Source: an optimization exercise on an open RTL-to-GDS flow (aim: small area). Production flows keep margins and buffers that such runs may drop.
Only simulation tests tie the RTL to the original design; equivalence was not proved.
Not every run is shown, and edits may drop behaviour that the tests do not exercise.

**flow/flow/run.sh**
```bash
#!/bin/bash
# Layout flow: the standard flow (standard.sh) with
#  - an area-oriented ABC script for the combinational logic in synthesis
#    (flip-flops are mapped before ABC runs, so registers are unchanged),
#  - the smallest buffer cell (buf_1) for the port buffers,
#  - extra settings below.
# Each step's full output is in the ORFS logs; this script's own output
# goes to flow.log.
set -e
HERE=$(pwd)
# ORFS scripts with the ABC script replaced (all other scripts unchanged)
mkdir -p "$HERE/scripts"
for f in "$FLOW_HOME"/scripts/*; do ln -sf "$f" "$HERE/scripts/"; done
rm -f "$HERE/scripts/abc_speed.script"
cp "$HERE/flow/abc_area.script" "$HERE/scripts/abc_speed.script"
export SCRIPTS_DIR="$HERE/scripts"
export BUFFER_PORTS_ARGS="-buffer_cell sky130_fd_sc_hd__buf_1"
if [ -f "$HERE/flow/extra.sh" ]; then source "$HERE/flow/extra.sh"; fi
bash standard.sh > flow.log 2>&1
```
**flow/flow/pins.tcl**
```tcl
# Keep the 24 input bits of each register file register together, in bit
# order, so that the read multiplexer's select line for that register stays
# local.
for {set r 0} {$r < 64} {incr r} {
  set pins {}
  for {set b 0} {$b < 24} {incr b} {
    lappend pins [get_ports "REG_RD_DATA\[[expr {$r * 24 + $b}]\]"]
  }
  set_io_pin_constraint -group -order -pin_names $pins
}
```
**flow/constraint.sdc**
```tcl
create_clock -name core_clock -period 10.0 [get_ports {CLK}]
set_input_delay 2.0000 -clock core_clock [delete_from_list [all_inputs] [get_ports {CLK}]]
set_output_delay 2.0000 -clock core_clock [all_outputs]
set_load 0.01 [all_outputs]
```
**flow/design.v**
```verilog
module int_action_rom #(
	parameter LC_INT_DEPTH = 13
)
(
	output	[4*LC_INT_DEPTH-1:0] int_func_id,
	output 	[(32*3)*LC_INT_DEPTH-1:0] int_payload,
	output	[2*LC_INT_DEPTH-1:0] int_cmd_len
);
wire	[4-1:0] int_func_array [0:LC_INT_DEPTH-1];
wire	[(32*3)-1:0] int_payload_array [0:LC_INT_DEPTH-1];
wire	[1:0] int_cmd_len_array [0:LC_INT_DEPTH-1];
genvar idx;
generate
	for (idx=0; idx<LC_INT_DEPTH; idx=idx+1)
	begin: INT_ACTION
		assign int_func_id[4*(idx+1)-1:4*idx] = int_func_array[idx];
		assign int_payload[(32*3)*(idx+1)-1:(32*3)*idx] = int_payload_array[idx];
		assign int_cmd_len[2*(idx+1)-1:2*idx] = int_cmd_len_array[idx];
	end
endgenerate
localparam RF_READ_INT_DEPTH = 3;
localparam RF_WRITE_INT_DEPTH = 3;
localparam MEM_READ_INT_DEPTH = 5;
wire	[7:0] rf_read_from [0:RF_READ_INT_DEPTH-1]; 
wire	[7:0] rf_read_length [0:RF_READ_INT_DEPTH-1]; 
wire	[7:0] rf_read_reply_addr[0:RF_READ_INT_DEPTH-1];  
wire	[7:0] rf_read_reply_loc[0:RF_READ_INT_DEPTH-1]; 
wire	[7:0] rf_write_to [0:5];
wire	[23:0] rf_write_data [0:5];
wire	[29:0] mem_read_start_addr [0:MEM_READ_INT_DEPTH-1];
wire	[7:0]  mem_read_reply_addr [0:MEM_READ_INT_DEPTH-1];
wire	[19:0] mem_read_length [0:MEM_READ_INT_DEPTH-1];
wire	[29:0] mem_read_reply_locs [0:MEM_READ_INT_DEPTH-1];
generate
	for (idx=0; idx<RF_READ_INT_DEPTH; idx=idx+1)
	begin: RF_READ_INT
		assign int_payload_array[idx] = (((rf_read_from[idx]<<24 | rf_read_length[idx]<<16 | rf_read_reply_addr[idx]<<8 | rf_read_reply_loc[idx])<<32*2) | {(32*2){1'b0}});	
		assign int_cmd_len_array[idx] = 2'b01;
		assign int_func_array[idx] = 4'h1;
	end
endgenerate
assign rf_read_from[0] = 8'h0;					 
assign rf_read_length[0] = 8'h0;				 
assign rf_read_reply_addr[0] = {4'd4, 4'h0}; 
assign rf_read_reply_loc[0] = 8'h0;				 
assign rf_read_from[1] = 8'h2;					 
assign rf_read_length[1] = 8'h4;				 
assign rf_read_reply_addr[1] = {4'd4, 4'h0};  
assign rf_read_reply_loc[1] = 8'h2;				 
assign rf_read_from[2] = 8'h0;					 
assign rf_read_length[2] = 8'd9;				 
assign rf_read_reply_addr[2] = {4'd4, 2'b01, 2'b00}; 
assign rf_read_reply_loc[2] = 8'd100;			 
generate
	for (idx=0; idx<RF_WRITE_INT_DEPTH; idx=idx+1)
	begin: RF_WRITE_INT
		assign int_func_array[RF_READ_INT_DEPTH+idx] = 4'h0;
	end
endgenerate
assign rf_write_to[0] = 8'b0;						 
assign rf_write_data[0] = 24'habcdef;				
assign int_cmd_len_array[RF_READ_INT_DEPTH] = 2'b01;					 
assign int_payload_array[RF_READ_INT_DEPTH] = (((rf_write_to[0]<<24 | rf_write_data[0])<<(32*2)) | {(32*2){1'b0}});	
assign rf_write_to[1] = 8'd1;						 
assign rf_write_data[1] = 24'h123456;				
assign rf_write_to[2] = 8'd3;						 
assign rf_write_data[2] = 24'h987654;				
assign int_cmd_len_array[RF_READ_INT_DEPTH+1] = 2'b10;					 
assign int_payload_array[RF_READ_INT_DEPTH+1] = (((rf_write_to[1]<<24 | rf_write_data[1])<<(32*2)) | ((rf_write_to[2]<<24 | rf_write_data[2])<<32) | {(32){1'b0}});	
assign rf_write_to[3] = 8'd2;						 
assign rf_write_data[3] = 24'h123321;				
assign rf_write_to[4] = 8'd4;						 
assign rf_write_data[4] = 24'habccba;				
assign rf_write_to[5] = 8'd6;						 
assign rf_write_data[5] = 24'h090785;				
assign int_cmd_len_array[RF_READ_INT_DEPTH+2] = 2'b11;				 
assign int_payload_array[RF_READ_INT_DEPTH+2] = ((rf_write_to[3]<<24 | rf_write_data[3])<<(32*2)) | ((rf_write_to[4]<<24 | rf_write_data[4])<<32) | (rf_write_to[5]<<24 | rf_write_data[5]);
generate
	for (idx=0; idx<MEM_READ_INT_DEPTH; idx=idx+1)
	begin: MEM_READ_INT
		assign int_payload_array[RF_READ_INT_DEPTH + RF_WRITE_INT_DEPTH + idx]	= ((((mem_read_reply_addr[idx]<<24) | (4'b0<<20) | mem_read_length[idx])<<(32*2)) | ((mem_read_start_addr[idx]<<2) | 2'b0)<<32) | ((mem_read_reply_locs[idx]<<2) | 2'b0);
	assign int_func_array[RF_READ_INT_DEPTH + RF_WRITE_INT_DEPTH + idx]		= 4'h3;
	end
endgenerate
assign mem_read_start_addr[0]	= 30'h0;			 
assign mem_read_reply_addr[0]	= {4'd4, 4'h2};  
assign mem_read_length[0]		= 20'd0;			 
assign mem_read_reply_locs[0]	= 30'd1;			 
assign int_cmd_len_array[RF_READ_INT_DEPTH+RF_WRITE_INT_DEPTH]	= 2'b11;
assign mem_read_start_addr[1]	= 30'h1;			 
assign mem_read_reply_addr[1]	= {4'd4, 4'h2};  
assign mem_read_length[1]		= 20'd4;			 
assign mem_read_reply_locs[1]	= 30'd2;			 
assign int_cmd_len_array[RF_READ_INT_DEPTH+RF_WRITE_INT_DEPTH+1]	= 2'b11;
assign mem_read_start_addr[2]	= 30'd100;			 
assign mem_read_reply_addr[2]	= {4'd3, 4'h0};  
assign mem_read_length[2]		= 20'd0;			 
assign mem_read_reply_locs[2]	= 30'd0;			 
assign int_cmd_len_array[RF_READ_INT_DEPTH+RF_WRITE_INT_DEPTH+2]	= 2'b10;
assign mem_read_start_addr[3]	= 30'd101;			 
assign mem_read_reply_addr[3]	= {4'd3, 4'h0};  
assign mem_read_length[3]		= 20'd3;			 
assign mem_read_reply_locs[3]	= 30'd0;			 
assign int_cmd_len_array[RF_READ_INT_DEPTH+RF_WRITE_INT_DEPTH+3]	= 2'b10;
assign mem_read_start_addr[4]	= 30'd0;			 
assign mem_read_reply_addr[4]	= {4'd4, 2'b01, 2'b01};  
assign mem_read_length[4]		= 20'd9;			 
assign mem_read_reply_locs[4]	= 30'd0;			 
assign int_cmd_len_array[RF_READ_INT_DEPTH+RF_WRITE_INT_DEPTH+4]	= 2'b10;
assign int_cmd_len_array[RF_READ_INT_DEPTH + RF_WRITE_INT_DEPTH + MEM_READ_INT_DEPTH]	= 2'b00;	 
assign int_func_array[RF_READ_INT_DEPTH + RF_WRITE_INT_DEPTH + MEM_READ_INT_DEPTH]		= 4'b0;		 
assign int_payload_array[RF_READ_INT_DEPTH + RF_WRITE_INT_DEPTH + MEM_READ_INT_DEPTH]	= 96'b0;	 
assign int_cmd_len_array[RF_READ_INT_DEPTH + RF_WRITE_INT_DEPTH + MEM_READ_INT_DEPTH + 1]	= 2'b01;	
assign int_func_array[RF_READ_INT_DEPTH + RF_WRITE_INT_DEPTH + MEM_READ_INT_DEPTH + 1]		= 4'b1100;	 
assign int_payload_array[RF_READ_INT_DEPTH + RF_WRITE_INT_DEPTH + MEM_READ_INT_DEPTH + 1]	= 96'b0;	 
endmodule
module layer_ctrl_v3 #(
	parameter LC_INT_DEPTH = 13,
	parameter LC_MEM_STREAM_CHANNELS = 2,
	parameter LC_MEM_ADDR_WIDTH = 32,
	parameter LC_MEM_DATA_WIDTH = 32,
	parameter LC_RF_DEPTH = 64
)
(
	input		CLK,
	input		RESETn,
	output		[31:0] TX_ADDR,
	output reg	[31:0] TX_DATA,
	output reg	TX_PEND,
	output reg	TX_REQ,
	input		TX_ACK,
	output		TX_PRIORITY,
	input		[31:0] RX_ADDR,
	input		[31:0] RX_DATA,
	input		RX_PEND,
	input		RX_REQ,
	output reg	RX_ACK,
	input		RX_BROADCAST,
	input		RX_FAIL,
	input		TX_FAIL,
	input		TX_SUCC,
	output reg	TX_RESP_ACK,
	input 		RELEASE_RST_FROM_MBUS,
	output 		MEM_REQ_OUT,
	output 		MEM_WRITE,
	input		MEM_ACK_IN,
	output reg	MEM_PEND,
	output		[31:0] MEM_WR_DATA,
	input		[31:0] MEM_RD_DATA,
	output reg	[29:0] MEM_ADDR,
	input		[3:0] PREFIX_ADDR_IN,
	input		[12:0] INT_VECTOR,
	output		[12:0] CLR_INT,
	input		[4*13-1:0] INT_FU_ID,
	input		[96*13-1:0] INT_CMD,
	input		[2*13-1:0] INT_CMD_LEN,
	input		[24*64-1:0] REG_RD_DATA,
	output		[23:0] REG_WR_DATA,
	output		[63:0] REG_WR_EN
);
function [29:0] inc30;
	input [29:0] a;
	integer i;
	reg c;
	begin
		c = 1'b1;
		for (i=0; i<30; i=i+1) begin
			inc30[i] = a[i] ^ c;
			c = a[i] & c;
		end
	end
endfunction
function [19:0] dec20;
	input [19:0] a;
	integer i;
	reg b;
	begin
		b = 1'b1;
		for (i=0; i<20; i=i+1) begin
			dec20[i] = a[i] ^ b;
			b = (~a[i]) & b;
		end
	end
endfunction
function [20:0] inc20c;
	input [19:0] a;
	integer i;
	reg c;
	begin
		c = 1'b1;
		for (i=0; i<20; i=i+1) begin
			inc20c[i] = a[i] ^ c;
			c = a[i] & c;
		end
		inc20c[20] = c;
	end
endfunction
function lt20;
	input [19:0] a;
	input [19:0] b;
	integer i;
	reg l;
	begin
		l = 1'b0;
		for (i=0; i<20; i=i+1)
			l = ((~a[i]) & b[i]) | (~(a[i] ^ b[i]) & l);
		lt20 = l;
	end
endfunction
wire	RESETn_local = (RESETn & (~RELEASE_RST_FROM_MBUS));
localparam LC_STATE_IDLE		= 4'd0;
localparam LC_STATE_RF_READ 	= 4'd1;
localparam LC_STATE_RF_WRITE 	= 4'd2;
localparam LC_STATE_MEM_READ 	= 4'd3;
localparam LC_STATE_MEM_WRITE 	= 4'd4;
localparam LC_STATE_BUS_TX		= 4'd5;
localparam LC_STATE_WAIT_CPL	= 4'd6;
localparam LC_STATE_ERROR		= 4'd7;
localparam LC_STATE_INT_ARBI	= 4'd8;
localparam LC_STATE_INT_HANDLED	= 4'd9;
localparam LC_STATE_CLR_INT		= 4'd10;
localparam LC_STATE_STREAM_ALERT= 4'd11;
localparam LC_STATE_STREAM_WRITE= 4'd12;
localparam MEM_READ_WAIT_START_ADDRESS	= 3'd1;
localparam MEM_READ_WAIT_DEST_LOCATION	= 3'd2;
localparam MEM_READ_TX_DEST_LOC			= 3'd3;
localparam MEM_READ_ACCESS_READ			= 3'd4;
localparam MEM_READ_ACCESS_WAIT			= 3'd5;
localparam MEM_READ_TX_WAIT				= 3'd6;
localparam RF_WRITE_LOAD			= 3'd1;
localparam RF_WRITE_STREAM_COUNTER	= 3'd2;
localparam RF_WRITE_STREAM_LOAD		= 3'd3;
localparam RF_WRITE_CHECK			= 3'd4;
localparam RF_WRITE_RECEIVE			= 3'd5;
localparam RF_WRITE_INT_COPY		= 3'd6;
localparam STREAM_MEM_WRITE			= 3'd1;
localparam STREAM_MEM_WAIT			= 3'd2;
localparam STREAM_MEM_REG_UPDATE	= 3'd3;
localparam STREAM_RECEIVE			= 3'd5;
localparam STREAM_REG2_UPDATE	= 3'd0;
localparam STREAM_REG2_LOAD		= 3'd1;
localparam STREAM_REG2_WR_DELAY	= 3'd2;
localparam STREAM_REG3_UPDATE	= 3'd3;
localparam STREAM_REG3_LOAD		= 3'd4;
localparam STREAM_REG3_WR_DELAY	= 3'd5;
localparam STREAM_ERROR_CHECK	= 3'd6;
reg		TX_ACK_DL1, TX_ACK_DL2;
reg		RX_REQ_DL1, RX_REQ_DL2;
reg		TX_FAIL_DL1, TX_FAIL_DL2;
reg		TX_SUCC_DL1, TX_SUCC_DL2;
reg		RX_FAIL_DL1, RX_FAIL_DL2;
reg		RX_PEND_DL2;
reg		MEM_ACK_IN_DL1, MEM_ACK_IN_DL2;
reg		[12:0] INT_VECTOR_DL1, INT_VECTOR_clocked;
reg		[3:0]	lc_state, next_lc_state;
reg		rx_pend_reg, next_rx_pend_reg;
reg		[2:0]	mem_sub_state, next_mem_sub_state;
reg		next_tx_pend, next_tx_req, next_rx_ack, next_tx_resp_ack;
reg		[1:0] wr_mode, next_wr_mode;
reg		clr_v, next_clr_v;
reg		layer_interrupted, next_layer_interrupted;
reg		mem_write, next_mem_write, mem_read, next_mem_read;
reg		stream_alert_double_bf, next_stream_alert_double_bf;
reg		stream_alert_overflow, next_stream_alert_overflow;
reg		stream_alert_buf_full, next_stream_alert_buf_full;
reg		[19:0] dma_counter, next_dma_counter;
reg		[31:0] rx_dat_buffer, next_rx_dat_buffer;
reg		[7:0]	tx_addr, next_tx_addr;
reg		[31:0] next_tx_data;
reg		[5:0]	rf_idx, next_rf_idx;
reg		[3:0]	int_idx, next_int_idx;
reg		[1:0]	int_cmd_cnt, next_int_cmd_cnt;
reg		[29:0] next_mem_aout;
reg		next_mem_pend;
reg		stream_channel, next_stream_channel;
reg		[2:0] stream_reg_update_state, next_stream_reg_update_state;
assign	TX_ADDR = {24'b0, tx_addr};
assign	TX_PRIORITY = 1'b0;
assign	CLR_INT = clr_v ? (13'd1 << int_idx) : 13'd0;
assign	MEM_REQ_OUT = (mem_write | mem_read);
assign	MEM_WRITE = mem_write;
assign	MEM_WR_DATA = rx_dat_buffer;
assign	REG_WR_DATA = rx_dat_buffer[23:0];
reg		[5:0] wr_idx;
always @*
begin
	case (wr_mode)
		2'd2:	wr_idx = {rx_dat_buffer[29:25], 1'b1};
		2'd3:	wr_idx = {3'b101, ~stream_channel, 1'b1, stream_reg_update_state[0]};
		default:	wr_idx = rx_dat_buffer[29:24];
	endcase
end
assign	REG_WR_EN = (wr_mode != 2'd0) ? (64'd1 << wr_idx) : 64'd0;
wire	[29:0] mem_addr_inc = inc30(MEM_ADDR);
wire	[19:0] dma_counter_dec = dec20(dma_counter);
reg		[31:0] ld_next_rx_dat_buffer;
reg		[7:0] ld_next_tx_addr;
reg		[31:0] ld_next_tx_data;
reg		[5:0] ld_next_rf_idx;
reg		[3:0] ld_next_int_idx;
reg		[1:0] ld_next_int_cmd_cnt;
reg		[29:0] ld_next_mem_aout;
reg		[0:0] ld_next_mem_pend;
reg		[0:0] ld_next_stream_channel;
reg		[2:0] ld_next_stream_reg_update_state;
reg		[19:0] ld_next_dma_counter;
wire	[23:0] rf_in_array [0:63];
genvar gi;
generate
	for (gi=0; gi<64; gi=gi+1)
	begin: UNPACK
		assign rf_in_array[gi] = REG_RD_DATA[24*gi +: 24];
	end
endgenerate
wire	[63:0] rf_sel = 64'd1 << rf_idx;
reg		[23:0] rf_rd_data;
integer ri;
always @*
begin
	rf_rd_data = 24'd0;
	for (ri=0; ri<64; ri=ri+1)
		rf_rd_data = rf_rd_data | (rf_in_array[ri] & {24{rf_sel[ri]}});
end
wire	[7:0] rf_dma_length = rx_dat_buffer[23:16];
wire	[5:0] rf_idx_temp = rx_dat_buffer[29:24];
wire	[7:0] rf_relay_addr = rx_dat_buffer[15:8];
wire	[3:0] interrupt_functional_id [0:12];
wire	[95:0] interrupt_payload [0:12];
wire	[1:0] interrupt_command_length [0:12];
generate
	for (gi=0; gi<13; gi=gi+1)
	begin: UNPACK_INT
		assign interrupt_functional_id[gi] = INT_FU_ID[4*gi +: 4];
		assign interrupt_payload[gi] = INT_CMD[96*gi +: 96];
		assign interrupt_command_length[gi] = INT_CMD_LEN[2*gi +: 2];
	end
endgenerate
reg		[3:0] int_first;
integer k;
always @*
begin
	int_first = 4'd0;
	for (k=12; k>=0; k=k-1)
		if (INT_VECTOR_clocked[k])
			int_first = k;
end
wire	[23:0] stream_reg0 = stream_channel ? rf_in_array[40] : rf_in_array[44];
wire	[23:0] stream_reg1 = stream_channel ? rf_in_array[41] : rf_in_array[45];
wire	[23:0] stream_reg2 = stream_channel ? rf_in_array[42] : rf_in_array[46];
wire	[23:0] stream_reg3 = stream_channel ? rf_in_array[43] : rf_in_array[47];
wire	stream_remaining	= lt20(stream_reg3[19:0], stream_reg2[19:0]);
wire	stream_enable		= stream_reg2[23];
wire	stream_wrapping		= stream_reg2[22];
wire	stream_double_bf	= stream_reg2[21];
wire	[29:0] stream_write_buffer_base = {stream_reg1[15:0], stream_reg0[15:2]};
wire	[29:0] stream_write_buffer_tagt = stream_write_buffer_base + stream_reg3[19:0];
wire	channel_enable_set = ((rx_dat_buffer[31:24] == 8'd46) | (rx_dat_buffer[31:24] == 8'd42)) & rx_dat_buffer[23];
wire	[23:0] sys_reg_bulk_mem = rf_in_array[50];
wire	bulk_enable = sys_reg_bulk_mem[23];
wire	bulk_ctrl_active = sys_reg_bulk_mem[22];
wire	[19:0] bulk_max_length = sys_reg_bulk_mem[19:0];
always @ (posedge CLK or negedge RESETn_local)
begin
	if (~RESETn_local)
		RX_PEND_DL2 <= 1'b0;
	else if (RX_REQ_DL1 & ~RX_REQ_DL2)
		RX_PEND_DL2 <= RX_PEND;
	else if (~RX_REQ_DL1)
		RX_PEND_DL2 <= 1'b0;
end
always @ (posedge CLK or negedge RESETn_local)
begin
	if (~RESETn_local)
	begin
		TX_ACK_DL1 <= 0;
		TX_ACK_DL2 <= 0;
		RX_REQ_DL1 <= 0;
		RX_REQ_DL2 <= 0;
		TX_FAIL_DL1 <= 0;
		TX_FAIL_DL2 <= 0;
		TX_SUCC_DL1 <= 0;
		TX_SUCC_DL2 <= 0;
		RX_FAIL_DL1 <= 0;
		RX_FAIL_DL2 <= 0;
		MEM_ACK_IN_DL1 <= 0;
		MEM_ACK_IN_DL2 <= 0;
		INT_VECTOR_DL1 <= 0;
		INT_VECTOR_clocked <= 0;
	end
	else
	begin
		TX_ACK_DL1 <= TX_ACK;
		TX_ACK_DL2 <= TX_ACK_DL1;
		RX_REQ_DL1 <= RX_REQ;
		RX_REQ_DL2 <= RX_REQ_DL1;
		TX_FAIL_DL1 <= TX_FAIL;
		TX_FAIL_DL2 <= TX_FAIL_DL1;
		TX_SUCC_DL1 <= TX_SUCC;
		TX_SUCC_DL2 <= TX_SUCC_DL1;
		RX_FAIL_DL1 <= RX_FAIL;
		RX_FAIL_DL2 <= RX_FAIL_DL1;
		MEM_ACK_IN_DL1 <= MEM_ACK_IN;
		MEM_ACK_IN_DL2 <= MEM_ACK_IN_DL1;
		INT_VECTOR_DL1 <= INT_VECTOR;
		INT_VECTOR_clocked <= INT_VECTOR_DL1;
	end
end
always @ (posedge CLK or negedge RESETn_local)
begin
	if (~RESETn_local)
	begin
		lc_state <= LC_STATE_IDLE;
		rx_pend_reg <= 0;
		mem_sub_state <= 0;
		TX_REQ <= 0;
		TX_PEND <= 0;
		RX_ACK	<= 0;
		TX_RESP_ACK <= 0;
		wr_mode <= 2'd0;
		clr_v <= 0;
		layer_interrupted <= 0;
		mem_write 	<= 0;
		mem_read 	<= 0;
		stream_alert_double_bf <= 1'b0;
		stream_alert_overflow <= 1'b0;
		stream_alert_buf_full <= 1'b0;
	end
	else
	begin
		lc_state <= next_lc_state;
		rx_pend_reg <= next_rx_pend_reg;
		mem_sub_state <= next_mem_sub_state;
		TX_REQ <= next_tx_req;
		TX_PEND <= next_tx_pend;
		RX_ACK	<= next_rx_ack;
		TX_RESP_ACK <= next_tx_resp_ack;
		wr_mode <= next_wr_mode;
		clr_v <= next_clr_v;
		layer_interrupted <= next_layer_interrupted;
		mem_write	<= next_mem_write;
		mem_read 	<= next_mem_read;
		stream_alert_double_bf <= next_stream_alert_double_bf;
		stream_alert_overflow <= next_stream_alert_overflow;
		stream_alert_buf_full <= next_stream_alert_buf_full;
	end
end
integer bi;
always @ (posedge CLK)
begin
	for (bi = 0; bi < 20; bi = bi + 1) if (ld_next_dma_counter[bi]) dma_counter[bi] <= next_dma_counter[bi];
	for (bi = 0; bi < 32; bi = bi + 1) if (ld_next_rx_dat_buffer[bi]) rx_dat_buffer[bi] <= next_rx_dat_buffer[bi];
	for (bi = 0; bi < 8; bi = bi + 1) if (ld_next_tx_addr[bi]) tx_addr[bi] <= next_tx_addr[bi];
	for (bi = 0; bi < 32; bi = bi + 1) if (ld_next_tx_data[bi]) TX_DATA[bi] <= next_tx_data[bi];
	for (bi = 0; bi < 6; bi = bi + 1) if (ld_next_rf_idx[bi]) rf_idx[bi] <= next_rf_idx[bi];
	for (bi = 0; bi < 4; bi = bi + 1) if (ld_next_int_idx[bi]) int_idx[bi] <= next_int_idx[bi];
	for (bi = 0; bi < 2; bi = bi + 1) if (ld_next_int_cmd_cnt[bi]) int_cmd_cnt[bi] <= next_int_cmd_cnt[bi];
	for (bi = 0; bi < 30; bi = bi + 1) if (ld_next_mem_aout[bi]) MEM_ADDR[bi] <= next_mem_aout[bi];
	if (ld_next_mem_pend) MEM_PEND <= next_mem_pend;
	if (ld_next_stream_channel) stream_channel <= next_stream_channel;
	for (bi = 0; bi < 3; bi = bi + 1) if (ld_next_stream_reg_update_state[bi]) stream_reg_update_state[bi] <= next_stream_reg_update_state[bi];
end
always @ *
begin
	next_lc_state = lc_state;
	next_rx_pend_reg = rx_pend_reg;
	next_mem_sub_state = mem_sub_state;
	next_dma_counter = {20{1'bx}};
	ld_next_dma_counter = {20{1'b0}};
	next_rx_dat_buffer = {32{1'bx}};
	ld_next_rx_dat_buffer = {32{1'b0}};
	next_tx_addr = {8{1'bx}};
	ld_next_tx_addr = {8{1'b0}};
	next_tx_data = {32{1'bx}};
	ld_next_tx_data = {32{1'b0}};
	next_tx_pend = TX_PEND;
	next_tx_req = TX_REQ;
	next_rx_ack = RX_ACK;
	next_tx_resp_ack = TX_RESP_ACK;
	next_wr_mode	= 2'd0;
	next_rf_idx = {6{1'bx}};
	ld_next_rf_idx = {6{1'b0}};
	next_clr_v = clr_v;
	next_int_idx = {4{1'bx}};
	ld_next_int_idx = {4{1'b0}};
	next_layer_interrupted = layer_interrupted;
	next_int_cmd_cnt = {2{1'bx}};
	ld_next_int_cmd_cnt = {2{1'b0}};
	next_mem_aout = {30{1'bx}};
	ld_next_mem_aout = {30{1'b0}};
	next_mem_write = mem_write;
	next_mem_read = mem_read;
	next_mem_pend = {1{1'bx}};
	ld_next_mem_pend = {1{1'b0}};
	next_stream_channel = {1{1'bx}};
	ld_next_stream_channel = {1{1'b0}};
	next_stream_reg_update_state = {3{1'bx}};
	ld_next_stream_reg_update_state = {3{1'b0}};
	next_stream_alert_double_bf = stream_alert_double_bf;
	next_stream_alert_overflow = stream_alert_overflow;
	next_stream_alert_buf_full = stream_alert_buf_full;
	if ((~(RX_REQ_DL2 | RX_FAIL_DL2)) & RX_ACK)
		next_rx_ack = 0;
	if (clr_v & (~INT_VECTOR_clocked[int_idx]))
		next_clr_v = 0;
	if (TX_ACK_DL2 & TX_REQ)
		next_tx_req = 0;
	if (TX_SUCC_DL2 | TX_FAIL_DL2)
		next_tx_resp_ack = 1;
	if ((~(TX_SUCC_DL2 | TX_FAIL_DL2)) & TX_RESP_ACK)
		next_tx_resp_ack = 0;
	if (TX_FAIL_DL2 & (~TX_RESP_ACK) & (TX_REQ))
		next_tx_req = 0;
	if (MEM_ACK_IN_DL2 & MEM_REQ_OUT)
	begin
		next_mem_read = 0;
		next_mem_write = 0;
	end
	case (lc_state)
		LC_STATE_IDLE:
		begin
			next_mem_sub_state = 0;
			next_tx_pend = 0;
			next_layer_interrupted = 0;
			if (stream_alert_overflow | stream_alert_double_bf | stream_alert_buf_full)
				next_lc_state = LC_STATE_STREAM_ALERT;
			else if ((INT_VECTOR_clocked != 0) && (~clr_v))
			begin
				begin next_int_idx = int_first; ld_next_int_idx = {4{1'b1}}; end
				begin next_dma_counter = {16'b0, int_first}; ld_next_dma_counter = {20{1'b1}}; end
				next_lc_state = LC_STATE_INT_ARBI;
			end
			else
			begin
				if (RX_REQ_DL2 | RX_FAIL_DL2)
					next_rx_ack = 1;
				if (RX_REQ_DL2 & (~RX_ACK))
				begin
					begin next_rx_dat_buffer = RX_DATA; ld_next_rx_dat_buffer = {32{1'b1}}; end
					next_rx_pend_reg = RX_PEND_DL2;
					case (RX_ADDR[3:0])
						4'h1: begin next_lc_state = LC_STATE_RF_READ; end
						4'h0: begin next_lc_state = LC_STATE_RF_WRITE; end
						4'h3: begin next_lc_state = LC_STATE_MEM_READ; end
						4'h2: begin next_lc_state = LC_STATE_MEM_WRITE; end
						default:
						begin
							if ((RX_ADDR[3:2]==2'b01) && (RX_ADDR[1]==1'b0))
							begin
								begin next_stream_channel = RX_ADDR[0]; ld_next_stream_channel = {1{1'b1}}; end
								next_lc_state = LC_STATE_STREAM_WRITE;
							end
							else if (RX_PEND_DL2)   
								next_lc_state = LC_STATE_ERROR;
						end
					endcase
				end
			end
		end
		LC_STATE_RF_READ:
		begin
			case (mem_sub_state)
				0:
				begin
					if (~rx_pend_reg)
					begin
						begin next_dma_counter = {12'b0, rf_dma_length}; ld_next_dma_counter = {20{1'b1}}; end
						begin next_rf_idx = rf_idx_temp; ld_next_rf_idx = {6{1'b1}}; end
						next_mem_sub_state = 1;
						begin next_tx_addr = rf_relay_addr; ld_next_tx_addr = {8{1'b1}}; end
					end
					else	 
					begin
						next_lc_state = LC_STATE_ERROR;
						next_mem_sub_state = 0;
					end
				end
				1:
				begin
					if (~TX_REQ & ~TX_ACK_DL2)
					begin
						begin next_tx_data = {rx_dat_buffer[7:0], rf_rd_data}; ld_next_tx_data = {32{1'b1}}; end
						next_tx_req = 1;
						next_lc_state = LC_STATE_BUS_TX;
						next_mem_sub_state = 2;
						if (dma_counter != 0)
						begin
							next_tx_pend = 1;
							begin next_dma_counter = dma_counter_dec; ld_next_dma_counter = {20{1'b1}}; end
						end
						else
							next_tx_pend = 0;
					end
				end
				2:
				begin
					begin next_rx_dat_buffer[7:0] = rx_dat_buffer[7:0] + ((&rf_idx) ? 8'hc1 : 8'h01); ld_next_rx_dat_buffer[7:0] = {8{1'b1}}; end
					begin next_rf_idx = rf_idx + 1'b1; ld_next_rf_idx = {6{1'b1}}; end
					next_mem_sub_state = 1;
				end
			endcase
		end
		LC_STATE_RF_WRITE:
		begin
			case (mem_sub_state)
				0:
				begin
					next_mem_sub_state = RF_WRITE_LOAD;
				end
				RF_WRITE_LOAD:
				begin
					next_wr_mode = (rx_dat_buffer[31:30] == 2'b00) ? 2'd1 : 2'd0;
					if (channel_enable_set)	 
						next_mem_sub_state = RF_WRITE_STREAM_COUNTER;
					else
						next_mem_sub_state = RF_WRITE_CHECK;
				end
				RF_WRITE_STREAM_COUNTER:
				begin
					begin next_rx_dat_buffer[23:0] = 24'd0; ld_next_rx_dat_buffer[23:0] = {24{1'b1}}; end		 
					next_mem_sub_state = RF_WRITE_STREAM_LOAD;
				end
				RF_WRITE_STREAM_LOAD:
				begin
					next_wr_mode = 2'd2;
					next_mem_sub_state = RF_WRITE_CHECK;
				end
				RF_WRITE_CHECK:
				begin
					if (layer_interrupted)
						next_mem_sub_state = RF_WRITE_INT_COPY;
					else
					begin
						if (rx_pend_reg)
							next_mem_sub_state = RF_WRITE_RECEIVE;
						else
							next_lc_state = LC_STATE_IDLE;
					end
				end
				RF_WRITE_RECEIVE:
				begin
					if (RX_REQ_DL2 & (~RX_ACK))
					begin
						next_rx_ack = 1;
						next_mem_sub_state = 0;
						begin next_rx_dat_buffer = RX_DATA; ld_next_rx_dat_buffer = {32{1'b1}}; end
						next_rx_pend_reg = RX_PEND_DL2;
					end
					else if ((RX_FAIL_DL2) & (~RX_ACK))
					begin
						next_rx_ack = 1;
						next_lc_state = LC_STATE_IDLE;
					end
				end
				RF_WRITE_INT_COPY:
				begin
					next_mem_sub_state = 0;
					begin next_int_cmd_cnt = int_cmd_cnt + 1'b1; ld_next_int_cmd_cnt = {2{1'b1}}; end
					if (rx_pend_reg)
					begin
						if (int_cmd_cnt==interrupt_command_length[int_idx])
							next_rx_pend_reg = 1'b0;
						else
							next_rx_pend_reg = 1'b1;
						case(int_cmd_cnt)
							2'b10: begin begin next_rx_dat_buffer = interrupt_payload[int_idx][63:32]; ld_next_rx_dat_buffer = {32{1'b1}}; end end
							2'b11: begin begin next_rx_dat_buffer = interrupt_payload[int_idx][31:0]; ld_next_rx_dat_buffer = {32{1'b1}}; end end
						endcase
					end
					else
						next_lc_state = LC_STATE_CLR_INT;
				end
				default:
				begin
				end
			endcase
		end
		LC_STATE_MEM_READ:
		begin
			case (mem_sub_state)
				0:
				begin
					begin next_dma_counter = rx_dat_buffer[19:0]; ld_next_dma_counter = {20{1'b1}}; end
					begin next_tx_addr = rx_dat_buffer[31:24]; ld_next_tx_addr = {8{1'b1}}; end
					if (rx_pend_reg)
						next_mem_sub_state = MEM_READ_WAIT_START_ADDRESS;
					else
						next_lc_state = LC_STATE_IDLE;
				end
				MEM_READ_WAIT_START_ADDRESS:
				begin
					if (layer_interrupted)
					begin
						next_tx_pend = 1;
						begin next_mem_aout = interrupt_payload[int_idx][63:34]; ld_next_mem_aout = {30{1'b1}}; end
						if (interrupt_command_length[int_idx]==2'b11)
							next_mem_sub_state = MEM_READ_WAIT_DEST_LOCATION;
						else
							next_mem_sub_state = MEM_READ_ACCESS_READ;
					end
					else
					begin
						if (RX_REQ_DL2 & (~RX_ACK))
						begin
							next_tx_pend = 1;
							next_rx_ack = 1;
							begin next_mem_aout = RX_DATA[31:2]; ld_next_mem_aout = {30{1'b1}}; end
							if (RX_PEND_DL2)
								next_mem_sub_state = MEM_READ_WAIT_DEST_LOCATION;
							else
								next_mem_sub_state = MEM_READ_ACCESS_READ;
						end
						else if (RX_FAIL_DL2 & (~RX_ACK))
						begin
							next_rx_ack = 1;
							next_lc_state = LC_STATE_IDLE;
						end
					end
				end
				MEM_READ_WAIT_DEST_LOCATION:
				begin
					if (layer_interrupted)
					begin
						begin next_tx_data = {interrupt_payload[int_idx][31:2], 2'b00}; ld_next_tx_data = {32{1'b1}}; end
						next_mem_sub_state = MEM_READ_TX_DEST_LOC;
					end
					else
					begin
						if (RX_REQ_DL2 & (~RX_ACK))
						begin
							next_rx_ack = 1;
							begin next_tx_data = {RX_DATA[31:2], 2'b00}; ld_next_tx_data = {32{1'b1}}; end
							if (RX_PEND_DL2)  
							begin
								next_rx_pend_reg = 1;
								next_mem_sub_state = 0;
								next_lc_state = LC_STATE_ERROR;
							end
							else
								next_mem_sub_state = MEM_READ_TX_DEST_LOC;
						end
						else if (RX_FAIL_DL2 & (~RX_ACK))
						begin
							next_rx_ack = 1;
							next_lc_state = LC_STATE_IDLE;
						end
					end
				end
				MEM_READ_TX_DEST_LOC:
				begin
					if (~TX_REQ & ~TX_ACK_DL2)
					begin
						next_tx_req = 1;
						next_mem_sub_state = MEM_READ_ACCESS_READ;
						next_lc_state = LC_STATE_BUS_TX;
					end
				end
				MEM_READ_ACCESS_READ:
				begin
					if (~MEM_REQ_OUT)
					begin
						next_mem_read = 1;
						next_mem_sub_state = MEM_READ_ACCESS_WAIT;
						begin next_mem_pend = (dma_counter != 0); ld_next_mem_pend = {1{1'b1}}; end
					end
				end
				MEM_READ_ACCESS_WAIT:
				begin
					if (MEM_ACK_IN_DL2)  
						next_mem_sub_state = MEM_READ_TX_WAIT;
				end
				MEM_READ_TX_WAIT:
				begin
					if (~TX_REQ & ~TX_ACK_DL2)
					begin
						next_tx_req = 1;
						begin next_tx_data = MEM_RD_DATA; ld_next_tx_data = {32{1'b1}}; end
						next_lc_state = LC_STATE_BUS_TX;
						next_mem_sub_state = MEM_READ_ACCESS_READ;
						begin next_mem_aout = mem_addr_inc; ld_next_mem_aout = {30{1'b1}}; end
						if (dma_counter != 0)
						begin
							begin next_dma_counter = dma_counter_dec; ld_next_dma_counter = {20{1'b1}}; end
							next_tx_pend = 1;
						end
						else
							next_tx_pend = 0;
					end
				end
				default:
				begin
				end
			endcase
		end
		LC_STATE_MEM_WRITE:
		begin
			case (mem_sub_state)
				0:
				begin
					begin next_mem_aout = rx_dat_buffer[31:2]; ld_next_mem_aout = {30{1'b1}}; end
					begin next_dma_counter = bulk_max_length; ld_next_dma_counter = {20{1'b1}}; end
					if (~rx_pend_reg)  
						next_lc_state = LC_STATE_IDLE;
					else if (~bulk_enable)	 
					begin
						next_mem_sub_state = 0;
						next_lc_state = LC_STATE_ERROR;
					end
					else
						next_mem_sub_state = 1;
				end
				1:
				begin
					if (RX_REQ_DL2 & (~RX_ACK))
					begin
						next_rx_ack = 1;
						next_mem_sub_state = 2;
						begin next_rx_dat_buffer = RX_DATA; ld_next_rx_dat_buffer = {32{1'b1}}; end
						next_rx_pend_reg = RX_PEND_DL2;
					end
					else if (RX_FAIL_DL2 & (~RX_ACK))
					begin
						next_rx_ack = 1;
						next_lc_state = LC_STATE_IDLE;
					end
				end
				2:
				begin
					if (~MEM_REQ_OUT)
					begin
						next_mem_write = 1;
						next_mem_sub_state = 3;
						if ((bulk_ctrl_active) && (dma_counter==0))
							begin next_mem_pend = 0; ld_next_mem_pend = {1{1'b1}}; end
						else
							begin next_mem_pend = rx_pend_reg; ld_next_mem_pend = {1{1'b1}}; end
					end
				end
				3:
				begin
					if (MEM_ACK_IN_DL2)
					begin
						if (rx_pend_reg)
						begin
							if ((dma_counter != 0) || (~bulk_ctrl_active))
							begin
								if (bulk_ctrl_active)
									begin next_dma_counter = dma_counter_dec; ld_next_dma_counter = {20{1'b1}}; end
								begin next_mem_aout = mem_addr_inc; ld_next_mem_aout = {30{1'b1}}; end
								next_mem_sub_state = 1;
							end
							else
							begin
								next_mem_sub_state = 0;
								next_lc_state = LC_STATE_ERROR;
							end
						end
						else
							next_lc_state = LC_STATE_IDLE;
					end
				end
				default:
				begin
				end
			endcase
		end
		LC_STATE_STREAM_WRITE:
		begin
			case (mem_sub_state)
				0:
				begin
					if (stream_enable)
					begin
						begin next_mem_aout = stream_write_buffer_tagt; ld_next_mem_aout = {30{1'b1}}; end
						begin next_mem_pend = ((stream_wrapping & rx_pend_reg) | (rx_pend_reg & stream_remaining)); ld_next_mem_pend = {1{1'b1}}; end
						next_mem_sub_state = STREAM_MEM_WRITE;
					end
					else
					begin
						if (rx_pend_reg)
						begin
							next_mem_sub_state = 0;
							next_lc_state = LC_STATE_ERROR;
						end
						else
							next_lc_state = LC_STATE_IDLE;
					end
				end
				STREAM_MEM_WRITE:
				begin
					if (~MEM_REQ_OUT)
					begin
						next_mem_write = 1;
						next_mem_sub_state = STREAM_MEM_WAIT;
					end
				end
				STREAM_MEM_WAIT:
				begin
					begin next_dma_counter = 1; ld_next_dma_counter = {20{1'b1}}; end
					begin next_stream_reg_update_state = STREAM_REG2_UPDATE; ld_next_stream_reg_update_state = {3{1'b1}}; end
					if (MEM_ACK_IN_DL2)
						next_mem_sub_state = STREAM_MEM_REG_UPDATE;
				end
				STREAM_MEM_REG_UPDATE:
				begin
					case (stream_reg_update_state)
						STREAM_REG2_UPDATE:
						begin
							begin next_stream_reg_update_state = STREAM_REG3_UPDATE; ld_next_stream_reg_update_state = {3{1'b1}}; end
							if (~stream_remaining)
							begin
								if (~stream_wrapping)
								begin
									begin next_rx_dat_buffer[23:0] = {1'b0, stream_reg2[22:0]}; ld_next_rx_dat_buffer[23:0] = {24{1'b1}}; end  
									begin next_stream_reg_update_state = STREAM_REG2_LOAD; ld_next_stream_reg_update_state = {3{1'b1}}; end
								end
								if (stream_alert_buf_full)
									next_stream_alert_overflow = 1'b1;
								else
									next_stream_alert_buf_full = 1'b1;
							end
						end
						STREAM_REG2_LOAD:
						begin
							next_wr_mode = 2'd3;
							begin next_stream_reg_update_state = STREAM_REG2_WR_DELAY; ld_next_stream_reg_update_state = {3{1'b1}}; end
						end
						STREAM_REG2_WR_DELAY:
						begin
							if (dma_counter != 0)
								begin next_dma_counter = dma_counter_dec; ld_next_dma_counter = {20{1'b1}}; end
							else
							begin
								begin next_dma_counter = 1; ld_next_dma_counter = {20{1'b1}}; end
								begin next_stream_reg_update_state = STREAM_REG3_UPDATE; ld_next_stream_reg_update_state = {3{1'b1}}; end
							end
						end
						STREAM_REG3_UPDATE:
						begin
							begin next_stream_reg_update_state = STREAM_ERROR_CHECK; ld_next_stream_reg_update_state = {3{1'b1}}; end
							if (stream_remaining)
							begin
								begin next_rx_dat_buffer[23:0] = {3'b0, inc20c(stream_reg3[19:0])}; ld_next_rx_dat_buffer[23:0] = {24{1'b1}}; end
								begin next_stream_reg_update_state = STREAM_REG3_LOAD; ld_next_stream_reg_update_state = {3{1'b1}}; end
								if ((stream_reg3[18:0]==stream_reg2[19:1]) && (stream_double_bf))
									next_stream_alert_double_bf = 1'b1;
							end
							else
							begin
								if (stream_wrapping)
								begin
									begin next_stream_reg_update_state = STREAM_REG3_LOAD; ld_next_stream_reg_update_state = {3{1'b1}}; end
									begin next_rx_dat_buffer[23:0] = 24'd0; ld_next_rx_dat_buffer[23:0] = {24{1'b1}}; end		 
								end
							end
						end
						STREAM_REG3_LOAD:
						begin
							next_wr_mode = 2'd3;
							begin next_stream_reg_update_state = STREAM_REG3_WR_DELAY; ld_next_stream_reg_update_state = {3{1'b1}}; end
						end
						STREAM_REG3_WR_DELAY:
						begin
							if (dma_counter != 0)
								begin next_dma_counter = dma_counter_dec; ld_next_dma_counter = {20{1'b1}}; end
							else
							begin
								begin next_dma_counter = 1; ld_next_dma_counter = {20{1'b1}}; end
								begin next_stream_reg_update_state = STREAM_ERROR_CHECK; ld_next_stream_reg_update_state = {3{1'b1}}; end
							end
						end
						STREAM_ERROR_CHECK:
						begin
							if ((~stream_enable) & (rx_pend_reg))
							begin
								next_mem_sub_state = 0;
								next_lc_state = LC_STATE_ERROR;
							end
							else if (MEM_PEND)
								next_mem_sub_state = STREAM_RECEIVE;
							else
								next_lc_state = LC_STATE_IDLE;
						end
						default:
						begin
						end
					endcase
				end
				STREAM_RECEIVE:
				begin
					if (RX_REQ_DL2 & (~RX_ACK))
					begin
						next_rx_ack = 1;
						next_mem_sub_state = 0;
						begin next_rx_dat_buffer = RX_DATA; ld_next_rx_dat_buffer = {32{1'b1}}; end
						next_rx_pend_reg = RX_PEND_DL2;
					end
					else if ((RX_FAIL_DL2) & (~RX_ACK))
					begin
						next_rx_ack = 1;
						next_lc_state = LC_STATE_IDLE;
					end
				end
				default:
				begin
				end
			endcase
		end
		LC_STATE_STREAM_ALERT:
		begin
			if (~TX_REQ & ~TX_ACK_DL2)
			begin
				next_tx_req = 1;
				begin next_tx_addr = stream_reg0[23:16]; ld_next_tx_addr = {8{1'b1}}; end
				begin next_tx_data = {stream_reg1[23:16], PREFIX_ADDR_IN, 2'b01, 1'b0, stream_channel,
								stream_enable, stream_alert_buf_full, stream_alert_double_bf, stream_alert_overflow, 12'b0}; ld_next_tx_data = {32{1'b1}}; end
				next_tx_pend = 0;
				next_lc_state = LC_STATE_BUS_TX;
				next_stream_alert_double_bf = 1'b0;
				next_stream_alert_overflow = 1'b0;
				next_stream_alert_buf_full = 1'b0;
			end
		end
		LC_STATE_BUS_TX:
		begin  
			if (TX_FAIL_DL2)
				next_lc_state = LC_STATE_CLR_INT;
			else if (TX_ACK_DL2)
			begin
				if (TX_PEND)
					next_lc_state = mem_sub_state[1] ? LC_STATE_RF_READ : LC_STATE_MEM_READ;
				else
					next_lc_state = LC_STATE_WAIT_CPL;
			end
		end
		LC_STATE_WAIT_CPL:
		begin
			if (TX_SUCC_DL2 | TX_FAIL_DL2)
				next_lc_state = LC_STATE_CLR_INT;
		end
		LC_STATE_INT_ARBI:
		begin
			if (dma_counter == 0)
				next_lc_state = LC_STATE_INT_HANDLED;
			else
				begin next_dma_counter = dma_counter_dec; ld_next_dma_counter = {20{1'b1}}; end
		end
		LC_STATE_INT_HANDLED:
		begin
			next_layer_interrupted = 1;
			if ((interrupt_command_length[int_idx])==2'b00)
				next_lc_state = LC_STATE_CLR_INT;
			else
			begin
				begin next_rx_dat_buffer = interrupt_payload[int_idx][95:64]; ld_next_rx_dat_buffer = {32{1'b1}}; end
				case (interrupt_functional_id[int_idx])
					4'h0: begin next_lc_state = LC_STATE_RF_WRITE; next_rx_pend_reg = interrupt_command_length[int_idx][1]; begin next_int_cmd_cnt = 2; ld_next_int_cmd_cnt = {2{1'b1}}; end end
					4'h1: begin next_lc_state = LC_STATE_RF_READ; next_rx_pend_reg = 0; end
					4'h3: begin next_lc_state = LC_STATE_MEM_READ; next_rx_pend_reg = 1; end
					default: begin next_lc_state = LC_STATE_CLR_INT; end	 
				endcase
			end
		end
		LC_STATE_ERROR:
		begin
			case (mem_sub_state)
				0:
				begin
					if (RX_REQ_DL2 & (~RX_ACK))
					begin
						next_rx_pend_reg = RX_PEND_DL2;
						next_mem_sub_state = 1;
					end
				end
				1:
				begin
					if (~rx_pend_reg)
					begin
						next_rx_ack = 1;
						next_lc_state = LC_STATE_IDLE;
					end
					else if (RX_FAIL_DL2)
					begin
						next_rx_ack = 1;
						next_lc_state = LC_STATE_IDLE;
					end
				end
				default:
				begin
				end
			endcase
		end
		LC_STATE_CLR_INT:
		begin
			next_lc_state = LC_STATE_IDLE;
			if (layer_interrupted)
				next_clr_v = 1'b1;
		end
		default:
		begin
		end
	endcase
end
endmodule
module layer_ctrl_top (
	input		CLK,
	input		RESETn,
	output		[32-1:0] TX_ADDR,
	output		[32-1:0] TX_DATA,
	output		TX_PEND,
	output		TX_REQ,
	input		TX_ACK,
	output		TX_PRIORITY,
	input		[32-1:0] RX_ADDR,
	input		[32-1:0] RX_DATA,
	input		RX_PEND,
	input		RX_REQ,
	output		RX_ACK,
	input		RX_BROADCAST,
	input		RX_FAIL,
	input		TX_FAIL,
	input		TX_SUCC,
	output		TX_RESP_ACK,
	output		MEM_REQ_OUT,
	output		MEM_WRITE,
	input		MEM_ACK_IN,
	output		MEM_PEND,
	output		[31:0] MEM_WR_DATA,
	input		[31:0] MEM_RD_DATA,
	output		[29:0] MEM_ADDR,
	input		[4-1:0] PREFIX_ADDR_IN,
	input		[12:0] INT_VECTOR,
	output		[12:0] CLR_INT,
	input		[24*64-1:0] REG_RD_DATA,
	output		[23:0] REG_WR_DATA,
	output		[63:0] REG_WR_EN
);
wire	[4*13-1:0] int_func_id;
wire	[(32*3)*13-1:0] int_payload;
wire	[2*13-1:0] int_cmd_len;
int_action_rom #(.LC_INT_DEPTH(13)) ir0 (
	.int_func_id(int_func_id),
	.int_payload(int_payload),
	.int_cmd_len(int_cmd_len)
);
layer_ctrl_v3 #(
	.LC_INT_DEPTH(13),
	.LC_MEM_STREAM_CHANNELS(2),
	.LC_MEM_ADDR_WIDTH(32),
	.LC_MEM_DATA_WIDTH(32),
	.LC_RF_DEPTH(64)
) lc0 (
	.CLK(CLK),
	.RESETn(RESETn),
	.TX_ADDR(TX_ADDR),
	.TX_DATA(TX_DATA),
	.TX_PEND(TX_PEND),
	.TX_REQ(TX_REQ),
	.TX_ACK(TX_ACK),
	.TX_PRIORITY(TX_PRIORITY),
	.RX_ADDR(RX_ADDR),
	.RX_DATA(RX_DATA),
	.RX_PEND(RX_PEND),
	.RX_REQ(RX_REQ),
	.RX_ACK(RX_ACK),
	.RX_BROADCAST(RX_BROADCAST),
	.RX_FAIL(RX_FAIL),
	.TX_FAIL(TX_FAIL),
	.TX_SUCC(TX_SUCC),
	.TX_RESP_ACK(TX_RESP_ACK),
	.RELEASE_RST_FROM_MBUS(1'b0),
	.MEM_REQ_OUT(MEM_REQ_OUT),
	.MEM_WRITE(MEM_WRITE),
	.MEM_ACK_IN(MEM_ACK_IN),
	.MEM_PEND(MEM_PEND),
	.MEM_WR_DATA(MEM_WR_DATA),
	.MEM_RD_DATA(MEM_RD_DATA),
	.MEM_ADDR(MEM_ADDR),
	.PREFIX_ADDR_IN(PREFIX_ADDR_IN),
	.INT_VECTOR(INT_VECTOR),
	.CLR_INT(CLR_INT),
	.INT_FU_ID(int_func_id),
	.INT_CMD(int_payload),
	.INT_CMD_LEN(int_cmd_len),
	.REG_RD_DATA(REG_RD_DATA),
	.REG_WR_DATA(REG_WR_DATA),
	.REG_WR_EN(REG_WR_EN)
);
endmodule
```
**flow/flow/extra.sh**
```bash
# IO pins also on met4 on the top and bottom edges, so that a smaller die
# holds them at the default pin spacing
export IO_PLACER_V="met2 met4"
# Pin groups for the register file inputs (see pins.tcl)
export PRE_IO_PLACEMENT_TCL="$HERE/flow/pins.tcl"
```
**flow/standard.sh**
```bash
#!/bin/bash
# synth_recipe.tcl (not shown) runs the flow's synth.tcl, then flattens the netlist and writes it again
# the make line also repeats each setting of config.mk as NAME=value (left out here)
make -C /OpenROAD-flow-scripts/flow DESIGN_CONFIG=/design/flow/config.mk WORK_HOME=/design/flow/orfs CLKGATE_MAP_FILE= SYNTH_SCRIPT=/design/flow/synth_recipe.tcl "${@:-finish}"
```
**flow/config.mk**
```make
export PLATFORM = sky130hd
export DESIGN_NAME = layer_ctrl_top
export DESIGN_NICKNAME = layer_ctrl_top
export VERILOG_FILES = /design/flow/design.v
export SDC_FILE = /design/flow/constraint.sdc
export NUM_CORES = 4
export LEC_CHECK = 0
export CAP_MARGIN = 20
export CORE_AREA = 6 6 434 434
export CTS_CLUSTER_DIAMETER = 150
export CTS_CLUSTER_SIZE = 25
export DIE_AREA = 0 0 440 440
export PLACE_DENSITY = 0.35
export SLEW_MARGIN = 20
```
**flow/flow/abc_area.script**
```
strash
dc2
resub -K 8
rewrite -z
resub -K 10 -N 2
refactor -z
dc2
resub -K 12
&get -n
&st
&dch -f
&nf -a
&st
&syn2
&dch -f
&nf -a
&put
topo
```
run_1/final_placement.png
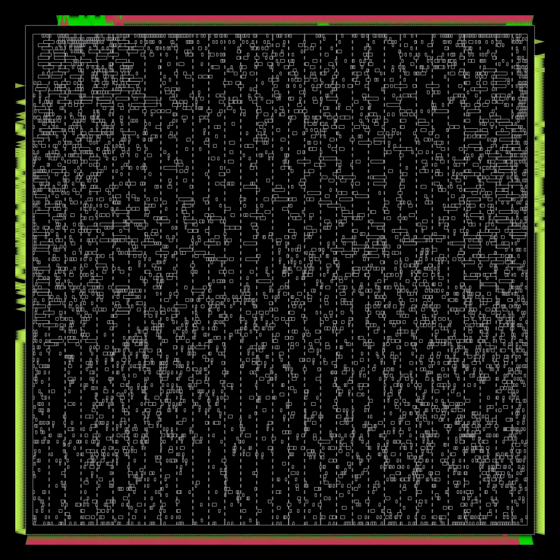
core box area: 181300 sq um
filler cell count in the final layout: 21530
Non-Filler Instances: 7813
Tapcell Cnt: 2370

run_1/clock_map.png
Scale bar: 100 um.
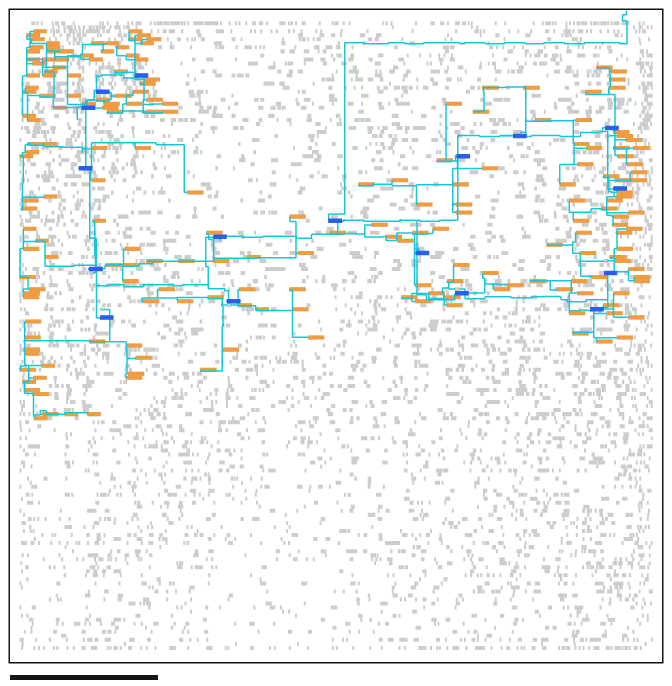
[orange] flip-flops | count: 199
[blue] cells driving clock nets | count: 17
[cyan] clock wires | length: 4440 um
routed clock nets: 18

run_1/metal_stack.png
Scale bar: 100 um.
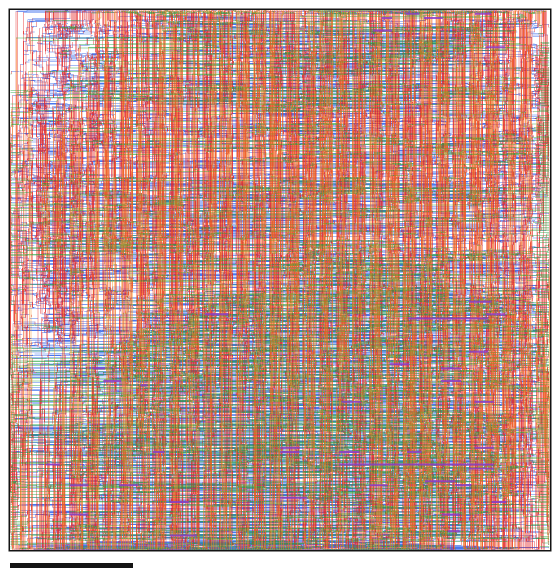
| colour | layer | wire length |
|---|---|---|
| blue | met1 | 214 mm |
| orange | met4 | 89.9 mm |
| green | met3 | 89.6 mm |
| purple | met5 | 691 um |
| red | met2 | 239 mm |

## run 1: synth_stat cells, drive strengths merged, types with 27 or more instances
library cell  count  area [sq um]
nand2           327          1227
a222oi          291          2913
nor2            272          1021
a22oi           245          1839
edfxtp          139          4174
nand4           135         844.6
o21ai           135         675.7
a21oi           127         635.6
ha              114          1426
nand3            84         420.4
clkinv           78         292.8
dfrtp            60          1501
a221oi           55         481.7
a22o             50         437.9
mux2i            50         500.5
buf              49         367.9
mux2             44         495.5
nor3             42         210.2
nor4             37         231.5
xnor2            27         236.5
## run 1: layout by cell type, fill, tap and decap left out, types with 60 or more instances in the layout
cell type,instances
nand2_1,325
nand3_1,82
a21oi_1,127
dfrtp_1,60
a222oi_1,291
a22oi_1,245
buf_4,246
nand4_1,135
o21ai_0,133
nor2_2,70
edfxtp_1,139
nor2_1,196
diode_2,635
ha_1,114
clkinv_1,78
buf_1,1835
## run 1: worst register-to-register path, stage by stage, from the launching register on
cell and delay (ns):
edfxtp_1 0.38, buf_12 0.31, mux2i_1 0.60, clkinv_1 0.41
ha_1 0.36, fa_1 0.43, a21o_1 0.19, a21oi_1 0.29
o21bai_1 0.13, a21oi_1 0.30, o21bai_1 0.16, a21oi_1 0.27
o21bai_1 0.12, a21oi_1 0.28, o21bai_1 0.13, a21oi_1 0.26
o21bai_1 0.11, a21oi_1 0.25, o21bai_1 0.11, a21oi_1 0.27
o21bai_1 0.11, a21oi_1 0.25, o21bai_1 0.10, a21oi_1 0.42
or2_0 0.37, nor2_1 0.11, xor2_1 0.16, o21ai_0 0.10
## run 1: final timing paths
path	start	endpoint	slack [ns]	cells after the start
worst max-delay path	REG_RD_DATA[1128]	lc0.MEM_ADDR[26]$_DFFE_PP_	1.85	27
worst min-delay path	lc0.INT_VECTOR_DL1[2]$_DFF_PN0_	lc0.INT_VECTOR_clocked[2]$_DFF_PN0_	0.36	0
worst max register to register	lc0.stream_channel$_DFFE_PP_	lc0.MEM_ADDR[26]$_DFFE_PP_	2.72	27
worst min register to register	lc0.INT_VECTOR_DL1[2]$_DFF_PN0_	lc0.INT_VECTOR_clocked[2]$_DFF_PN0_	0.36	0
max in group asynchronous	RESETn	lc0.stream_alert_double_bf$_DFFE_PN0P_	7.73	2
min in group asynchronous	RESETn	lc0.RX_REQ_DL1$_DFF_PN0_	1.65	2
## run 1: cell type report
cell class	count	area share
antenna	635	0.04341
clock buffer	19	0.01210
clock inverter	13	0.004033
inverter	78	0.007998
multi-input combinational	2403	0.4548
sequential	199	0.1550
tap	2370	0.08101
timing repair buffer	2096	0.2416
## run 1: per-layer routing
metal  GRT usage  up-vias  share of wire
li1            -    16490              -
met1      0.6274    26080           0.34
met2      0.8066     6817           0.38
met3      0.3718     2673           0.14
met4      0.7058       80           0.14
met5     0.07208        -         0.0011
## run 1: cells by family after synthesis
kind of cell / after synthesis / share of synthesized area
AOI/OAI and AO/OA: 1113 / 0.3836
and+or+nand+nor: 1017 / 0.2110
DFF: 199 / 0.2522
buffers and inverters: 127 / 0.02936
adders and majority gates: 115 / 0.06428
muxes: 94 / 0.04426
xor gates and xnor gates: 39 / 0.01518
other: 1 / 0.0001667
## run 1: per-stage QoR
stage                     cell area (sq um)  hold WS (ns)
after floorplan                       22590        0.3312
after global placement                34280        0.3329
after detailed placement              34340        0.3356
after CTS                             34930        0.3566
after global routing                  36010        0.3621
final                                 36610        0.3564
==> metrics.md, run 1 <==
| Metric | Value |
|---|---|
| # placed instances | 7140 |
| Worst setup margin | 1.855 ns |
| DRC | 0 |
| Synth Area per Inst | 8.319 sq um |
| CTS tree | done |
| CP Buf/Inv Count | 2 |
| Initial DRT Pass Iterations | 12 |
| Peak Freq | 0.1228 GHz |
| Largest net degree at the start of global routing | 61 |
| Area Overhead vs Synth | 62.68% |
| Post-synth ARST share | 0.3015 |
| RSZ-0062 raised after global routing | false |
| Initial antenna violation count | 774 |
| Wirelength, routed | 633600 um |
| Post-synth EDFFs | 139 |
| Clk buf depth | 2 |
| Die footprint | 193600 sq um |
| Ys flop type | edfxtp_1 |
| WP data required | 10.29 ns |
| DRT iter0 DRCs | 11890 |
| Yosys cell types | 61 |
| DIE WIDTH | 440 um |
| GPL Wtd Cong | 1.167 |
| FF+latch count, synth | 199 |
| Clock Latency Late Sink | 0.59 ns |
| Slowest cell on the critical path | mux2i_1 |
| Period utilization | 0.8145 |
| Layout cells sized above 1 | 0.08174 |
| Layout Utilization | 0.2019 |
| Slew @ Worst Pin | 1.612 ns |
| Multi-input gate area | 16650 sq um |
| Postcts setup bufs | 0 |
| Slew headroom | -0.07483 |
| Top Registers | lc0.TX_DATA: 32 flops, lc0.rx_dat_buffer: 32 flops, lc0.MEM_ADDR: 30 flops |
| Detailed-route via count | 52140 |
| Startpoint types | primary input |
| Clock transition at the registers of the reported paths | 0.09 ns |
| Vias in the first global route | 43260 |
| Via density | 6.673 |
| Violated checks | slew limit |
| CTS H-tree depth | 4 |
| Data arrival time of the critical path | 8.43 ns |
| Post-synthesis sequential area ratio | 0.2522 |
| Drt wl/cell | 81.10 um |
| IO Pins | 1894 |
| Min-Delay Path Class | flop to flop |
| NumNets Final | 6569 |
| DRT antenna net count | 0 |
| Die height | 440 um |
| Num CTS Buffers | 17 |
| Slew Limit Fails | 5 |
| CP endpoint kind | flop |
| Row cnt | 156 |
| Global-route wire length before repair | 720200 um |
| Crit-path max FO | 4 |
| Crit Path Class | primary input to flop |
| Slowest Stage Delay on Critical Path | 0.49 ns |
| Synthesized instance count | 2705 |
| CTS Sinks | 199 |
| Post-layout min period | 8.145 ns |
| Final setup viols | 0 |
| Final Hold Fails | 0 |
| Worst path top cell family by delay | compound AO/OA/AOI/OAI gates |
| All-Layer GR Usage | 0.6184 |
| YS warnings | 2 |
| Post_cts resized | 0 |
| Hold bufs inserted after CTS | 0 |
| Count of input and output buffers | 1839 |
| MaxCap Viol Count | 0 |
| Status | failed layout checks |
| Clock Skews | 0.02529 ns |
| Initial Util | 0.1241 |
| Post-DP HPWL | 559300 um |
| TNS Setup | 0 ns |
| Place WS | 1.635 ns |
| Reg area | 5675 sq um |
| CTS Root Cell | clkbuf_16 |
| CP most frequent cell | a21oi_1 |
| Grt ovf | 0 |
| Mapped cell area | 22500 sq um |
==> run 2: changes to the inputs <==
==> flow/flow/extra.sh (replaced) <==
# IO pins also on met4 on the top and bottom edges, so that a smaller die
# holds them at the default pin spacing
export IO_PLACER_V="met2 met4"
removed: flow/flow/pins.tcl
run_2/clock_map.png
Scale bar: 100 um.
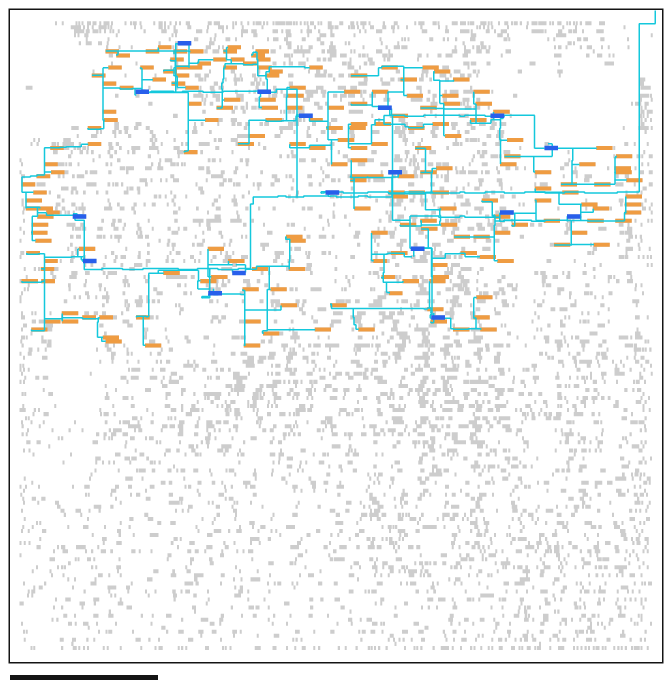
Clock Latency Late Sink: 0.58 ns

run_2/metal_stack.png
Scale bar: 100 um.
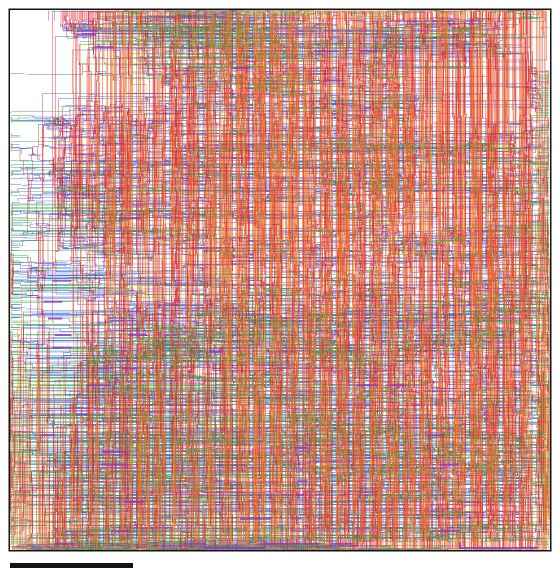
| colour | layer | wire length |
|---|---|---|
| blue | met1 | 171 mm |
| purple | met5 | 639 um |
| red | met2 | 223 mm |
| orange | met4 | 92.5 mm |
| green | met3 | 57.0 mm |

==> run 2 against run 1 <==
Effect of this change: now clean on timing, DRC and antenna; core utilization shrank 0.095 points; setup slack gained 0.097 ns; flip-flop and latch count did not move; critical path type unchanged; critical endpoint unchanged.
==> metrics.md, run 2 <==
| Metric | Value |
|---|---|
| DRT iter0 DRCs | 9873 |
| Wirelength, routed | 544700 um |
| Commonest cells post-synth | nand2_1 (327), a222oi_1 (291), nor2_1 (272), a22oi_1 (245), edfxtp_1 (139) |
| FF-to-FF End | lc0.MEM_ADDR[26]$_DFFE_PP_ |
| Postcts setup bufs | 0 |
| IO Pins | 1894 |
| Post_cts resized | 0 |
| Initial DRT Pass Iterations | 12 |
| Synth Area in Adders | 0.06428 |
| # placed instances | 7094 |
| CTS H-tree depth | 4 |
| YS warnings | 2 |
| Post-layout min period | 8.048 ns |
| Core box area | 181300 sq um |
| FF+latch count, synth | 199 |
| Slew Limit Fails | 0 |
| Min-Delay Path Class | flop to flop |
| Initial antenna violation count | 751 |
| TNS Setup | 0 ns |
| WP data required | 10.31 ns |
| MaxCap Viol Count | 0 |
| Non-Filler Instances | 7780 |
| Yosys cell types | 61 |
| Hold path cells | 0 |
| DRC | 0 |
| Die footprint | 193600 sq um |
| Most frequent cells in the layout | buf_1 (1838), nand2_1 (326), a222oi_1 (291), a22oi_1 (245), buf_4 (202) |
| Clock transition at the registers of the reported paths | 0.09 ns |
| CP endpoint kind | flop |
| Filler cell count in the final layout | 21520 |
| Final Hold Fails | 0 |
| Commonest non-fill, non-tap cell in the layout | buf_1 |
| Biggest area consumer among synthesized cells | edfxtp_1 |
| Top Registers | lc0.TX_DATA: 32 flops, lc0.rx_dat_buffer: 32 flops, lc0.MEM_ADDR: 30 flops |
| Synth top area share | 0.1855 |
| Layout cells sized above 1 | 0.06749 |
| GPL Wtd Cong | 1.121 |
| Post-synthesis sequential area ratio | 0.2522 |
| Crit-path max FO | 4 |
| Status | no timing/DRC/antenna violations |
| Clock Skews | 0.01738 ns |
| DRT antenna net count | 0 |
| Data arrival time of the critical path | 8.36 ns |
==> run 2: cell counts after synthesis <==
No cell type changed its count.
==> run 2: cell type report <==
| cell class | count | area, sq um | area share |
|---|---|---|---|
| repair buffers | 2044 | 8468 | 0.2324 |
| flip-flops and latches | 199 | 5675 | 0.1558 |
| well taps | 2370 | 2965 | 0.08139 |
| clock buffers | 18 | 429.2 | 0.01178 |
| diodes | 654 | 1637 | 0.04492 |
| inverters | 78 | 292.8 | 0.008036 |
| clock inverters | 14 | 98.84 | 0.002713 |
| multi-input cells | 2403 | 16870 | 0.4629 |
==> run 2: worst max path at each step <==
stage	startpoint	to	slack, ns	cells past startpoint
after CTS	REG_RD_DATA[1032]	lc0.MEM_ADDR[26]$_DFFE_PP_	2.22	27
final	REG_RD_DATA[1032]	lc0.MEM_ADDR[26]$_DFFE_PP_	1.95	27
after global placement	REG_RD_DATA[1032]	lc0.MEM_ADDR[22]$_DFFE_PP_	1.63	27
after detailed placement	REG_RD_DATA[1032]	lc0.MEM_ADDR[26]$_DFFE_PP_	1.65	27
after floorplan	lc0.stream_channel$_DFFE_PP_	lc0.rx_dat_buffer[10]$_DFFE_PP_	2.28	25
after global routing	REG_RD_DATA[1032]	lc0.MEM_ADDR[26]$_DFFE_PP_	1.89	27
==> run 2: per-layer routing <==
layer	up-vias	GRT usage	wire, um
met5	-	0.01008	639
met4	72	0.7155	92520
met3	2289	0.2169	57030
met2	4911	0.7673	223100
met1	23400	0.5218	171400
li1	16410	-	-
==> run 2: cell families (layout without fill, tap and decap cells) <==
logic type / after synthesis / in the layout
XOR/XNOR: 39 / 39
adder cells (fa/ha/maj): 115 / 115
buffers and inverters: 127 / 2154
multiplexers: 94 / 94
AO/OA/AOI/OAI: 1113 / 1113
other: 1 / 679
AND/OR/NAND/NOR: 1017 / 1017
flip-flops: 199 / 199
==> run 2: critical path: stages <==
cell	delay (ns)
buf_1	0.18
mux2i_1	0.72
clkinv_1	0.39
ha_1	0.34
fa_1	0.40
a21o_1	0.19
a21oi_1	0.22
o21bai_1	0.12
a21oi_1	0.35
o21bai_1	0.13
a21oi_1	0.40
o21bai_1	0.11
a21oi_1	0.26
o21bai_1	0.09
a21oi_1	0.24
o21bai_1	0.09
a21oi_1	0.24
o21bai_1	0.10
a21oi_1	0.28
o21bai_1	0.11
a21oi_1	0.28
o21bai_1	0.09
a21oi_1	0.25
or2_0	0.37
nor2_1	0.12
xor2_1	0.15
o21ai_0	0.10
==> run 2: metrics by stage <==
| stage | worst slack (ns) | util | hold WS, ns | cell area, sq um |
|---|---|---|---|---|
| 2_1_floorplan | 2.279 | - | 0.3312 | 22590 |
| 3_3_place_gp | 1.633 | 0.1885 | 0.3333 | 34190 |
| 3_5_place_dp | 1.647 | 0.1890 | 0.3347 | 34260 |
| 4_1_cts | 2.224 | 0.1919 | 0.3530 | 34790 |
| 5_1_grt | 1.888 | 0.1981 | 0.3577 | 35920 |
| 6_report | 1.952 | 0.2009 | 0.3511 | 36430 |
==> run 3: too many edits to list; what changed since run 2 <==
flow/design.v: 1188 -> 1196 lines; modules unchanged: 2
  layer_ctrl_v3: edited, 987 -> 995 lines
==> flow/flow/abc_area.script (replaced) <==
strash
dc2
resub -K 8
rewrite -z
resub -K 10 -N 2
refactor -z
dc2
resub -K 12
rewrite -z
resub -K 12 -N 2
dc2
&get -n
&st
&dch -f
&nf -a
&st
&syn2
&dch -f
&nf -a
&st
&dch -f
&nf -a
&put
topo
--- a/flow/flow/extra.sh
+++ b/flow/flow/extra.sh
@@ -2,2 +2,4 @@
 # holds them at the default pin spacing
 export IO_PLACER_V="met2 met4"
+# Downsize gates off the critical paths after global routing
+export RECOVER_POWER=100
run_3/clock_map.png
Scale bar: 100 um.
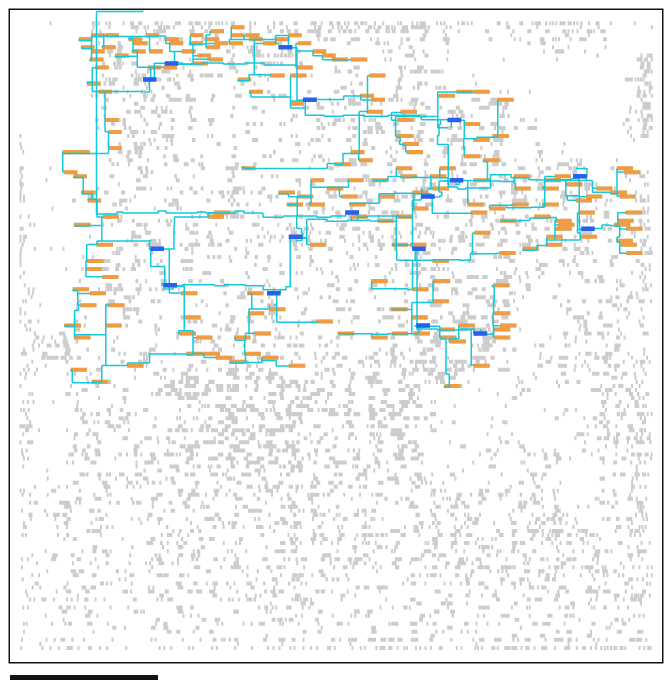
[blue] cells driving clock nets | count: 17
[orange] flip-flops | count: 199
[cyan] clock wires | length: 4580 um
routed clock nets: 18

run_3/pdn.png
Pins as bars on the die edge.
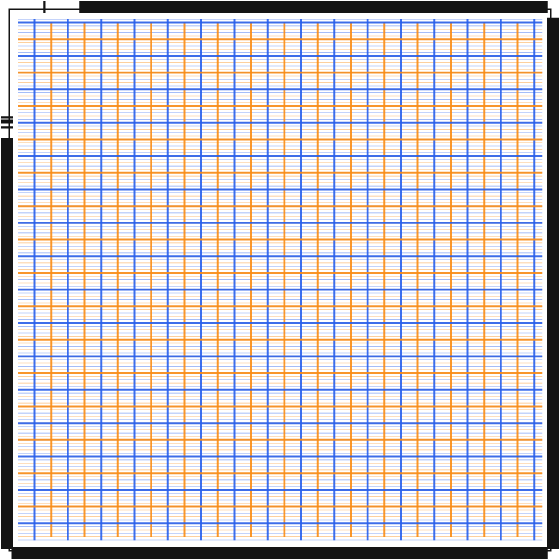
| colour | net |
|---|---|
| orange | VDD |
| blue | VSS |
signal pins: 1894
met1 rails: 157
rows: 156

==> run 3 against run 2 <==
Effect of this change: hold slack improved by 0.0041 ns; routed wire length rose by 1.0%; global-route usage rose by 0.28 points; design area fell by 1.6%; the layout now fails its checks (capacitance limit, slew limit); synthesized cell count fell by 1.6%; count of clock-buffer cells in the layout did not move; core utilization fell by 0.32 points; clock skew rose by 0.028 ns; highest routed layer unchanged; sequential share of layout area rose by 0.26 points.
==> metrics.md, run 3 <==
| Metric | Value |
|---|---|
| Status | failed layout checks |
| Violated checks | capacitance limit, slew limit |
| R2r startpoint | lc0.stream_channel$_DFFE_PP_ |
| Crit Path Class | primary input to flop |
| Most frequent cells in the layout | buf_1 (1809), nand2_1 (312), a222oi_1 (306), nor2_1 (226), a22oi_1 (193) |
| Period utilization | 0.9204 |
| Ys flop type | edfxtp_1 |
| Core box area | 181300 sq um |
| Post_cts resized | 0 |
| Layout cells sized above 1 | 0.05946 |
| DIE WIDTH | 440 um |
| Vias in the first global route | 42430 |
| Clock Latency Late Sink | 0.59 ns |
| Commonest non-fill, non-tap cell in the layout | buf_1 |
| Postcts setup bufs | 0 |
| Synthesized instance count | 2661 |
| Post-synthesis sequential area ratio | 0.2547 |
| WP data required | 10.17 ns |
| MaxCap Viol Count | 12 |
| # placed instances | 7046 |
| Detailed-route via count | 47720 |
| M3 GR Usage | 0.2390 |
| Worst path top cell family by delay | compound AO/OA/AOI/OAI gates |
| Slew Limit Fails | 267 |
| CP most frequent cell | o21a_1 |
| Initial DRT Pass Iterations | 11 |
| Met1 GRT Util | 0.5069 |
| Peak Freq | 0.1087 GHz |
| CP Buf/Inv Count | 2 |
| Post-synth EDFFs | 139 |
| CTS tree | done |
| Slew headroom | -1.607 |
| DRT antenna net count | 0 |
| Final Hold Fails | 0 |
| Final setup viols | 0 |
| Wirelength, routed | 550200 um |
| CTS H-tree depth | 4 |
| Yosys cell types | 60 |
| Hold path startpoint | lc0.INT_VECTOR_DL1[12]$_DFF_PN0_ |
| Num CTS Buffers | 17 |
| Slowest Stage Delay on Critical Path | 1.05 ns |
| Global-route wire length before repair | 642600 um |
| Slew @ Worst Pin | 3.911 ns |
| Initial antenna violation count | 732 |
| Initial Util | 0.1229 |
| R2r worst-path depth | 27 |
| Post-DP HPWL | 470300 um |
| Most area-consuming cells after synthesis | edfxtp_1 (19%), a222oi_1 (14%), dfrtp_1 (6.7%) |
| Mapped cell area | 22280 sq um |
| CTS Sinks | 199 |
| RSZ-0062 raised after global routing | false |
| Row cnt | 156 |
| Min-Delay Path Class | flop to flop |
| Hold path cells | 0 |
| Clk buf depth | 2 |
[run 3: kinds of logic (layout without fill, tap and decap cells)]
group | after synthesis | count (layout) | synth area share
other | 1 | 648 | 0.0001683
buffers and inverters | 119 | 2143 | 0.02830
and+or+nand+nor | 1021 | 1021 | 0.2130
DFF | 199 | 199 | 0.2547
AOI/OAI and AO/OA | 1094 | 1094 | 0.3869
xor gates and xnor gates | 19 | 19 | 0.007468
adders and majority gates | 115 | 115 | 0.06491
muxes | 93 | 93 | 0.04453
[run 3: cell type report]
| cell class | instances | area [sq um] | area share |
|---|---|---|---|
| Antenna cell | 623 | 1559 | 0.04349 |
| Clock buffer | 18 | 450.4 | 0.01257 |
| Clock inverter | 14 | 170.2 | 0.004747 |
| Inverter | 70 | 262.8 | 0.007330 |
| Multi-Input combinational cell | 2367 | 16460 | 0.4592 |
| Sequential cell | 199 | 5677 | 0.1584 |
| Tap cell | 2370 | 2965 | 0.08273 |
| Timing Repair Buffer | 2041 | 8302 | 0.2316 |
[run 3: worst max path at each step]
| stage | end | slack (ns) | cells past startpoint |
|---|---|---|---|
| floorplan | lc0.rx_dat_buffer[0]$_DFFE_PP_ | 1.33 | 26 |
| global placement | lc0.rx_dat_buffer[4]$_DFFE_PP_ | 1.31 | 27 |
| detailed placement | lc0.rx_dat_buffer[4]$_DFFE_PP_ | 1.40 | 27 |
| CTS | lc0.rx_dat_buffer[0]$_DFFE_PP_ | 1.93 | 27 |
| global route | lc0.rx_dat_buffer[15]$_DFFE_PP_ | 1.07 | 27 |
| finish | lc0.rx_dat_buffer[15]$_DFFE_PP_ | 0.80 | 27 |
[run 3: stage by stage]
step	setup slack (ns)	area, sq um
5_1_grt	1.071	35430
6_report	0.7963	35850
3_5_place_dp	1.399	33800
3_3_place_gp	1.313	33780
2_1_floorplan	1.326	22370
4_1_cts	1.926	34420
[run 3: routing by layer]
metal | share of wire | vias to the layer above | wire length (um)
met5 | 0.0013 | - | 699
met1 | 0.31 | 23580 | 169400
li1 | - | 16260 | -
met4 | 0.17 | 68 | 94120
met3 | 0.11 | 2450 | 60770
met2 | 0.41 | 5358 | 225200
==> run 4: changes to the inputs <==
==> flow/flow/extra.sh (replaced) <==
# IO pins also on met4 on the top and bottom edges, so that a smaller die
# holds them at the default pin spacing
export IO_PLACER_V="met2 met4"
run_4/final_placement.png
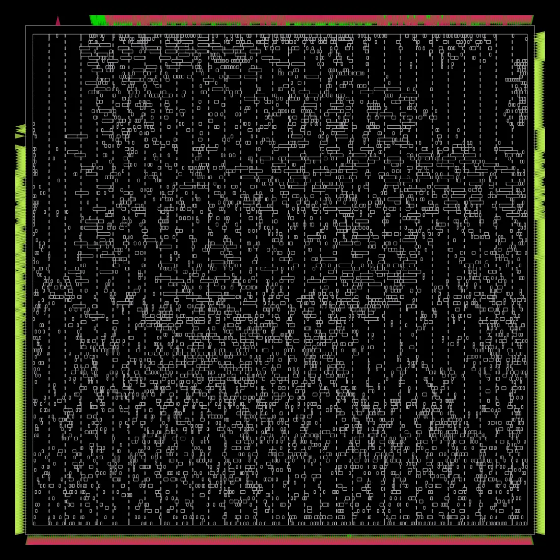
row cnt: 156
Layout Utilization: 0.1988
Seq cells: 199

run_4/cell_classes.png
Scale bar: 100 um. Fill, decap, tap and diode cells in grey.
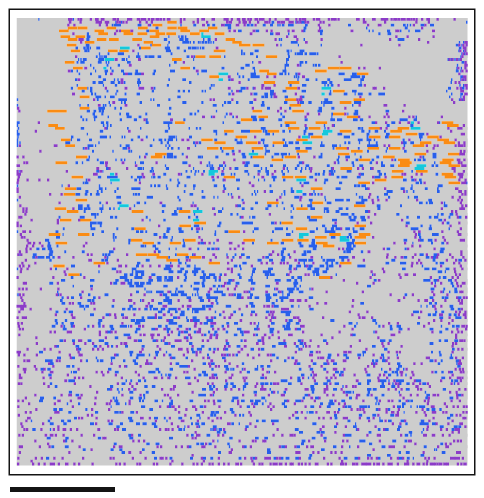
| colour | class | cells | share of their area |
|---|---|---|---|
| purple | other buffers and delay cells | 2041 | 27% |
| cyan | clock drivers and dummy loads | 32 | 2.0% |
| blue | all other logic | 2437 | 53% |
| orange | flip-flops | 199 | 18% |

==> run 4 against run 3 <==
Effect of this change: design area increased by 0.57%; hold slack about the same; critical path type unchanged; via count about the same; largest cell class unchanged; flip-flop and latch count unchanged; the run now finishes clean; die area unchanged; synthesized area unchanged; fmax increased by 10%.
==> metrics.md, run 4 <==
| Metric | Value |
|---|---|
| Post-DP HPWL | 470300 um |
| Clock transition at the registers of the reported paths | 0.09 ns |
| Startpoint types | primary input |
| Post-layout min period | 8.346 ns |
| All-Layer GR Usage | 0.5405 |
| NumNets Final | 6470 |
| Die height | 440 um |
| Post-DP Area | 33800 sq um |
| Post-synth EDFFs | 139 |
| Layout cells sized above 1 | 0.06753 |
| CTS Sinks | 199 |
| Initial antenna violation count | 732 |
| Yosys cell types | 60 |
| Clk buf depth | 2 |
| Worst setup margin | 1.654 ns |
| Synth top area share | 0.1873 |
| Multi-input gate area | 16500 sq um |
| IO Pins | 1894 |
| MaxCap Viol Count | 0 |
| Final setup viols | 0 |
| Most frequent cells in the layout | buf_1 (1838), nand2_1 (311), a222oi_1 (306), nor2_1 (224), buf_4 (197) |
| Non-Filler Instances | 7724 |
| CTS tree | done |
| Min-Delay Path Class | flop to flop |
| Commonest cells post-synth | nand2_1 (312), a222oi_1 (306), nor2_1 (282), a22oi_1 (193) |
| DRT antenna net count | 0 |
| Initial DRT Pass Iterations | 14 |
| Status | no timing/DRC/antenna violations |
| Filler cell count in the final layout | 21540 |
| Num CTS Buffers | 17 |
| Clock Latency Late Sink | 0.59 ns |
| Synthesized instance count | 2661 |
| Final Hold Fails | 0 |
| Place WS | 1.399 ns |
| Post-synth ARST share | 0.3015 |
| Synth Area per Inst | 8.374 sq um |
| Area Overhead vs Synth | 61.78% |
| DIE WIDTH | 440 um |
| Crit-path max FO | 16 |
| Most frequent cell after synthesis | nand2_1 |
| Period utilization | 0.8346 |
| Die footprint | 193600 sq um |
| Peak Freq | 0.1198 GHz |
| YS warnings | 2 |
[run 4: layer usage]
layer | track usage | routed length, um | vias up | share of wire
li1 | - | - | 16270 | -
met1 | 0.5069 | 167600 | 23600 | 0.31
met2 | 0.7773 | 223200 | 5343 | 0.41
met3 | 0.2390 | 61690 | 2466 | 0.11
met4 | 0.7191 | 96190 | 82 | 0.18
met5 | 0.009325 | 566 | - | 0.0010
[run 4: area by class of cell]
class,count,area share
Clock inverter,14,0.004720
Multi-Input combinational cell,2367,0.4576
Tap cell,2370,0.08225
Antenna cell,645,0.04477
Clock buffer,18,0.01249
Inverter,70,0.007288
Timing Repair Buffer,2041,0.2334
Sequential cell,199,0.1575
[run 4: critical path, stage by stage]
cell and delay [ns]:
buf_1 0.31, mux2_1 0.68, ha_1 0.35, a21boi_0 0.13
o21a_1 0.19, o21a_1 0.17, o21a_1 0.19, o21a_1 0.19
o21a_1 0.17, o21a_1 0.17, o21a_1 0.20, o21a_1 0.19
o21a_1 0.17, o21a_1 0.17, o21a_1 0.17, o21a_1 0.17
o21a_1 0.17, o21a_1 0.16, o21a_1 0.17, o21a_1 0.16
o21a_1 0.16, o21ai_0 0.48, nor3b_2 0.43, mux2_1 0.26
a21oi_1 0.08, o221ai_1 0.39, buf_4 0.41
[run 4: kinds of logic after synthesis]
| family | after synthesis | share of synthesized area |
|---|---|---|
| compound gates | 1094 | 0.3869 |
| xor+xnor | 19 | 0.007468 |
| fa+ha+maj | 115 | 0.06491 |
| buf+inv | 119 | 0.02830 |
| flops | 199 | 0.2547 |
| mux | 93 | 0.04453 |
| other cells | 1 | 0.0001683 |
| simple gates | 1021 | 0.2130 |
[run 4: path summary, 6_finish.rpt]
kind / cells after the start / endpoint / start
max in group asynchronous: 2 / lc0.layer_interrupted$_DFFE_PN0P_ / RESETn
setup reg to reg: 27 / lc0.rx_dat_buffer[23]$_DFFE_PP_ / lc0.stream_channel$_DFFE_PP_
hold reg to reg: 0 / lc0.TX_FAIL_DL2$_DFF_PN0_ / lc0.TX_FAIL_DL1$_DFF_PN0_
min in group asynchronous: 2 / lc0.TX_SUCC_DL1$_DFF_PN0_ / RESETn
setup / recovery: 27 / lc0.rx_dat_buffer[23]$_DFFE_PP_ / REG_RD_DATA[1009]
hold / removal: 0 / lc0.TX_FAIL_DL2$_DFF_PN0_ / lc0.TX_FAIL_DL1$_DFF_PN0_

[what the ideal ports hide]
Ports are ideal in the flow. The routed layouts listed here were re-timed in OpenROAD.
Step 1: set_driving_cell puts a clkbuf_16 on CLK and a buf_2 on each other input, an assumption about the parent block.
Step 2 adds t to the input delays and takes it off the output delays; t is the mean of the earliest and latest rising clock arrival at the registers after step 1. Input paths then give back, and output paths get back, about the clock's delay inside the block.
a / b / c = no drivers / after step 1 / after step 2; a / b = the first two.
run | t, ns | setup WS [ns] | latest minus earliest clock arrival (ns) | cell pins on the clock port's net
run 1 | 0.673 | 1.855 / 1.923 / 1.250 | 0.025 / 0.026 | 1
run 2 | 0.665 | 1.952 / 2.022 / 1.357 | 0.017 / 0.018 | 1
run 3 | 0.653 | 0.796 / 0.844 / 0.190 | 0.045 / 0.045 | 1
run 4 | 0.652 | 1.654 / 1.700 / 1.048 | 0.044 / 0.044 | 1
